This is an optimization exercise on Yosys and OpenROAD, whose aim is small area, not a production implementation.
Only simulation tests tie the RTL to the original design; equivalence was not proved.
The series may have gaps, and a smaller design here may also do less where the tests do not look.

## flow/design.v in outline (module list and top-level ports)
// module top: 208 lines
// module lane0: 398 lines
// module lane1: 400 lines
// module lane2: 400 lines
// module l1eng: 1141 lines
module top (
    input clk,
    input rst_n,
    input [7:0] pixel_in,
    input pixel_valid,
    output [6:0] hex,
    output finish,
    output signed [11:0] score0,
    output signed [11:0] score1
);
  // ...
==> flow/flow/run.sh <==
#!/bin/bash
# Standard layout with two changes to how the netlist is made (registers are untouched):
#  1. synthesis maps the logic with flow/abc.script, an area-oriented ABC script (the
#     standard one also buffers and upsizes for speed, which this design does not need);
#  2. flow/fixinv.py then chooses the polarity of adder and simple two-input cells so that
#     fewer inverters are needed (see its header).
# Floorplan through finish are the standard steps (standard.sh).
set -e
W=$PWD
rm -rf "$W/scripts_abc"
cp -r "$FLOW_HOME/scripts" "$W/scripts_abc"
cp flow/abc.script "$W/scripts_abc/abc_speed.script"
sed "s|make -C |make SCRIPTS_DIR=$W/scripts_abc -C |" standard.sh > standard_abc.sh
bash standard_abc.sh synth > synth.log 2>&1
R=orfs/results/$FLOW_PLATFORM/top/base
cp $R/1_2_yosys.v 1_2_yosys.abc.v
python3 flow/fixinv.py 1_2_yosys.abc.v 1_2_yosys.fixinv.v > fixinv.log 2>&1
cp 1_2_yosys.fixinv.v $R/1_2_yosys.v
rm -f $R/1_synth.odb $R/1_synth.sdc
bash standard.sh finish > layout.log 2>&1
==> flow/flow/abc.script <==
&get -n
&st
&dch
&nf -a
&st
&syn2
&dch -f
&nf -a
&st
&synch2
&nf -a
&st
&dch -f
&nf -a
&put
==> flow/flow/fixinv.py <==
#!/usr/bin/env python3
"""Netlist clean-up between synthesis and floorplan: fewer inverters.

Yosys maps adders to full/half-adder cells with inverters between them wherever the two
sides disagree on polarity. Many of those inverters can go:
  * a full adder is self-dual, FA(~a,~b,~c) = (~cout,~sum), so it can be "flipped";
  * an XOR/XNOR gate can take any input or output complemented (swap xor2 <-> xnor2);
  * a two-input AND/OR-type gate can take any polarity by choosing among
    and2/nand2/or2/nor2/nor2b/nand2b;
  * a half adder can be rebuilt from an XOR/XNOR gate and such a two-input gate.
Simulated annealing picks the polarities that minimise total cell area (inverters plus the
area of the chosen cells), then the netlist is rewritten. Registers, ports and all other
cells are kept as they are; the result is logically identical.

usage: fixinv4.py IN.v OUT.v
"""
import re, sys, random, math
from collections import defaultdict

P = 'sky130_fd_sc_hd__'
A_INV = 3.7536
OUTPINS = {'X', 'Y', 'Q', 'Q_N', 'COUT', 'SUM', 'HI', 'LO'}
CELL_RE = re.compile(r'^\s*(sky130_fd_sc_hd__\w+)\s+(\S+)\s*\((.*?)\);\s*$', re.S | re.M)
RESTARTS, SWEEPS = 6, 300
# AND-family: function = ((a^pa) & (b^pb)) ^ po
AND_IMPL = {
    (0, 0, 0): ('and2_1', 6.256, [('A', 'a'), ('B', 'b')], 'X'),
    (0, 0, 1): ('nand2_1', 3.7536, [('A', 'a'), ('B', 'b')], 'Y'),
    (1, 1, 0): ('nor2_1', 3.7536, [('A', 'a'), ('B', 'b')], 'Y'),
    (1, 1, 1): ('or2_1', 6.256, [('A', 'a'), ('B', 'b')], 'X'),
    (1, 0, 0): ('nor2b_1', 6.256, [('A', 'a'), ('B_N', 'b')], 'Y'),
    (0, 1, 0): ('nor2b_1', 6.256, [('A', 'b'), ('B_N', 'a')], 'Y'),
    (1, 0, 1): ('nand2b_1', 6.256, [('A_N', 'a'), ('B', 'b')], 'Y'),
    (0, 1, 1): ('nand2b_1', 6.256, [('A_N', 'b'), ('B', 'a')], 'Y'),
}
# original AND-family cells: (pin a, pin b, out pin, (pa, pb, po), area)
AND_CELLS = {
    'and2_0': ('A', 'B', 'X', (0, 0, 0), 6.256), 'and2_1': ('A', 'B', 'X', (0, 0, 0), 6.256),
    'nand2_1': ('A', 'B', 'Y', (0, 0, 1), 3.7536),
    'or2_0': ('A', 'B', 'X', (1, 1, 1), 6.256), 'or2_1': ('A', 'B', 'X', (1, 1, 1), 6.256),
    'nor2_1': ('A', 'B', 'Y', (1, 1, 0), 3.7536),
    'nor2b_1': ('A', 'B_N', 'Y', (1, 0, 0), 6.256), 'and2b_1': ('A_N', 'B', 'X', (1, 0, 0), 7.5072),
    'nand2b_1': ('A_N', 'B', 'Y', (1, 0, 1), 6.256), 'or2b_1': ('A', 'B_N', 'X', (1, 0, 1), 7.5072),
}
XOR_CELLS = {'xor2_1': ('A', 'B', 'X', 0), 'xnor2_1': ('A', 'B', 'Y', 1)}

def main(src, dst):
    text = open(src).read()
    cells = []
    for m in CELL_RE.finditer(text):
        pins = [(pm.group(1), pm.group(2).strip()) for pm in re.finditer(r'\.(\w+)\(([^()]*)\)', m.group(3))]
        cells.append({'type': m.group(1), 'name': m.group(2), 'pins': pins, 'span': (m.start(), m.end())})
    head, tail = text[:cells[0]['span'][0]], text[cells[-1]['span'][1]:]
    outs = set(m.group(2) for m in re.finditer(r'^\s*output\s+(\[[^\]]*\]\s*)?(\w+);', head, re.M))
    def is_port(net): return net.split('[')[0].strip() in outs
    driver = {}
    for i, c in enumerate(cells):
        for pin, net in c['pins']:
            if pin in OUTPINS: driver[net] = (i, pin)
    inv_of = {}
    for i, c in enumerate(cells):
        if c['type'] in (P + 'inv_1', P + 'clkinv_1'):
            p = dict(c['pins'])
            if not is_port(p['Y']): inv_of[p['Y']] = (p['A'], i)
    removable = set(i for (_, i) in inv_of.values())
    def base(net):
        pol = 0
        while net in inv_of:
            net = inv_of[net][0]; pol ^= 1
        return net, pol
    # ---- nodes ----
    nv = 0
    in_var = {}    # (cell, pin) -> var   (pin receives complement when var = 1)
    out_var = {}   # (cell, pin) -> var   (output carries complement when var = 1)
    node_vars = {}
    kind = {}
    for i, c in enumerate(cells):
        t = c['type'][len(P):]
        if i in removable: continue
        if t == 'fa_1':
            v = nv; nv += 1
            for pin in ('A', 'B', 'CIN'): in_var[(i, pin)] = v
            for pin in ('COUT', 'SUM'): out_var[(i, pin)] = v
            kind[i] = 'fa'; node_vars[i] = [v]
        elif t == 'ha_1':
            va, vb, vs, vc = nv, nv + 1, nv + 2, nv + 3; nv += 4
            in_var[(i, 'A')] = va; in_var[(i, 'B')] = vb
            out_var[(i, 'SUM')] = vs; out_var[(i, 'COUT')] = vc
            kind[i] = 'ha'; node_vars[i] = [va, vb, vs, vc]
        elif t in XOR_CELLS:
            pa, pb, po, _ = XOR_CELLS[t]
            va, vb, vo = nv, nv + 1, nv + 2; nv += 3
            in_var[(i, pa)] = va; in_var[(i, pb)] = vb; out_var[(i, po)] = vo
            kind[i] = 'xor'; node_vars[i] = [va, vb, vo]
        elif t in AND_CELLS:
            pa, pb, po, pol, area = AND_CELLS[t]
            va, vb, vo = nv, nv + 1, nv + 2; nv += 3
            in_var[(i, pa)] = va; in_var[(i, pb)] = vb; out_var[(i, po)] = vo
            kind[i] = 'and'; node_vars[i] = [va, vb, vo]
    x = [0] * nv
    def node_cost(i):
        k = kind[i]
        if k == 'fa' or k == 'xor': return 0.0
        vs = [x[v] for v in node_vars[i]]
        if k == 'ha':
            if vs == [0, 0, 0, 0]: return 12.512
            return 8.7584 + AND_IMPL[(vs[0], vs[1], vs[3])][1]
        t = cells[i]['type'][len(P):]
        pa, pb, po, pol, area = AND_CELLS[t]
        if vs == [0, 0, 0]: return area
        return AND_IMPL[(pol[0] ^ vs[0], pol[1] ^ vs[1], pol[2] ^ vs[2])][1]
    # ---- classes ----
    cls_drv = {}; cls_sinks = defaultdict(list); cls_fixed = defaultdict(set)
    for i, c in enumerate(cells):
        if i in removable: continue
        for pin, net in c['pins']:
            if pin in OUTPINS: continue
            b, pol = base(net)
            v = in_var.get((i, pin), -1)
            if v < 0: cls_fixed[b].add(pol)
            else: cls_sinks[b].append((v, pol))
    for net in list(driver.keys()):
        if is_port(net):
            b, pol = base(net); cls_fixed[b].add(pol)
    blist = sorted(set(cls_sinks) | set(cls_fixed))
    C_drv = []
    for b in blist:
        d = driver.get(b)
        C_drv.append(out_var.get(d, -1) if d else -1)
    C_sinks = [cls_sinks[b] for b in blist]
    C_fixed = [cls_fixed[b] for b in blist]
    bidx = {b: k for k, b in enumerate(blist)}
    touch = defaultdict(list)
    for k, b in enumerate(blist):
        vs = set([C_drv[k]] if C_drv[k] >= 0 else []) | set(v for v, _ in C_sinks[k])
        for v in vs: touch[v].append(k)
    var_node = {}
    for i, vs in node_vars.items():
        for v in vs: var_node[v] = i
    def ccost(k):
        dv = C_drv[k]; dp = x[dv] if dv >= 0 else 0
        for w in C_fixed[k]:
            if w != dp: return A_INV
        for (v, pol) in C_sinks[k]:
            if (pol ^ x[v]) != dp: return A_INV
        return 0.0
    def total_cost():
        return sum(ccost(k) for k in range(len(blist))) + sum(node_cost(i) for i in node_vars)
    t0 = total_cost()
    print(f'inverters {sum(1 for c in cells if c["type"] in (P + "inv_1", P + "clkinv_1"))}, model {t0:.1f}', file=sys.stderr)
    best, best_x = t0, x[:]
    for seed in range(RESTARTS):
        rnd = random.Random(seed + 1)
        x[:] = [0] * nv
        tot = total_cost()
        for it in range(SWEEPS):
            T = 8.0 * (0.08 / 8.0) ** (it / (SWEEPS - 1)) if it < SWEEPS - 20 else 0.0
            order = list(range(nv)); rnd.shuffle(order)
            for v in order:
                ks = touch[v]; ni = var_node[v]
                before = sum(ccost(k) for k in ks) + node_cost(ni)
                x[v] ^= 1
                d = sum(ccost(k) for k in ks) + node_cost(ni) - before
                if d <= 1e-9 or (T > 0 and rnd.random() < math.exp(-d / T)):
                    tot += d
                else:
                    x[v] ^= 1
            if tot < best - 1e-9: best, best_x = tot, x[:]
        print(f'restart {seed}: {tot:.1f} (best {best:.1f})', file=sys.stderr)
    x[:] = best_x
    # ---- rewrite ----
    newcells, extra_wires, invnet = [], [], {}
    def get_inv(b):
        if b not in invnet:
            n = f'_fixinv{len(invnet)}_'
            invnet[b] = n; extra_wires.append(n)
            newcells.append({'type': P + 'inv_1', 'name': f'_fixinv_cell{len(invnet)}_', 'pins': [('A', b), ('Y', n)]})
        return invnet[b]
    def dpol(b):
        k = bidx.get(b)
        if k is None: return 0
        dv = C_drv[k]
        return x[dv] if dv >= 0 else 0
    def actual(net, want_rel):
        b, pol = base(net)
        return b if (pol ^ want_rel) == dpol(b) else get_inv(b)
    changed = 0
    for i, c in enumerate(cells):
        if i in removable: continue
        k = kind.get(i); p = dict(c['pins'])
        if k is None:
            newcells.append({'type': c['type'], 'name': c['name'],
                             'pins': [(pin, net if pin in OUTPINS else actual(net, 0)) for pin, net in c['pins']]})
        elif k == 'fa':
            f = x[node_vars[i][0]]
            newcells.append({'type': c['type'], 'name': c['name'],
                             'pins': [(pin, net if pin in OUTPINS else actual(net, f)) for pin, net in c['pins']]})
        elif k == 'ha':
            na, nb, ns, nc = [x[v] for v in node_vars[i]]
            a = actual(p['A'], na); b = actual(p['B'], nb)
            if [na, nb, ns, nc] == [0, 0, 0, 0]:
                newcells.append({'type': c['type'], 'name': c['name'], 'pins': [('A', a), ('B', b), ('COUT', p['COUT']), ('SUM', p['SUM'])]})
            else:
                changed += 1
                sx = na ^ nb ^ ns
                newcells.append({'type': P + ('xnor2_1' if sx else 'xor2_1'), 'name': c['name'] + '_s',
                                 'pins': [('A', a), ('B', b), ('Y' if sx else 'X', p['SUM'])]})
                cell, area, pm, op = AND_IMPL[(na, nb, nc)]
                newcells.append({'type': P + cell, 'name': c['name'] + '_c',
                                 'pins': [(pn, a if s_ == 'a' else b) for pn, s_ in pm] + [(op, p['COUT'])]})
        elif k == 'xor':
            t = c['type'][len(P):]
            pa, pb, po, inv0 = XOR_CELLS[t]
            na, nb, no = [x[v] for v in node_vars[i]]
            a = actual(p[pa], na); b = actual(p[pb], nb)
            sx = inv0 ^ na ^ nb ^ no
            if (na, nb, no) != (0, 0, 0): changed += 1
            newcells.append({'type': P + ('xnor2_1' if sx else 'xor2_1'), 'name': c['name'],
                             'pins': [('A', a), ('B', b), ('Y' if sx else 'X', p[po])]})
        else:
            t = c['type'][len(P):]
            pa, pb, po, pol, area = AND_CELLS[t]
            na, nb, no = [x[v] for v in node_vars[i]]
            a = actual(p[pa], na); b = actual(p[pb], nb)
            if (na, nb, no) == (0, 0, 0):
                newcells.append({'type': c['type'], 'name': c['name'],
                                 'pins': [(pin, net if pin in OUTPINS else actual(net, 0)) for pin, net in c['pins']]})
            else:
                changed += 1
                cell, area2, pm, op = AND_IMPL[(pol[0] ^ na, pol[1] ^ nb, pol[2] ^ no)]
                newcells.append({'type': P + cell, 'name': c['name'],
                                 'pins': [(pn, a if s_ == 'a' else b) for pn, s_ in pm] + [(op, p[po])]})
    for net in list(driver.keys()):
        if is_port(net):
            b, pol = base(net)
            if b == net and dpol(b) != 0: raise SystemExit(f'port net {net} would carry a complement')
    esc = lambda n: n + ' ' if n.startswith('\\') else n
    body = ''.join(f"  {c['type']} {esc(c['name'])} (\n" + ',\n'.join(f"    .{pp}({esc(n)})" for pp, n in c['pins']) + '\n  );\n' for c in newcells)
    open(dst, 'w').write(head.rstrip() + '\n' + ''.join(f'  wire {w};\n' for w in extra_wires) + body + tail)
    print(f'inverters now {sum(1 for c in newcells if c["type"] == P + "inv_1")}, cells changed {changed}', file=sys.stderr)

if __name__ == '__main__':
    main(sys.argv[1], sys.argv[2])
==> flow/standard.sh <==
#!/bin/bash
# synth_recipe.tcl (not shown) runs the flow's synth.tcl, then flattens the netlist and writes it again
# the make line also repeats each setting of config.mk as NAME=value (left out here)
make -C /OpenROAD-flow-scripts/flow DESIGN_CONFIG=/design/flow/config.mk WORK_HOME=/design/flow/orfs CLKGATE_MAP_FILE= SYNTH_SCRIPT=/design/flow/synth_recipe.tcl "${@:-finish}"
==> flow/config.mk <==
export PLATFORM = sky130hd
export DESIGN_NAME = top
export DESIGN_NICKNAME = top
export VERILOG_FILES = /design/flow/design.v
export SDC_FILE = /design/flow/constraint.sdc
export NUM_CORES = 8
export LEC_CHECK = 0
export CAP_MARGIN = 20
export CORE_MARGIN = 2
export CORE_UTILIZATION = 40
export CTS_BUF_LIST = sky130_fd_sc_hd__clkbuf_16
export CTS_CLUSTER_DIAMETER = 100
export CTS_CLUSTER_SIZE = 24
export GPL_TIMING_DRIVEN = 0
export SLEW_MARGIN = 20
==> flow/constraint.sdc <==
create_clock -name core_clock -period 13.0 [get_ports {clk}]
set_input_delay 2.6000 -clock core_clock [delete_from_list [all_inputs] [get_ports {clk}]]
set_output_delay 2.6000 -clock core_clock [all_outputs]
set_load 0.01 [all_outputs]
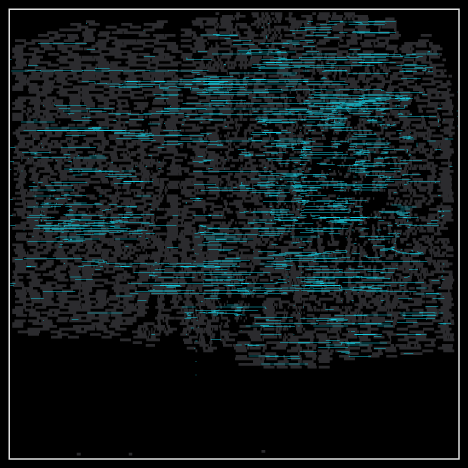
Fig. 1. Signal wires on met3 (run 1).
Drawn at 1 px/µm. Cells faint in the background.
- wire length on this layer: 19600 µm
- share of all routed wire: 8.4%
- longest straight run: 168 µm
- nets with wire on the layer: 621

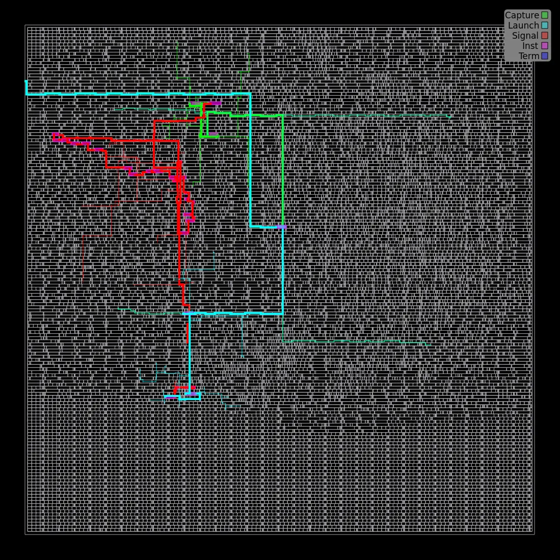
Fig. 2. Critical path on the layout (run 1).
final setup TNS: 0 ns
shortest clock period the worst path allows after layout: 11.02 ns

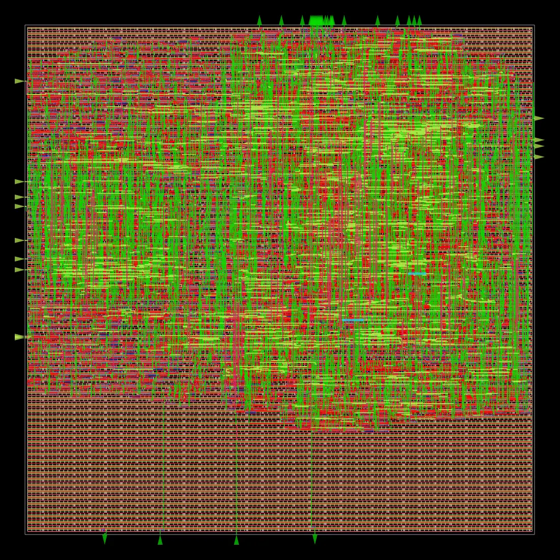
Fig. 3. The routed nets (run 1).
total routed wirelength: 233000 µm
detailed-route wire length per cell: 28.3 µm
sum of met2 wire segment lengths after detailed routing: 110000 µm
highest metal layer with signal wires: met5
Overall Global Routing Usage: 23.4%

==> metrics.yaml, run 1 <==
outcome: "complete, no violations"
layout.area.top_class: "registers"
layout.buffer.nonclock.area_share_pct: 3.13
grt_first_pass_wirelength_um: 345000
synth_warnings: 1
slew_headroom_pct: 16.5
worst_path_max_delay_cell: "sky130_fd_sc_hd__nand2_1"
setup.worst_path.start_class: "flop"
multi_input_area_share_pct: 43.8
placement_rows: 163
worst_clock_skew_ns: 0.0417
timing.setup.critical_path_class: "flop to flop"
synth.cell_area_um2: 78900
final_util_pct: 44.4
chipWidth_um: 448
cts_tree: "built"
wl_met1_um: 93700
cts_root_buffer: "sky130_fd_sc_hd__clkbuf_16"
cts_made_buffers: 69
critPathMaxStageDelay_ns: 0.90
largest_reg_flops: 448
timing.hold.ws_ns: 0.416
leading_cell_type_in_the_layout_fill_and_taps_excluded: "sky130_fd_sc_hd__edfxtp_1"
area_used_by_multi_input_combinational_logic_um2: 38300
layout-area-overhead-vs-synth_pct: 10.7
critPathBufInv: 4
finish.net_count: 6612
worstHoldPathType: "flop to flop"
drtAntennaViolNets: 0
initial_drt_markers: 6525
n_multi_input_combinational_cell: 3704
globalRoute.totalOverflow: 0
cts_htree_levels: 3
tap_cells: 2640
min_period_over_period_pct: 84.8
endpoint_kind_of_the_worst_setup_timing_path: "flop"
globalRouteMet1Util_pct: 31.6
placedInstanceArea_um2: 85300
report.final.setup_viol: 0
fmaxAchievable_mhz: 90.7
antenna_found_initial: 7
timing.final.hold_violations: 0
grt_max_degree: 49
preCtsSetupSlack_ns: 1.81
reg2reg_slack_ns: 1.98
num_antenna_cells: 0
post_route_cells_drive_above_1_share_pct: 6.41
final.setup.worst_slack_ns: 1.98
non_clock_inverter_count: 272
met3_length_um: 19600
drv_cap: 0
global_route.peak_usage_layer: "met2"
postCtsHoldBufs: 0
final_cell_mix: "sky130_fd_sc_hd__edfxtp_1, sky130_fd_sc_hd__fa_1, sky130_fd_sc_hd__xnor2_1"
post_synthesis_net_count: 6380
n_fill_cell: 17500
remaining_drc_errors: 0
non_clock_buffer_count: 190
worstHoldPathCells: 0
layout.sequential_cells: 1352
worst_path_most_repeated_cell: "sky130_fd_sc_hd__fa_1"
critical_path_required_ns: 13.39
timing.final.max_slew_violations: 0
seq_area_share_pct: 45.8
detailroute.via_count: 48900
cts_resized: 0
place.detailed.hpwl_um: 171000
clk_pin_slew_worst_paths_ns: 0.09
crit_arrival_ns: 11.42
layout.clock.cell_area_share_pct: 2.35
die-height_um: 448
io-pin-count: 43
n_clock_buffer: 70
post_synth_inst_count: 5357
place_inst: 8155
fp.dieArea_um2: 201000
grt_use_met2_pct: 37.8
rsz0062_at_grt: "no"
viasPerCell: 5.92
core-area_um2: 197000
area.sequential_um2: 40000
layout.cells.non_filler: 8259
cts.sink_count: 1352
stdcell_area_um2: 87400
synthesis.area_per_instance_um2: 14.7
path_depth_of_the_worst_reg2reg_path: 28
floorplan.initialDensity_pct: 40.1
post_cts.repair.setup_buffers: 0
portBuffers: 41
clock_latency_ns: 0.74
detail_route.first_pass.iterations: 9
gr-usage-met3_pct: 4.44
cts-root-to-sink-buffers: 3
place_congestion: 0.972
tightest_slew_ns: 1.25
cp_num_cells: 28
cpLargestDelayFamily: "adder cells"
via_count_of_the_first_global_routing_pass: 51400
critPathMaxFanout: 12
Fig. 4: run 1, signal wires on met2
Drawn at 1 px/µm. Cells faint in the background.
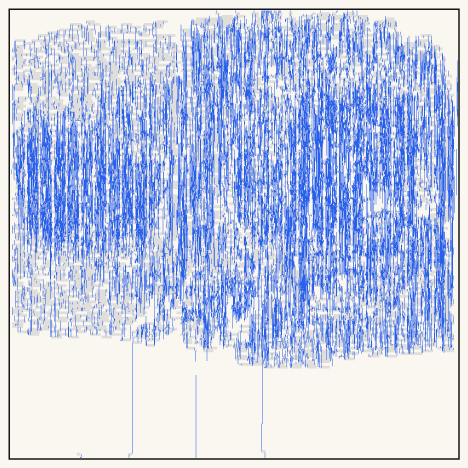

==> run 2: changes to the inputs <==
--- a/flow/config.mk
+++ b/flow/config.mk
@@ -13,3 +13,2 @@
 export CTS_CLUSTER_SIZE = 24
-export GPL_TIMING_DRIVEN = 0
 export SLEW_MARGIN = 20
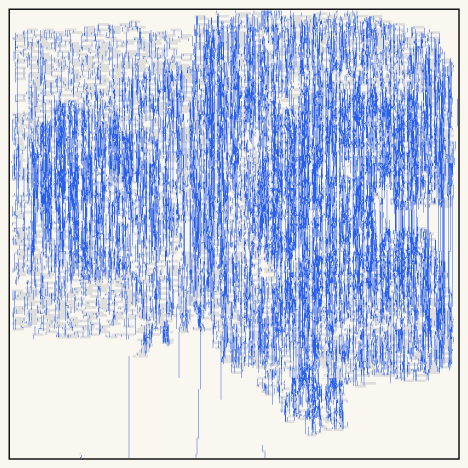
Fig. 5. Signal wires on met2 (run 2).
Drawn at 1 px/µm. Cells faint in the background.
- nets with wire on the layer: 5732
- wire length on this layer: 118 mm

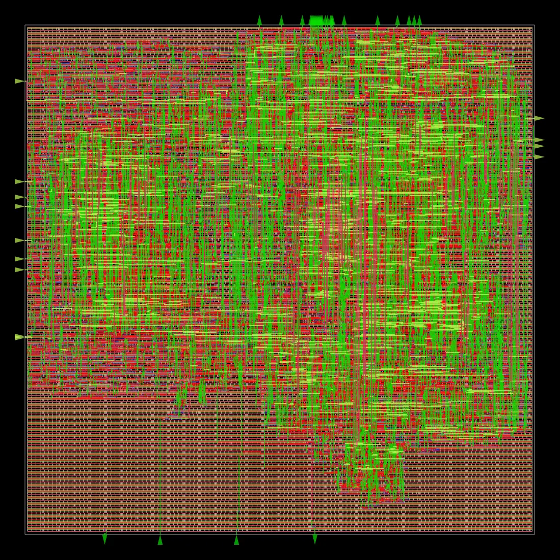
Fig. 6. The routed nets (run 2).
Overall Global Routing Usage: 24.7%
met3 wire len: 19700 µm
detailed-route wire length per cell: 29.8 µm
M1 WL: 98200 µm

==> run 2 against run 1 <==
Still clean on timing, DRC and antenna. Area after synthesis unchanged. Global-route usage grew 1.2 points. Die area is the same. Critical path type unchanged. Highest routed layer is now met4.
==> metrics.yaml, run 2 <==
outcome: "complete, no violations"
n_clock_buffer: 72
critPathMaxFanout: 12
timing.hold.ws_ns: 0.409
reg2reg_slack_ns: 2.97
cpLargestDelayFamily: "adder cells"
critPathMaxStageDelay_ns: 0.66
chipWidth_um: 448
clock_latency_ns: 0.74
placement_rows: 163
preCtsSetupSlack_ns: 2.95
floorplan.initialDensity_pct: 40.1
route.top_layer_used: "met4"
seq_area_share_pct: 46.3
non_clock_inverter_count: 272
worstHoldPathType: "flop to flop"
finish.net_count: 6636
setup.worst_path.start_class: "flop"
fmaxAchievable_mhz: 99.7
io-pin-count: 43
clk_pin_slew_worst_paths_ns: 0.09
cts_resized: 0
layout.cells.non_filler: 8291
final.setup.tns_ns: 0
final_util_pct: 43.9
die-height_um: 448
fin_crit_ns: 10.03
worst_path_max_delay_cell: "sky130_fd_sc_hd__nand2_1"
final.setup.worst_slack_ns: 2.97
num_antenna_cells: 1
crit_arrival_ns: 10.53
area.sequential_um2: 40000
synth_warnings: 1
area_used_by_multi_input_combinational_logic_um2: 38000
grt_first_pass_wirelength_um: 359000
drv_cap: 0
n_multi_input_combinational_cell: 3704
globalRouteMet1Util_pct: 33.1
post_synth_inst_count: 5357
layout.sequential_cells: 1352
detail_route.first_pass.iterations: 9
non_clock_buffer_count: 212
place.detailed.hpwl_um: 178000
via_count_of_the_first_global_routing_pass: 50800
rsz0062_at_grt: "no"
multi_input_area_share_pct: 44.0
endpoint_kind_of_the_worst_setup_timing_path: "flop"
cts_root_buffer: "sky130_fd_sc_hd__clkbuf_16"
cts-root-to-sink-buffers: 3
worst_path_most_repeated_cell: "sky130_fd_sc_hd__fa_1"
report.final.setup_viol: 0
cts.sink_count: 1352
worst_clock_skew_ns: 0.0551
largest_reg_flops: 448
post_synthesis_net_count: 6380
remaining_drc_errors: 0
worstHoldPathCells: 0
layout-area-overhead-vs-synth_pct: 9.38
timing.final.max_slew_violations: 0
portBuffers: 41
crit_chain: "inv_1 -> nand2_1 -> nor2_1 -> nand4b_1 -> nand2_1 -> inv_1 -> fa_1 -> fa_1 -> fa_1 -> fa_1 -> fa_1 -> fa_1 -> fa_1 -> fa_1 -> fa_1 -> fa_1 -> fa_1 -> fa_1 -> fa_1 -> fa_1 -> fa_1 -> fa_1 -> nor2_1"
core-area_um2: 197000
postCtsHoldBufs: 0
grt_max_degree: 176
synth.cell_area_um2: 78900
detailroute.via_count: 48800
drtAntennaViolNets: 0
tap_cells: 2640
drt_wl_total_um: 247000
global_route.peak_usage_layer: "met2"
cp_num_cells: 23
layout.clock.cell_area_share_pct: 2.58
stdcell_area_um2: 86300
critPathBufInv: 2
post_route_cells_drive_above_1_share_pct: 5.79
gr-usage-met3_pct: 4.06
antenna_found_initial: 9
path_depth_of_the_worst_reg2reg_path: 23
cts_made_buffers: 71
n_fill_cell: 17600
layout.area.top_class: "registers"
timing.setup.critical_path_class: "flop to flop"
cts_tree: "built"
place_inst: 8177
fp.dieArea_um2: 201000
synthesis.area_per_instance_um2: 14.7
initial_drt_markers: 6450
place_congestion: 0.993
timing.final.hold_violations: 0
tightest_slew_ns: 1.18
critical_path_required_ns: 13.50
slew_headroom_pct: 21.7
leading_cell_type_in_the_layout_fill_and_taps_excluded: "sky130_fd_sc_hd__edfxtp_1"
layout.buffer.nonclock.area_share_pct: 2.06
post_cts.repair.setup_buffers: 0
routed-wl-met2_um: 118000
cts_htree_levels: 3
min_period_over_period_pct: 77.1
placedInstanceArea_um2: 84000
viasPerCell: 5.89
globalRoute.totalOverflow: 0
final_cell_mix: "sky130_fd_sc_hd__edfxtp_1, sky130_fd_sc_hd__fa_1, sky130_fd_sc_hd__xnor2_1"
grt_use_met2_pct: 40.1
Fig. 7: run 2, cells coloured by class
Drawn at 1 px/µm.
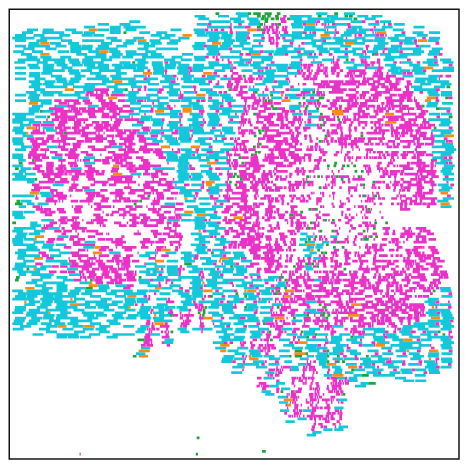

==> run 3: changes to the inputs <==
--- a/flow/config.mk
+++ b/flow/config.mk
@@ -10,5 +10,5 @@
 export CORE_UTILIZATION = 40
-export CTS_BUF_LIST = sky130_fd_sc_hd__clkbuf_16
-export CTS_CLUSTER_DIAMETER = 100
-export CTS_CLUSTER_SIZE = 24
+export CTS_BUF_LIST = sky130_fd_sc_hd__clkbuf_8 sky130_fd_sc_hd__clkbuf_16
+export CTS_CLUSTER_DIAMETER = 90
+export CTS_CLUSTER_SIZE = 20
 export SLEW_MARGIN = 20
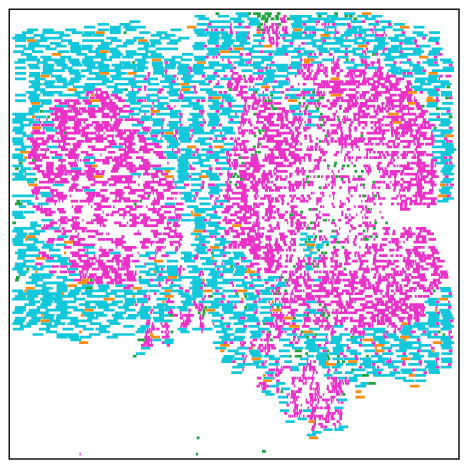
Fig. 8. Cells coloured by class (run 3).
Drawn at 1 px/µm.
- magenta: combinational and other logic (cells 3976; share of their area 47%)
- cyan: sequential cells (cells 1352; share of their area 48%)
- orange: clock drivers and dummy loads (cells 136; share of their area 3.2%)
- green: remaining buffers and delay cells (cells 211; share of their area 2.1%)

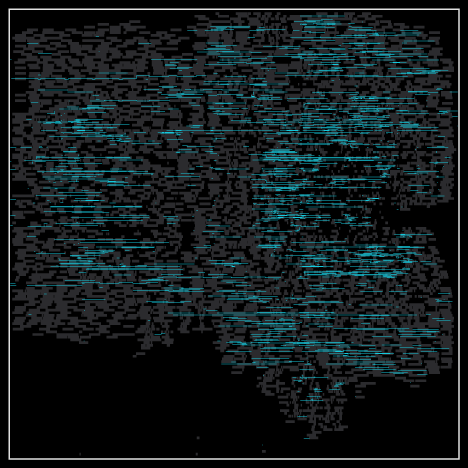
Fig. 9. Signal wires on met3 (run 3).
Drawn at 1 px/µm. Cells faint in the background.
- longest straight run: 129 µm
- main direction: horizontal

==> run 3 against run 2 <==
Setup slack got worse by 0.026 ns. Critical endpoint is now q4[13]. Highest routed layer unchanged. Maximum frequency fell by 0.26%. Worst hold slack improved by 0.00099 ns.
==> metrics.yaml, run 3 <==
via_count_of_the_first_global_routing_pass: 51000
placedInstanceArea_um2: 84000
wl_met1_um: 98200
post_synthesis_net_count: 6380
drtAntennaViolNets: 0
die-height_um: 448
timing.final.max_slew_violations: 0
io-pin-count: 43
worstHoldPathCells: 0
routed_wire_length_per_instance_um: 29.8
remaining_drc_errors: 0
layout.area.top_class: "registers"
layout.buffer.nonclock.area_share_pct: 2.03
reg2reg_slack_ns: 2.94
outcome: "complete, no violations"
fp.dieArea_um2: 201000
num_antenna_cells: 0
crit_arrival_ns: 10.61
non_clock_inverter_count: 272
cpLargestDelayFamily: "adder cells"
tap_cells: 2640
globalRouteMet1Util_pct: 33.1
largest_reg_flops: 448
final.setup.tns_ns: 0
min_period_over_period_pct: 77.3
synthesis.area_per_instance_um2: 14.7
detailroute.via_count: 49100
grt_usage_pct: 24.8
portBuffers: 41
global_route.peak_usage_layer: "met2"
seq_area_share_pct: 46.1
place_congestion: 0.993
n_multi_input_combinational_cell: 3704
worst_path_most_repeated_cell: "sky130_fd_sc_hd__fa_1"
grt_first_pass_wirelength_um: 360000
detail_route.first_pass.iterations: 7
setup.worst_path.start_class: "flop"
cts_resized: 0
cts_htree_levels: 3
multi_input_area_share_pct: 43.8
critPathBufInv: 2
area_used_by_multi_input_combinational_logic_um2: 38000
layout.sequential_cells: 1352
post_synth_inst_count: 5357
globalRoute.totalOverflow: 0
cts.sink_count: 1352
final_util_pct: 44.1
place.detailed.hpwl_um: 178000
timing.setup.critical_path_class: "flop to flop"
report.final.setup_viol: 0
preCtsSetupSlack_ns: 2.95
timing.final.hold_violations: 0
leading_cell_type_in_the_layout_fill_and_taps_excluded: "sky130_fd_sc_hd__edfxtp_1"
layout-area-overhead-vs-synth_pct: 9.93
initial_drt_markers: 6211
cts_root_buffer: "sky130_fd_sc_hd__clkbuf_16"
routed-wl-met2_um: 117000
finish.net_count: 6651
postCtsHoldBufs: 0
viasPerCell: 5.90
layout.clock.cell_area_share_pct: 3.09
slew_headroom_pct: 24.8
path_depth_of_the_worst_reg2reg_path: 23
critPathMaxStageDelay_ns: 0.67
drt_wl_total_um: 247000
layout.cells.non_filler: 8315
non_clock_buffer_count: 211
synth.cell_area_um2: 78900
fin_crit_ns: 10.06
grt_max_degree: 176
drv_cap: 0
placement_rows: 163
cts-root-to-sink-buffers: 3
crit_chain: "inv_1 -> nand2_1 -> nor2_1 -> nand4b_1 -> nand2_1 -> inv_1 -> fa_1 -> fa_1 -> fa_1 -> fa_1 -> fa_1 -> fa_1 -> fa_1 -> fa_1 -> fa_1 -> fa_1 -> fa_1 -> fa_1 -> fa_1 -> fa_1 -> fa_1 -> fa_1 -> nor2_1"
grt_use_met2_pct: 40.2
stdcell_area_um2: 86800
n_clock_buffer: 87
final.setup.worst_slack_ns: 2.94
synth_warnings: 1
endpoint_kind_of_the_worst_setup_timing_path: "flop"
chipWidth_um: 448
clock_latency_ns: 0.77
post_route_cells_drive_above_1_share_pct: 6.17
clk_pin_slew_worst_paths_ns: 0.08
cts_made_buffers: 87
critPathMaxFanout: 12
place_inst: 8177
met3_length_um: 20000
fmaxAchievable_mhz: 99.5
n_fill_cell: 17600
core-area_um2: 197000
cts_tree: "built"
route.top_layer_used: "met4"
area.sequential_um2: 40000
antenna_found_initial: 9
worstHoldPathType: "flop to flop"
post_cts.repair.setup_buffers: 0
worst_clock_skew_ns: 0.0432
tightest_slew_ns: 1.12
final_cell_mix: "sky130_fd_sc_hd__edfxtp_1, sky130_fd_sc_hd__fa_1, sky130_fd_sc_hd__xnor2_1"
worst_path_max_delay_cell: "sky130_fd_sc_hd__nand2_1"
timing.hold.ws_ns: 0.410
cp_num_cells: 23
rsz0062_at_grt: "no"
critical_path_required_ns: 13.56
floorplan.initialDensity_pct: 40.1
gr-usage-met3_pct: 4.20
Fig. 10: run 3, signal wires on met2
Drawn at 1 px/µm. Cells faint in the background.
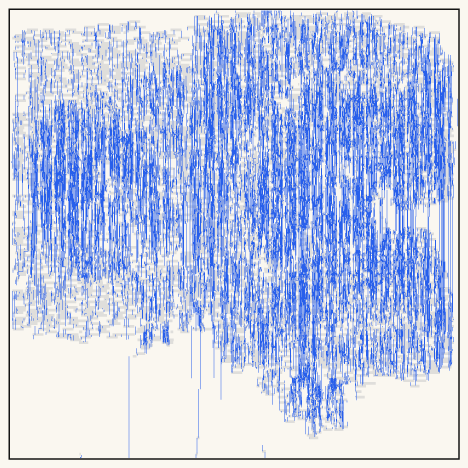

==> run 4: changes to the inputs <==
--- a/flow/design.v
+++ b/flow/design.v
@@ -11,6 +11,4 @@
     integer i;
-    reg [7:0] pr;
-    reg vr;
-    always @(posedge clk) pr <= pixel_in;
-    always @(posedge clk or negedge rst_n) if (!rst_n) vr <= 1'b0; else vr <= pixel_valid;
+    wire [7:0] pr = pixel_in;
+    wire vr = pixel_valid;
     reg [4:0] col;
--- a/flow/config.mk
+++ b/flow/config.mk
@@ -10,5 +10,5 @@
 export CORE_UTILIZATION = 40
-export CTS_BUF_LIST = sky130_fd_sc_hd__clkbuf_8 sky130_fd_sc_hd__clkbuf_16
-export CTS_CLUSTER_DIAMETER = 90
-export CTS_CLUSTER_SIZE = 20
+export CTS_BUF_LIST = sky130_fd_sc_hd__clkbuf_16
+export CTS_CLUSTER_DIAMETER = 100
+export CTS_CLUSTER_SIZE = 24
 export SLEW_MARGIN = 20
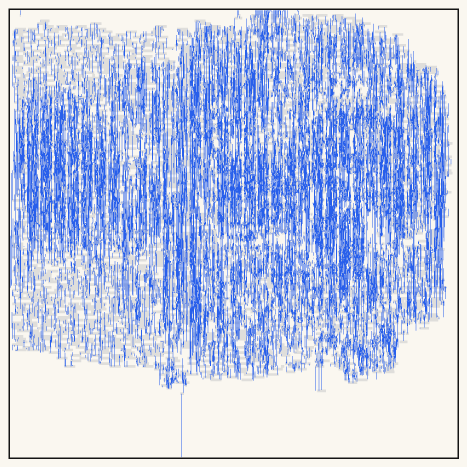
Fig. 11. Signal wires on met2 (run 4).
Drawn at 1 px/µm. Cells faint in the background.
met2 demand-to-capacity share in global routing: 40.0%
total routed wirelength: 247000 µm
via count: 49.3k

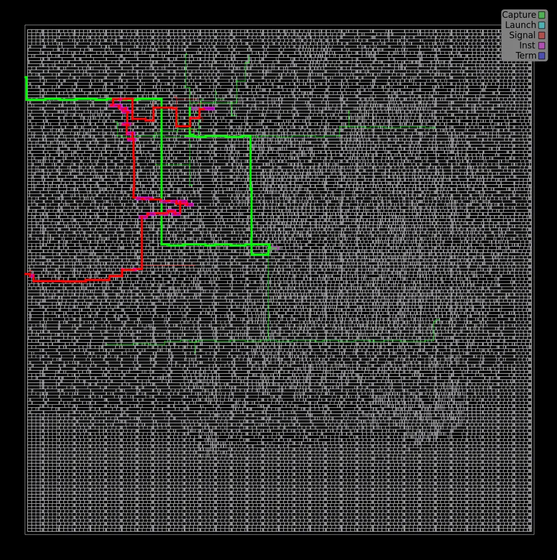
Fig. 12. Critical path on the layout (run 4).
final core utilization: 44.0%
shortest clock period the worst path allows after layout: 11.40 ns
smallest setup slack after layout: 1.60 ns
post-route insts no fill: 8262

==> run 4 against run 3 <==
Largest cell class unchanged. Synthesized cell count about the same. Register-to-register slack worse by 0.63 ns. Critical path type is now input port to flop. Setup slack worse by 1.3 ns. Highest routed layer unchanged.
==> metrics.yaml, run 4 <==
outcome: "complete, no violations"
routed_wire_length_per_instance_um: 29.9
remaining_drc_errors: 0
routed-wl-met2_um: 116000
postCtsHoldBufs: 0
synth_warnings: 1
seq_area_share_pct: 46.4
drv_cap: 0
final_cell_mix: "sky130_fd_sc_hd__edfxtp_1, sky130_fd_sc_hd__fa_1, sky130_fd_sc_hd__xor2_1"
cts_resized: 0
timing.final.hold_violations: 0
portBuffers: 41
wl_met1_um: 97400
critPathMaxFanout: 12
tap_cells: 2624
drtAntennaViolNets: 0
grt_first_pass_wirelength_um: 359000
globalRouteMet1Util_pct: 32.9
synthesis.area_per_instance_um2: 14.7
worstHoldPathCells: 0
viasPerCell: 5.97
path_depth_of_the_worst_reg2reg_path: 31
placedInstanceArea_um2: 83700
endpoint_kind_of_the_worst_setup_timing_path: "flop"
gr-usage-met3_pct: 4.51
chipWidth_um: 447
post_cts.repair.setup_buffers: 0
cpLargestDelayFamily: "adder cells"
cts.sink_count: 1343
met3_length_um: 20400
n_fill_cell: 17500
largest_reg_flops: 448
report.final.setup_viol: 0
critPathBufInv: 3
initial_drt_markers: 6445
timing.final.max_slew_violations: 0
floorplan.initialDensity_pct: 40.3
leading_cell_type_in_the_layout_fill_and_taps_excluded: "sky130_fd_sc_hd__edfxtp_1"
cts_root_buffer: "sky130_fd_sc_hd__clkbuf_16"
n_multi_input_combinational_cell: 3708
layout-area-overhead-vs-synth_pct: 9.12
reg2reg_slack_ns: 2.31
post_synthesis_net_count: 6343
globalRoute.totalOverflow: 0
stdcell_area_um2: 85800
post_route_cells_drive_above_1_share_pct: 5.69
grt_max_degree: 177
cts_htree_levels: 3
num_antenna_cells: 1
cp_num_cells: 23
critPathMaxStageDelay_ns: 0.64
worst_clock_skew_ns: 0.0551
non_clock_inverter_count: 274
cts-root-to-sink-buffers: 3
slew_headroom_pct: 19.5
setup.worst_path.start_class: "input port"
layout.sequential_cells: 1343
antenna_found_initial: 1
layout.clock.cell_area_share_pct: 2.49
area.sequential_um2: 39800
place_congestion: 0.996
route.top_layer_used: "met4"
critical_path_required_ns: 13.52
global_route.peak_usage_layer: "met2"
io-pin-count: 43
detail_route.first_pass.iterations: 6
multi_input_area_share_pct: 44.1
worst_path_max_delay_cell: "sky130_fd_sc_hd__clkdlybuf4s50_1"
cts_made_buffers: 70
fp.dieArea_um2: 200000
worst_path_most_repeated_cell: "sky130_fd_sc_hd__fa_1"
final.setup.tns_ns: 0
tightest_slew_ns: 1.20
n_clock_buffer: 70
finish.net_count: 6593
timing.hold.ws_ns: 0.402
preCtsSetupSlack_ns: 0.853
placement_rows: 162
core-area_um2: 195000
place.detailed.hpwl_um: 175000
place_inst: 8155
area_used_by_multi_input_combinational_logic_um2: 37900
clock_latency_ns: 0.75
min_period_over_period_pct: 87.7
grt_usage_pct: 24.8
via_count_of_the_first_global_routing_pass: 51100
non_clock_buffer_count: 207
clk_pin_slew_worst_paths_ns: 0.09
synth.cell_area_um2: 78700
worstHoldPathType: "flop to flop"
rsz0062_at_grt: "no"
cts_tree: "built"
crit_arrival_ns: 11.93
timing.setup.critical_path_class: "input port to flop"
post_synth_inst_count: 5354
crit_chain: "clkdlybuf4s50_1 -> inv_1 -> xnor2_1 -> fa_1 -> fa_1 -> fa_1 -> fa_1 -> fa_1 -> fa_1 -> fa_1 -> fa_1 -> fa_1 -> fa_1 -> fa_1 -> fa_1 -> fa_1 -> fa_1 -> fa_1 -> fa_1 -> fa_1 -> xor2_1 -> buf_4 -> nor2_1"
layout.area.top_class: "registers"
die-height_um: 447
layout.buffer.nonclock.area_share_pct: 1.98
fmaxAchievable_mhz: 87.7
Fig. 13: run 4, the routed nets
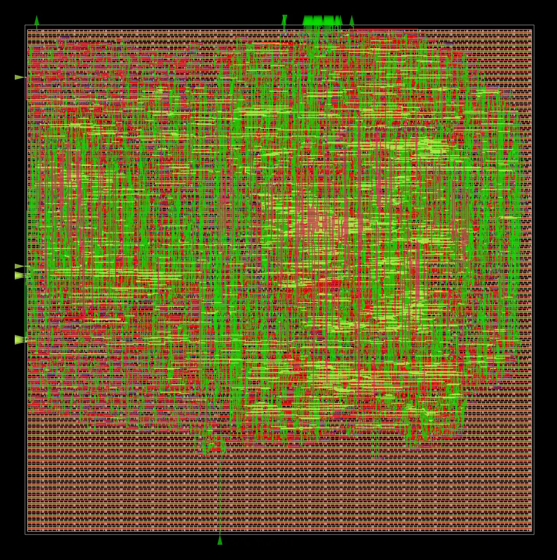

==> run 5: changes to the inputs <==
--- a/flow/config.mk
+++ b/flow/config.mk
@@ -7,3 +7,3 @@
 export LEC_CHECK = 0
-export CAP_MARGIN = 20
+export CAP_MARGIN = 5
 export CORE_MARGIN = 2
@@ -13,2 +13,2 @@
 export CTS_CLUSTER_SIZE = 24
-export SLEW_MARGIN = 20
+export SLEW_MARGIN = 5
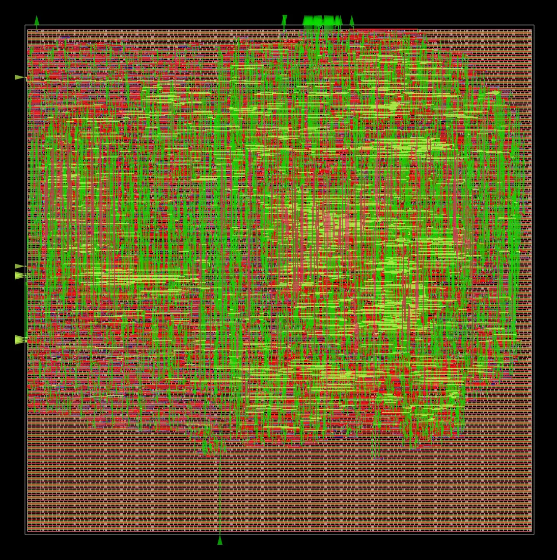
Fig. 14. The routed nets (run 5).
sum of met2 wire segment lengths after detailed routing: 116000 µm
highest metal layer with signal wires: met4
Overall Global Routing Usage: 24.7%
total routed wirelength: 246000 µm

==> run 5 against run 4 <==
Still clean. Critical path depth unchanged. Critical path type unchanged. Register-to-register slack improved by 0.04 ns. Sequential cell count unchanged. Synthesized cell count unchanged. Global-route usage about the same. Sequential share of layout area increased by 0.062 points. Clock skew decreased by 0.00078 ns. Highest routed layer unchanged. Worst hold slack got worse by 0.011 ns. Via count increased by 0.17%.
==> metrics.yaml, run 5 <==
min_period_over_period_pct: 88.0
remaining_drc_errors: 0
endpoint_kind_of_the_worst_setup_timing_path: "flop"
critPathMaxStageDelay_ns: 0.63
global_route.peak_usage_layer: "met2"
final_cell_mix: "sky130_fd_sc_hd__edfxtp_1, sky130_fd_sc_hd__fa_1, sky130_fd_sc_hd__xor2_1"
die-height_um: 447
n_clock_buffer: 70
multi_input_area_share_pct: 44.1
layout.cells.non_filler: 8259
critPathBufInv: 3
rsz0062_at_grt: "no"
layout-area-overhead-vs-synth_pct: 8.98
final_util_pct: 43.9
num_antenna_cells: 1
portBuffers: 41
cts_made_buffers: 70
seq_area_share_pct: 46.4
drtAntennaViolNets: 0
finish.net_count: 6590
cts_resized: 0
report.final.setup_viol: 0
core-area_um2: 195000
timing.final.max_slew_violations: 0
area.sequential_um2: 39800
gr-usage-met3_pct: 4.34
post_cts.repair.setup_buffers: 0
final.setup.tns_ns: 0
post_synthesis_net_count: 6343
cp_num_cells: 23
place_congestion: 0.996
tightest_slew_ns: 1.34
fin_crit_ns: 11.44
met3_length_um: 20800
clk_pin_slew_worst_paths_ns: 0.09
detailroute.via_count: 49400
globalRouteMet1Util_pct: 33.2
grt_first_pass_wirelength_um: 359000
placedInstanceArea_um2: 83600
fmaxAchievable_mhz: 87.5
drv_cap: 0
crit_chain: "clkdlybuf4s50_1 -> inv_1 -> xnor2_1 -> fa_1 -> fa_1 -> fa_1 -> fa_1 -> fa_1 -> fa_1 -> fa_1 -> fa_1 -> fa_1 -> fa_1 -> fa_1 -> fa_1 -> fa_1 -> fa_1 -> fa_1 -> fa_1 -> fa_1 -> xor2_1 -> buf_4 -> nor2_1"
initial_drt_markers: 6410
n_multi_input_combinational_cell: 3708
globalRoute.totalOverflow: 0
io-pin-count: 43
layout.sequential_cells: 1343
final.setup.worst_slack_ns: 1.56
timing.setup.critical_path_class: "input port to flop"
critPathMaxFanout: 12
synth.cell_area_um2: 78700
layout.clock.cell_area_share_pct: 2.47
postCtsHoldBufs: 0
post_route_cells_drive_above_1_share_pct: 5.48
antenna_found_initial: 1
timing.hold.ws_ns: 0.392
reg2reg_slack_ns: 2.35
outcome: "complete, no violations"
via_count_of_the_first_global_routing_pass: 51000
clock_latency_ns: 0.74
path_depth_of_the_worst_reg2reg_path: 29
stdcell_area_um2: 85700
cts-root-to-sink-buffers: 3
leading_cell_type_in_the_layout_fill_and_taps_excluded: "sky130_fd_sc_hd__edfxtp_1"
non_clock_buffer_count: 204
worst_path_most_repeated_cell: "sky130_fd_sc_hd__fa_1"
viasPerCell: 5.98
worstHoldPathType: "flop to flop"
fp.dieArea_um2: 200000
placement_rows: 162
detail_route.first_pass.iterations: 9
grt_use_met2_pct: 39.8
non_clock_inverter_count: 274
setup.worst_path.start_class: "input port"
grt_max_degree: 177
worst_clock_skew_ns: 0.0543
synth_warnings: 1
tap_cells: 2624
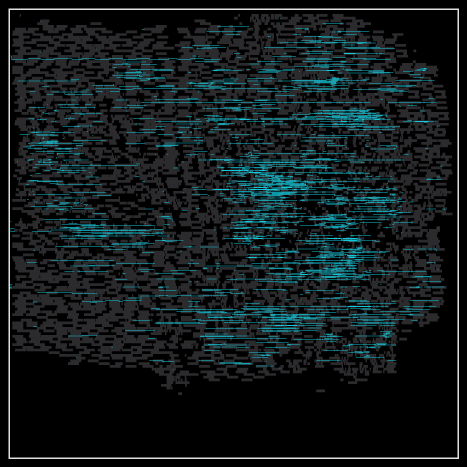
Fig. 15. Signal wires on met3 (run 5).
Drawn at 1 px/µm. Cells faint in the background.
- wire length on this layer: 20.8 mm
- longest straight run: 205 µm

Fig. 16: run 5, critical path on the layout
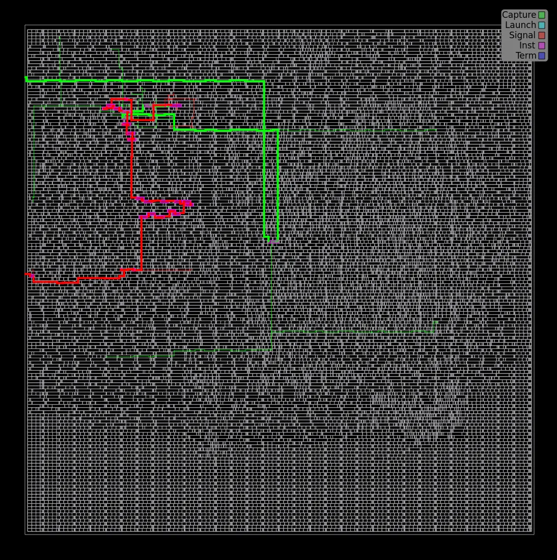

==> run 6: changes to the inputs <==
--- a/flow/config.mk
+++ b/flow/config.mk
@@ -7,3 +7,3 @@
 export LEC_CHECK = 0
-export CAP_MARGIN = 5
+export CAP_MARGIN = 20
 export CORE_MARGIN = 2
@@ -12,3 +12,3 @@
 export CTS_CLUSTER_DIAMETER = 100
-export CTS_CLUSTER_SIZE = 24
-export SLEW_MARGIN = 5
+export CTS_CLUSTER_SIZE = 28
+export SLEW_MARGIN = 20
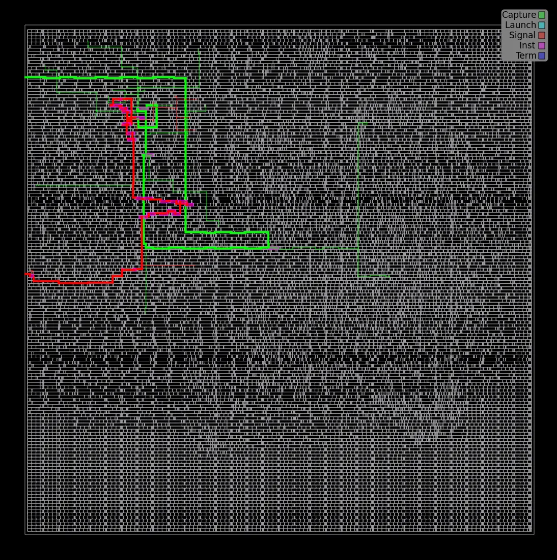
Fig. 17. Critical path on the layout (run 6).
final core utilization: 43.8%
shortest clock period the worst path allows after layout: 11.36 ns
post-route insts no fill: 8256
smallest setup slack after layout: 1.64 ns

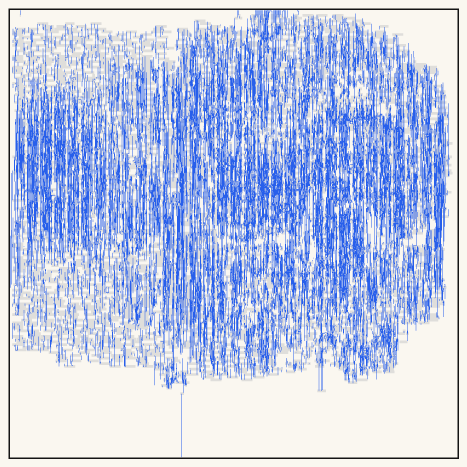
Fig. 18. Signal wires on met2 (run 6).
Drawn at 1 px/µm. Cells faint in the background.
- main direction: vertical
- longest straight run: 160 µm

==> run 6 against run 5 <==
Routed wire length barely moved. Clock skew rose by 0.0040 ns. Register-to-register slack got worse by 0.03 ns. Via count barely moved. Still clean. Cell area fell by 0.31%. Critical endpoint is now q0[8]. Largest cell class unchanged.
==> metrics.yaml, run 6 <==
outcome: "complete, no violations"
via_count_of_the_first_global_routing_pass: 51000
tap_cells: 2624
largest_reg_flops: 448
critPathMaxStageDelay_ns: 0.64
endpoint_kind_of_the_worst_setup_timing_path: "flop"
synth_warnings: 1
synthesis.area_per_instance_um2: 14.7
seq_area_share_pct: 46.6
layout-area-overhead-vs-synth_pct: 8.64
post_cts.repair.setup_buffers: 0
num_antenna_cells: 0
core-area_um2: 195000
layout.sequential_cells: 1343
cp_num_cells: 23
non_clock_buffer_count: 207
layout.area.top_class: "registers"
grt_first_pass_wirelength_um: 358000
routed_wire_length_per_instance_um: 29.8
remaining_drc_errors: 0
gr-usage-met3_pct: 4.10
min_period_over_period_pct: 87.4
n_multi_input_combinational_cell: 3708
finish.net_count: 6580
tightest_slew_ns: 1.19
placedInstanceArea_um2: 83700
cts-root-to-sink-buffers: 3
cts_made_buffers: 57
worst_path_most_repeated_cell: "sky130_fd_sc_hd__fa_1"
cpLargestDelayFamily: "adder cells"
globalRouteMet1Util_pct: 32.9
area.sequential_um2: 39800
rsz0062_at_grt: "no"
post_synth_inst_count: 5354
timing.hold.ws_ns: 0.422
postCtsHoldBufs: 0
die-height_um: 447
timing.setup.critical_path_class: "input port to flop"
final.setup.tns_ns: 0
clock_latency_ns: 0.76
detailroute.via_count: 49400
slew_headroom_pct: 20.6
io-pin-count: 43
wl_met1_um: 97500
n_fill_cell: 17500
detail_route.first_pass.iterations: 8
path_depth_of_the_worst_reg2reg_path: 29
non_clock_inverter_count: 274
worstHoldPathCells: 0
critPathBufInv: 3
grt_max_degree: 177
drv_cap: 0
worstHoldPathType: "flop to flop"
routed-wl-met2_um: 116000
report.final.setup_viol: 0
place_inst: 8155
clk_pin_slew_worst_paths_ns: 0.10
preCtsSetupSlack_ns: 0.853
multi_input_area_share_pct: 44.3
Fig. 19: run 6, the routed nets
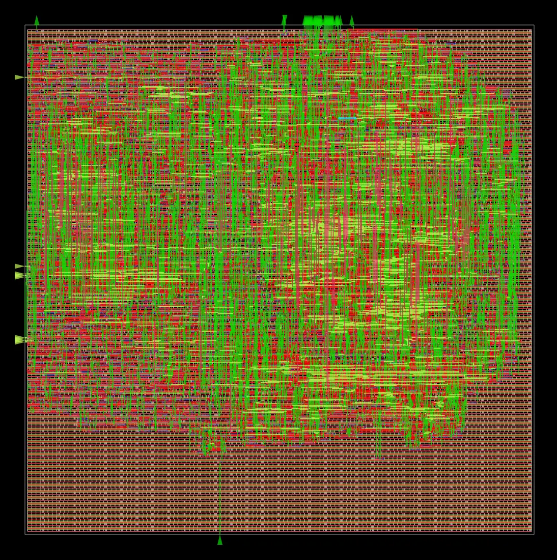

==> run 7: changes to the inputs <==
--- a/flow/config.mk
+++ b/flow/config.mk
@@ -12,3 +12,3 @@
 export CTS_CLUSTER_DIAMETER = 100
-export CTS_CLUSTER_SIZE = 28
+export CTS_CLUSTER_SIZE = 26
 export SLEW_MARGIN = 20
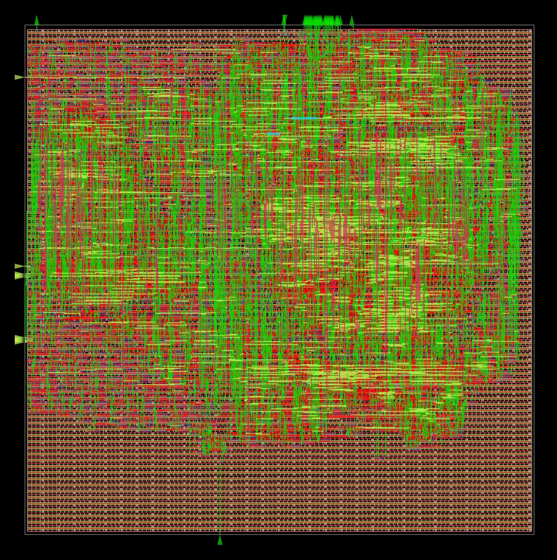
Fig. 20. The routed nets (run 7).
via count: 49.3k
met3 wire len: 21200 µm
total routed wirelength: 246000 µm
M1 WL: 96200 µm
highest metal layer with signal wires: met5

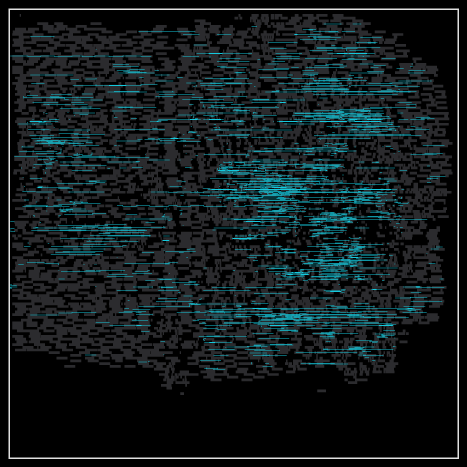
Fig. 21. Signal wires on met3 (run 7).
Drawn at 1 px/µm. Cells faint in the background.
- wire length on this layer: 21.2 mm
- longest straight run: 174 µm
- share of all routed wire: 8.6%
- main direction: horizontal

==> run 7 against run 6 <==
Still clean. Critical path depth did not move. Setup slack improved by 0.0071 ns. Area after synthesis is the same. Cell count is essentially flat.
==> metrics.yaml, run 7 <==
cts_made_buffers: 61
n_fill_cell: 17500
routed-wl-met2_um: 116000
endpoint_kind_of_the_worst_setup_timing_path: "flop"
routed_wire_length_per_instance_um: 29.8
detail_route.first_pass.iterations: 9
tightest_slew_ns: 1.22
fmaxAchievable_mhz: 88.1
cts_root_buffer: "sky130_fd_sc_hd__clkbuf_16"
grt_usage_pct: 24.7
synthesis.area_per_instance_um2: 14.7
place_inst: 8155
cpLargestDelayFamily: "adder cells"
critical_path_required_ns: 13.55
critPathMaxFanout: 12
leading_cell_type_in_the_layout_fill_and_taps_excluded: "sky130_fd_sc_hd__edfxtp_1"
place.detailed.hpwl_um: 175000
placedInstanceArea_um2: 83700
globalRouteMet1Util_pct: 32.8
worst_clock_skew_ns: 0.0613
reg2reg_slack_ns: 2.29
drv_cap: 0
worst_path_max_delay_cell: "sky130_fd_sc_hd__clkdlybuf4s50_1"
grt_first_pass_wirelength_um: 358000
synth_warnings: 1
post_synthesis_net_count: 6343
setup.worst_path.start_class: "input port"
floorplan.initialDensity_pct: 40.3
fp.dieArea_um2: 200000
layout.cells.non_filler: 8260
preCtsSetupSlack_ns: 0.853
timing.hold.ws_ns: 0.420
min_period_over_period_pct: 87.3
outcome: "complete, no violations"
post_synth_inst_count: 5354
area_used_by_multi_input_combinational_logic_um2: 37900
stdcell_area_um2: 85600
synth.cell_area_um2: 78700
final.setup.tns_ns: 0
worst_path_most_repeated_cell: "sky130_fd_sc_hd__fa_1"
remaining_drc_errors: 0
crit_arrival_ns: 11.90
initial_drt_markers: 6430
cts.sink_count: 1343
critPathBufInv: 3
multi_input_area_share_pct: 44.3
post_cts.repair.setup_buffers: 0
layout.area.top_class: "registers"
cts-root-to-sink-buffers: 3
n_multi_input_combinational_cell: 3708
tap_cells: 2624
global_route.peak_usage_layer: "met2"
io-pin-count: 43
grt_max_degree: 177
finish.net_count: 6583
drtAntennaViolNets: 0
seq_area_share_pct: 46.5
clk_pin_slew_worst_paths_ns: 0.10
viasPerCell: 5.96
largest_reg_flops: 448
clock_latency_ns: 0.76
final_util_pct: 43.8
final.setup.worst_slack_ns: 1.65
layout.clock.cell_area_share_pct: 2.19
via_count_of_the_first_global_routing_pass: 51100
timing.final.max_slew_violations: 0
num_antenna_cells: 0
cts_tree: "built"
cts_resized: 0
timing.final.hold_violations: 0
report.final.setup_viol: 0
worstHoldPathType: "flop to flop"
slew_headroom_pct: 18.1
rsz0062_at_grt: "no"
postCtsHoldBufs: 0
cp_num_cells: 23
timing.setup.critical_path_class: "input port to flop"
n_clock_buffer: 61
non_clock_inverter_count: 274
final_cell_mix: "sky130_fd_sc_hd__edfxtp_1, sky130_fd_sc_hd__fa_1, sky130_fd_sc_hd__xor2_1"
post_route_cells_drive_above_1_share_pct: 5.43
placement_rows: 162
worstHoldPathCells: 0
layout-area-overhead-vs-synth_pct: 8.79
layout.buffer.nonclock.area_share_pct: 1.98
core-area_um2: 195000
path_depth_of_the_worst_reg2reg_path: 29
non_clock_buffer_count: 206
gr-usage-met3_pct: 4.44
layout.sequential_cells: 1343
chipWidth_um: 447
grt_use_met2_pct: 39.9
cts_htree_levels: 2
crit_chain: "clkdlybuf4s50_1 -> inv_1 -> xnor2_1 -> fa_1 -> fa_1 -> fa_1 -> fa_1 -> fa_1 -> fa_1 -> fa_1 -> fa_1 -> fa_1 -> fa_1 -> fa_1 -> fa_1 -> fa_1 -> fa_1 -> fa_1 -> fa_1 -> fa_1 -> xor2_1 -> buf_4 -> nor2_1"
fin_crit_ns: 11.35
area.sequential_um2: 39800
place_congestion: 0.996
critPathMaxStageDelay_ns: 0.63
globalRoute.totalOverflow: 0
antenna_found_initial: 2
die-height_um: 447
portBuffers: 41
Fig. 22: run 7, cells coloured by class
Drawn at 1 px/µm.
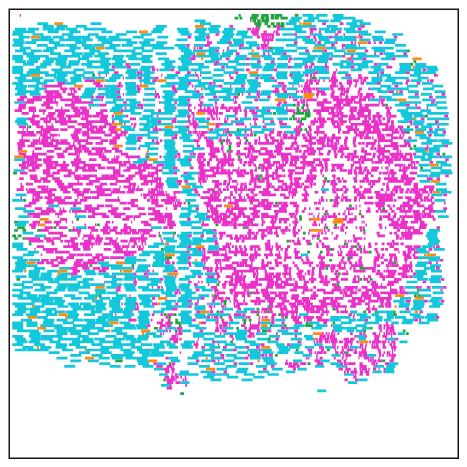

==> run 8: changes to the inputs <==
--- a/flow/flow/fixinv.py
+++ b/flow/flow/fixinv.py
@@ -14,3 +14,3 @@
 
-usage: fixinv4.py IN.v OUT.v
+usage: fixinv.py IN.v OUT.v
 """
@@ -23,3 +23,3 @@
 CELL_RE = re.compile(r'^\s*(sky130_fd_sc_hd__\w+)\s+(\S+)\s*\((.*?)\);\s*$', re.S | re.M)
-RESTARTS, SWEEPS = 6, 300
+RESTARTS, SWEEPS = 12, 500
 # AND-family: function = ((a^pa) & (b^pb)) ^ po
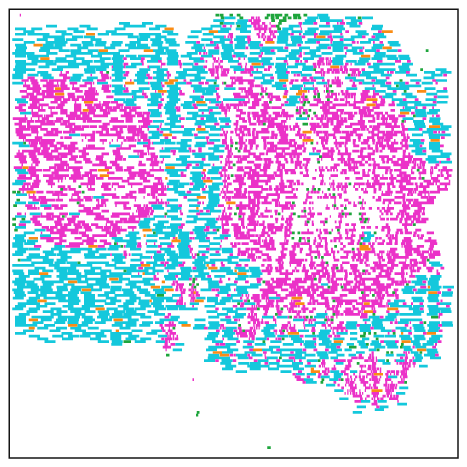
Fig. 23. Cells coloured by class (run 8).
Drawn at 1 px/µm.
- orange: clock drivers and dummy loads (cells 102; share of their area 2.6%)
- cyan: sequential cells (cells 1343; share of their area 48%)
- magenta: combinational and other logic (cells 3987; share of their area 47%)
- green: remaining buffers and delay cells (cells 208; share of their area 2.1%)

==> run 8 against run 7 <==
Still clean on timing, DRC and antenna. Critical path type unchanged. First-iteration DRC count decreased by 3.0%. Worst hold slack got worse by 0.0068 ns.
==> metrics.yaml, run 8 <==
outcome: "complete, no violations"
slew_headroom_pct: 18.1
global_route.peak_usage_layer: "met2"
route.top_layer_used: "met4"
chipWidth_um: 447
post_route_cells_drive_above_1_share_pct: 5.74
grt_first_pass_wirelength_um: 349000
cts-root-to-sink-buffers: 3
place_inst: 8162
core-area_um2: 195000
place_congestion: 0.983
cts_root_buffer: "sky130_fd_sc_hd__clkbuf_16"
rsz0062_at_grt: "no"
layout.clock.cell_area_share_pct: 2.55
fin_crit_ns: 11.43
multi_input_area_share_pct: 44.1
worst_clock_skew_ns: 0.0438
critical_path_required_ns: 13.51
viasPerCell: 5.89
timing.final.max_slew_violations: 0
leading_cell_type_in_the_layout_fill_and_taps_excluded: "sky130_fd_sc_hd__edfxtp_1"
area.sequential_um2: 39800
antenna_found_initial: 0
num_antenna_cells: 0
die-height_um: 447
endpoint_kind_of_the_worst_setup_timing_path: "flop"
worst_path_max_delay_cell: "sky130_fd_sc_hd__fa_1"
reg2reg_slack_ns: 2.42
fp.dieArea_um2: 200000
finish.net_count: 6578
via_count_of_the_first_global_routing_pass: 50600
postCtsHoldBufs: 0
io-pin-count: 43
grt_usage_pct: 24.0
non_clock_buffer_count: 208
final.setup.tns_ns: 0
worstHoldPathType: "flop to flop"
largest_reg_flops: 448
synthesis.area_per_instance_um2: 14.7
layout-area-overhead-vs-synth_pct: 9.20
layout.sequential_cells: 1343
seq_area_share_pct: 46.4
final_cell_mix: "sky130_fd_sc_hd__edfxtp_1, sky130_fd_sc_hd__fa_1, sky130_fd_sc_hd__xnor2_1"
drv_cap: 0
routed_wire_length_per_instance_um: 28.7
detail_route.first_pass.iterations: 9
clock_latency_ns: 0.73
portBuffers: 41
synth.cell_area_um2: 78600
timing.setup.critical_path_class: "input port to flop"
post_synthesis_net_count: 6330
area_used_by_multi_input_combinational_logic_um2: 37800
grt_use_met2_pct: 39.1
layout.cells.non_filler: 8264
cp_num_cells: 21
n_fill_cell: 17600
cpLargestDelayFamily: "adder cells"
placement_rows: 162
timing.final.hold_violations: 0
worst_path_most_repeated_cell: "sky130_fd_sc_hd__fa_1"
drtAntennaViolNets: 0
stdcell_area_um2: 85800
detailroute.via_count: 48700
cts_tree: "built"
final_util_pct: 44.0
post_cts.repair.setup_buffers: 0
timing.hold.ws_ns: 0.413
worstHoldPathCells: 0
setup.worst_path.start_class: "input port"
fmaxAchievable_mhz: 87.5
initial_drt_markers: 6237
tightest_slew_ns: 1.22
post_synth_inst_count: 5359
n_clock_buffer: 70
critPathMaxStageDelay_ns: 0.61
report.final.setup_viol: 0
clk_pin_slew_worst_paths_ns: 0.09
n_multi_input_combinational_cell: 3725
gr-usage-met3_pct: 3.93
synth_warnings: 1
crit_arrival_ns: 11.94
critPathBufInv: 2
grt_max_degree: 205
met3_length_um: 19100
cts_htree_levels: 3
preCtsSetupSlack_ns: 0.827
globalRoute.totalOverflow: 0
cts.sink_count: 1343
cts_resized: 0
place.detailed.hpwl_um: 169000
min_period_over_period_pct: 88.0
tap_cells: 2624
globalRouteMet1Util_pct: 31.9
crit_chain: "clkdlybuf4s50_1 -> inv_1 -> fa_1 -> fa_1 -> fa_1 -> fa_1 -> fa_1 -> fa_1 -> fa_1 -> fa_1 -> fa_1 -> fa_1 -> fa_1 -> fa_1 -> fa_1 -> fa_1 -> fa_1 -> fa_1 -> fa_1 -> fa_1 -> nor2_1"
layout.area.top_class: "registers"
placedInstanceArea_um2: 83600
layout.buffer.nonclock.area_share_pct: 1.99
floorplan.initialDensity_pct: 40.3
cts_made_buffers: 67
remaining_drc_errors: 0
final.setup.worst_slack_ns: 1.57
path_depth_of_the_worst_reg2reg_path: 23
critPathMaxFanout: 12
non_clock_inverter_count: 262
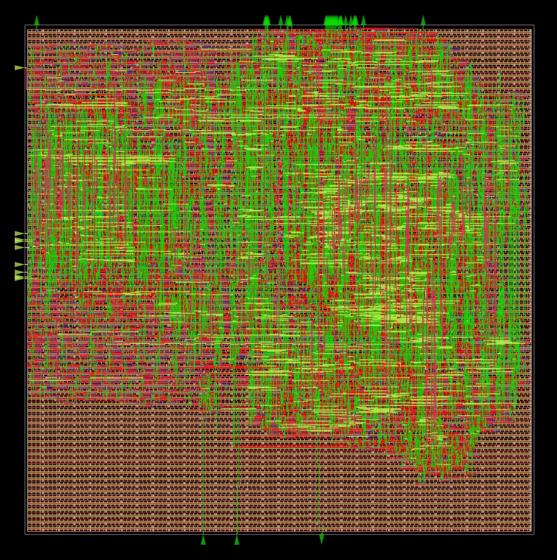
Fig. 24. The routed nets (run 8).
total routed wirelength: 237000 µm
M1 WL: 93600 µm
sum of met2 wire segment lengths after detailed routing: 113000 µm

Fig. 25: run 8, critical path on the layout
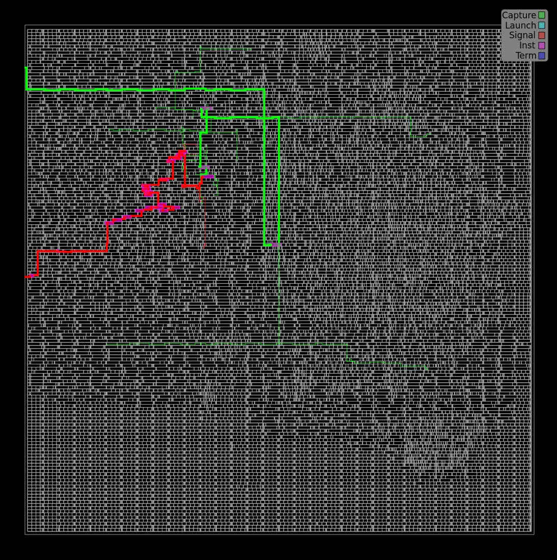

==> run 9: changes to the inputs <==
--- a/flow/config.mk
+++ b/flow/config.mk
@@ -12,3 +12,3 @@
 export CTS_CLUSTER_DIAMETER = 100
-export CTS_CLUSTER_SIZE = 26
+export CTS_CLUSTER_SIZE = 28
 export SLEW_MARGIN = 20
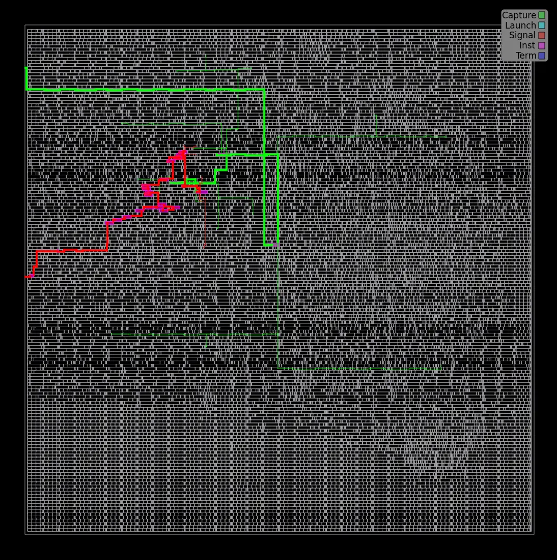
Fig. 26. Critical path on the layout (run 9).
post-route insts no fill: 8262
smallest setup slack after layout: 1.57 ns
final core utilization: 44.0%

==> run 9 against run 8 <==
Still clean. Maximum frequency about the same. Via count is 0.42% higher. Area after synthesis unchanged. Routed wire length down 0.29%. Global-route usage is essentially flat. Die area is the same. Register-to-register slack is essentially flat. First-iteration DRC count grew 1.5%.
==> metrics.yaml, run 9 <==
n_multi_input_combinational_cell: 3725
grt_max_degree: 205
cts_resized: 0
critPathMaxFanout: 12
post_synth_inst_count: 5359
core-area_um2: 195000
clock_latency_ns: 0.73
place_inst: 8162
largest_reg_flops: 448
endpoint_kind_of_the_worst_setup_timing_path: "flop"
final.setup.tns_ns: 0
layout.area.top_class: "registers"
worstHoldPathType: "flop to flop"
timing.final.max_slew_violations: 0
preCtsSetupSlack_ns: 0.827
finish.net_count: 6577
worst_path_most_repeated_cell: "sky130_fd_sc_hd__fa_1"
post_cts.repair.setup_buffers: 0
critPathBufInv: 2
seq_area_share_pct: 46.4
cts.sink_count: 1343
layout.clock.cell_area_share_pct: 2.55
portBuffers: 41
critical_path_required_ns: 13.50
num_antenna_cells: 0
grt_use_met2_pct: 39.0
rsz0062_at_grt: "no"
n_clock_buffer: 68
leading_cell_type_in_the_layout_fill_and_taps_excluded: "sky130_fd_sc_hd__edfxtp_1"
viasPerCell: 5.92
met3_length_um: 19500
min_period_over_period_pct: 87.9
setup.worst_path.start_class: "input port"
post_synthesis_net_count: 6330
timing.final.hold_violations: 0
routed-wl-met2_um: 113000
antenna_found_initial: 2
post_route_cells_drive_above_1_share_pct: 5.73
cts-root-to-sink-buffers: 3
reg2reg_slack_ns: 2.42
tap_cells: 2624
postCtsHoldBufs: 0
timing.setup.critical_path_class: "input port to flop"
synth.cell_area_um2: 78600
final_cell_mix: "sky130_fd_sc_hd__edfxtp_1, sky130_fd_sc_hd__fa_1, sky130_fd_sc_hd__xnor2_1"
worst_path_max_delay_cell: "sky130_fd_sc_hd__fa_1"
fin_crit_ns: 11.43
timing.hold.ws_ns: 0.410
placedInstanceArea_um2: 83600
detailroute.via_count: 48900
stdcell_area_um2: 85800
placement_rows: 162
synthesis.area_per_instance_um2: 14.7
drtAntennaViolNets: 0
non_clock_buffer_count: 208
multi_input_area_share_pct: 44.1
critPathMaxStageDelay_ns: 0.61
detail_route.first_pass.iterations: 10
fmaxAchievable_mhz: 87.5
fp.dieArea_um2: 200000
synth_warnings: 1
area_used_by_multi_input_combinational_logic_um2: 37800
grt_first_pass_wirelength_um: 348000
routed_wire_length_per_instance_um: 28.6
remaining_drc_errors: 0
drv_cap: 0
crit_chain: "clkdlybuf4s50_1 -> inv_1 -> fa_1 -> fa_1 -> fa_1 -> fa_1 -> fa_1 -> fa_1 -> fa_1 -> fa_1 -> fa_1 -> fa_1 -> fa_1 -> fa_1 -> fa_1 -> fa_1 -> fa_1 -> fa_1 -> fa_1 -> fa_1 -> nor2_1"
cpLargestDelayFamily: "adder cells"
crit_arrival_ns: 11.93
route.top_layer_used: "met4"
globalRoute.totalOverflow: 0
path_depth_of_the_worst_reg2reg_path: 23
report.final.setup_viol: 0
cts_htree_levels: 3
chipWidth_um: 447
slew_headroom_pct: 20.1
area.sequential_um2: 39800
initial_drt_markers: 6329
via_count_of_the_first_global_routing_pass: 50600
worst_clock_skew_ns: 0.0499
cts_tree: "built"
cts_root_buffer: "sky130_fd_sc_hd__clkbuf_16"
outcome: "complete, no violations"
tightest_slew_ns: 1.19
n_fill_cell: 17600
non_clock_inverter_count: 262
worstHoldPathCells: 0
cts_made_buffers: 66
cp_num_cells: 21
io-pin-count: 43
place_congestion: 0.983
grt_usage_pct: 23.9
clk_pin_slew_worst_paths_ns: 0.10
layout.buffer.nonclock.area_share_pct: 1.99
place.detailed.hpwl_um: 169000
global_route.peak_usage_layer: "met2"
layout.sequential_cells: 1343
floorplan.initialDensity_pct: 40.3
wl_met1_um: 93000
globalRouteMet1Util_pct: 32.0
layout-area-overhead-vs-synth_pct: 9.21
die-height_um: 447
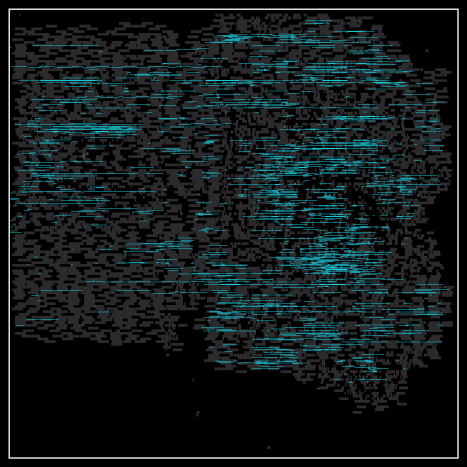
Fig. 27. Signal wires on met3 (run 9).
Drawn at 1 px/µm. Cells faint in the background.
total routed wirelength: 236000 µm
met3 GRT Util: 3.91%

## afterwards: timing with drivers on the ports
The results above use ideal ports. As a check the final layouts listed here were re-extracted and re-timed, cells and wires unchanged. Step 1: set_driving_cell puts a clkbuf_16 on clk and a buf_2 on each other input, an assumption about the parent block. Step 2 times the ports against the registers' clock, not the clock port: input delays grow and output delays shrink by t, the midpoint of the rising clock arrivals with the driver on. Three values: ideal ports, drivers, drivers and shift; two values: the first two.
run	t, ns	setup WS [ns]	worst setup path at the end
run 1	0.800	1.977 / 1.977 / 1.977	register to register
run 2	0.802	2.971 / 2.971 / 2.971	register to register
run 3	0.843	2.945 / 2.945 / 2.945	register to register
run 4	0.806	1.597 / 1.656 / 0.850	input to register
run 5	0.804	1.565 / 1.630 / 0.826	input to register
run 6	0.818	1.642 / 1.704 / 0.886	input to register
run 7	0.812	1.649 / 1.712 / 0.899	input to register
run 8	0.794	1.565 / 1.630 / 0.836	input to register
run 9	0.794	1.571 / 1.636 / 0.842	input to register
After both steps every run listed still meets setup and hold. For run 6, which loses most, drivers alone change the setup slack by +0.062 ns; drivers and shift together by -0.756 ns.
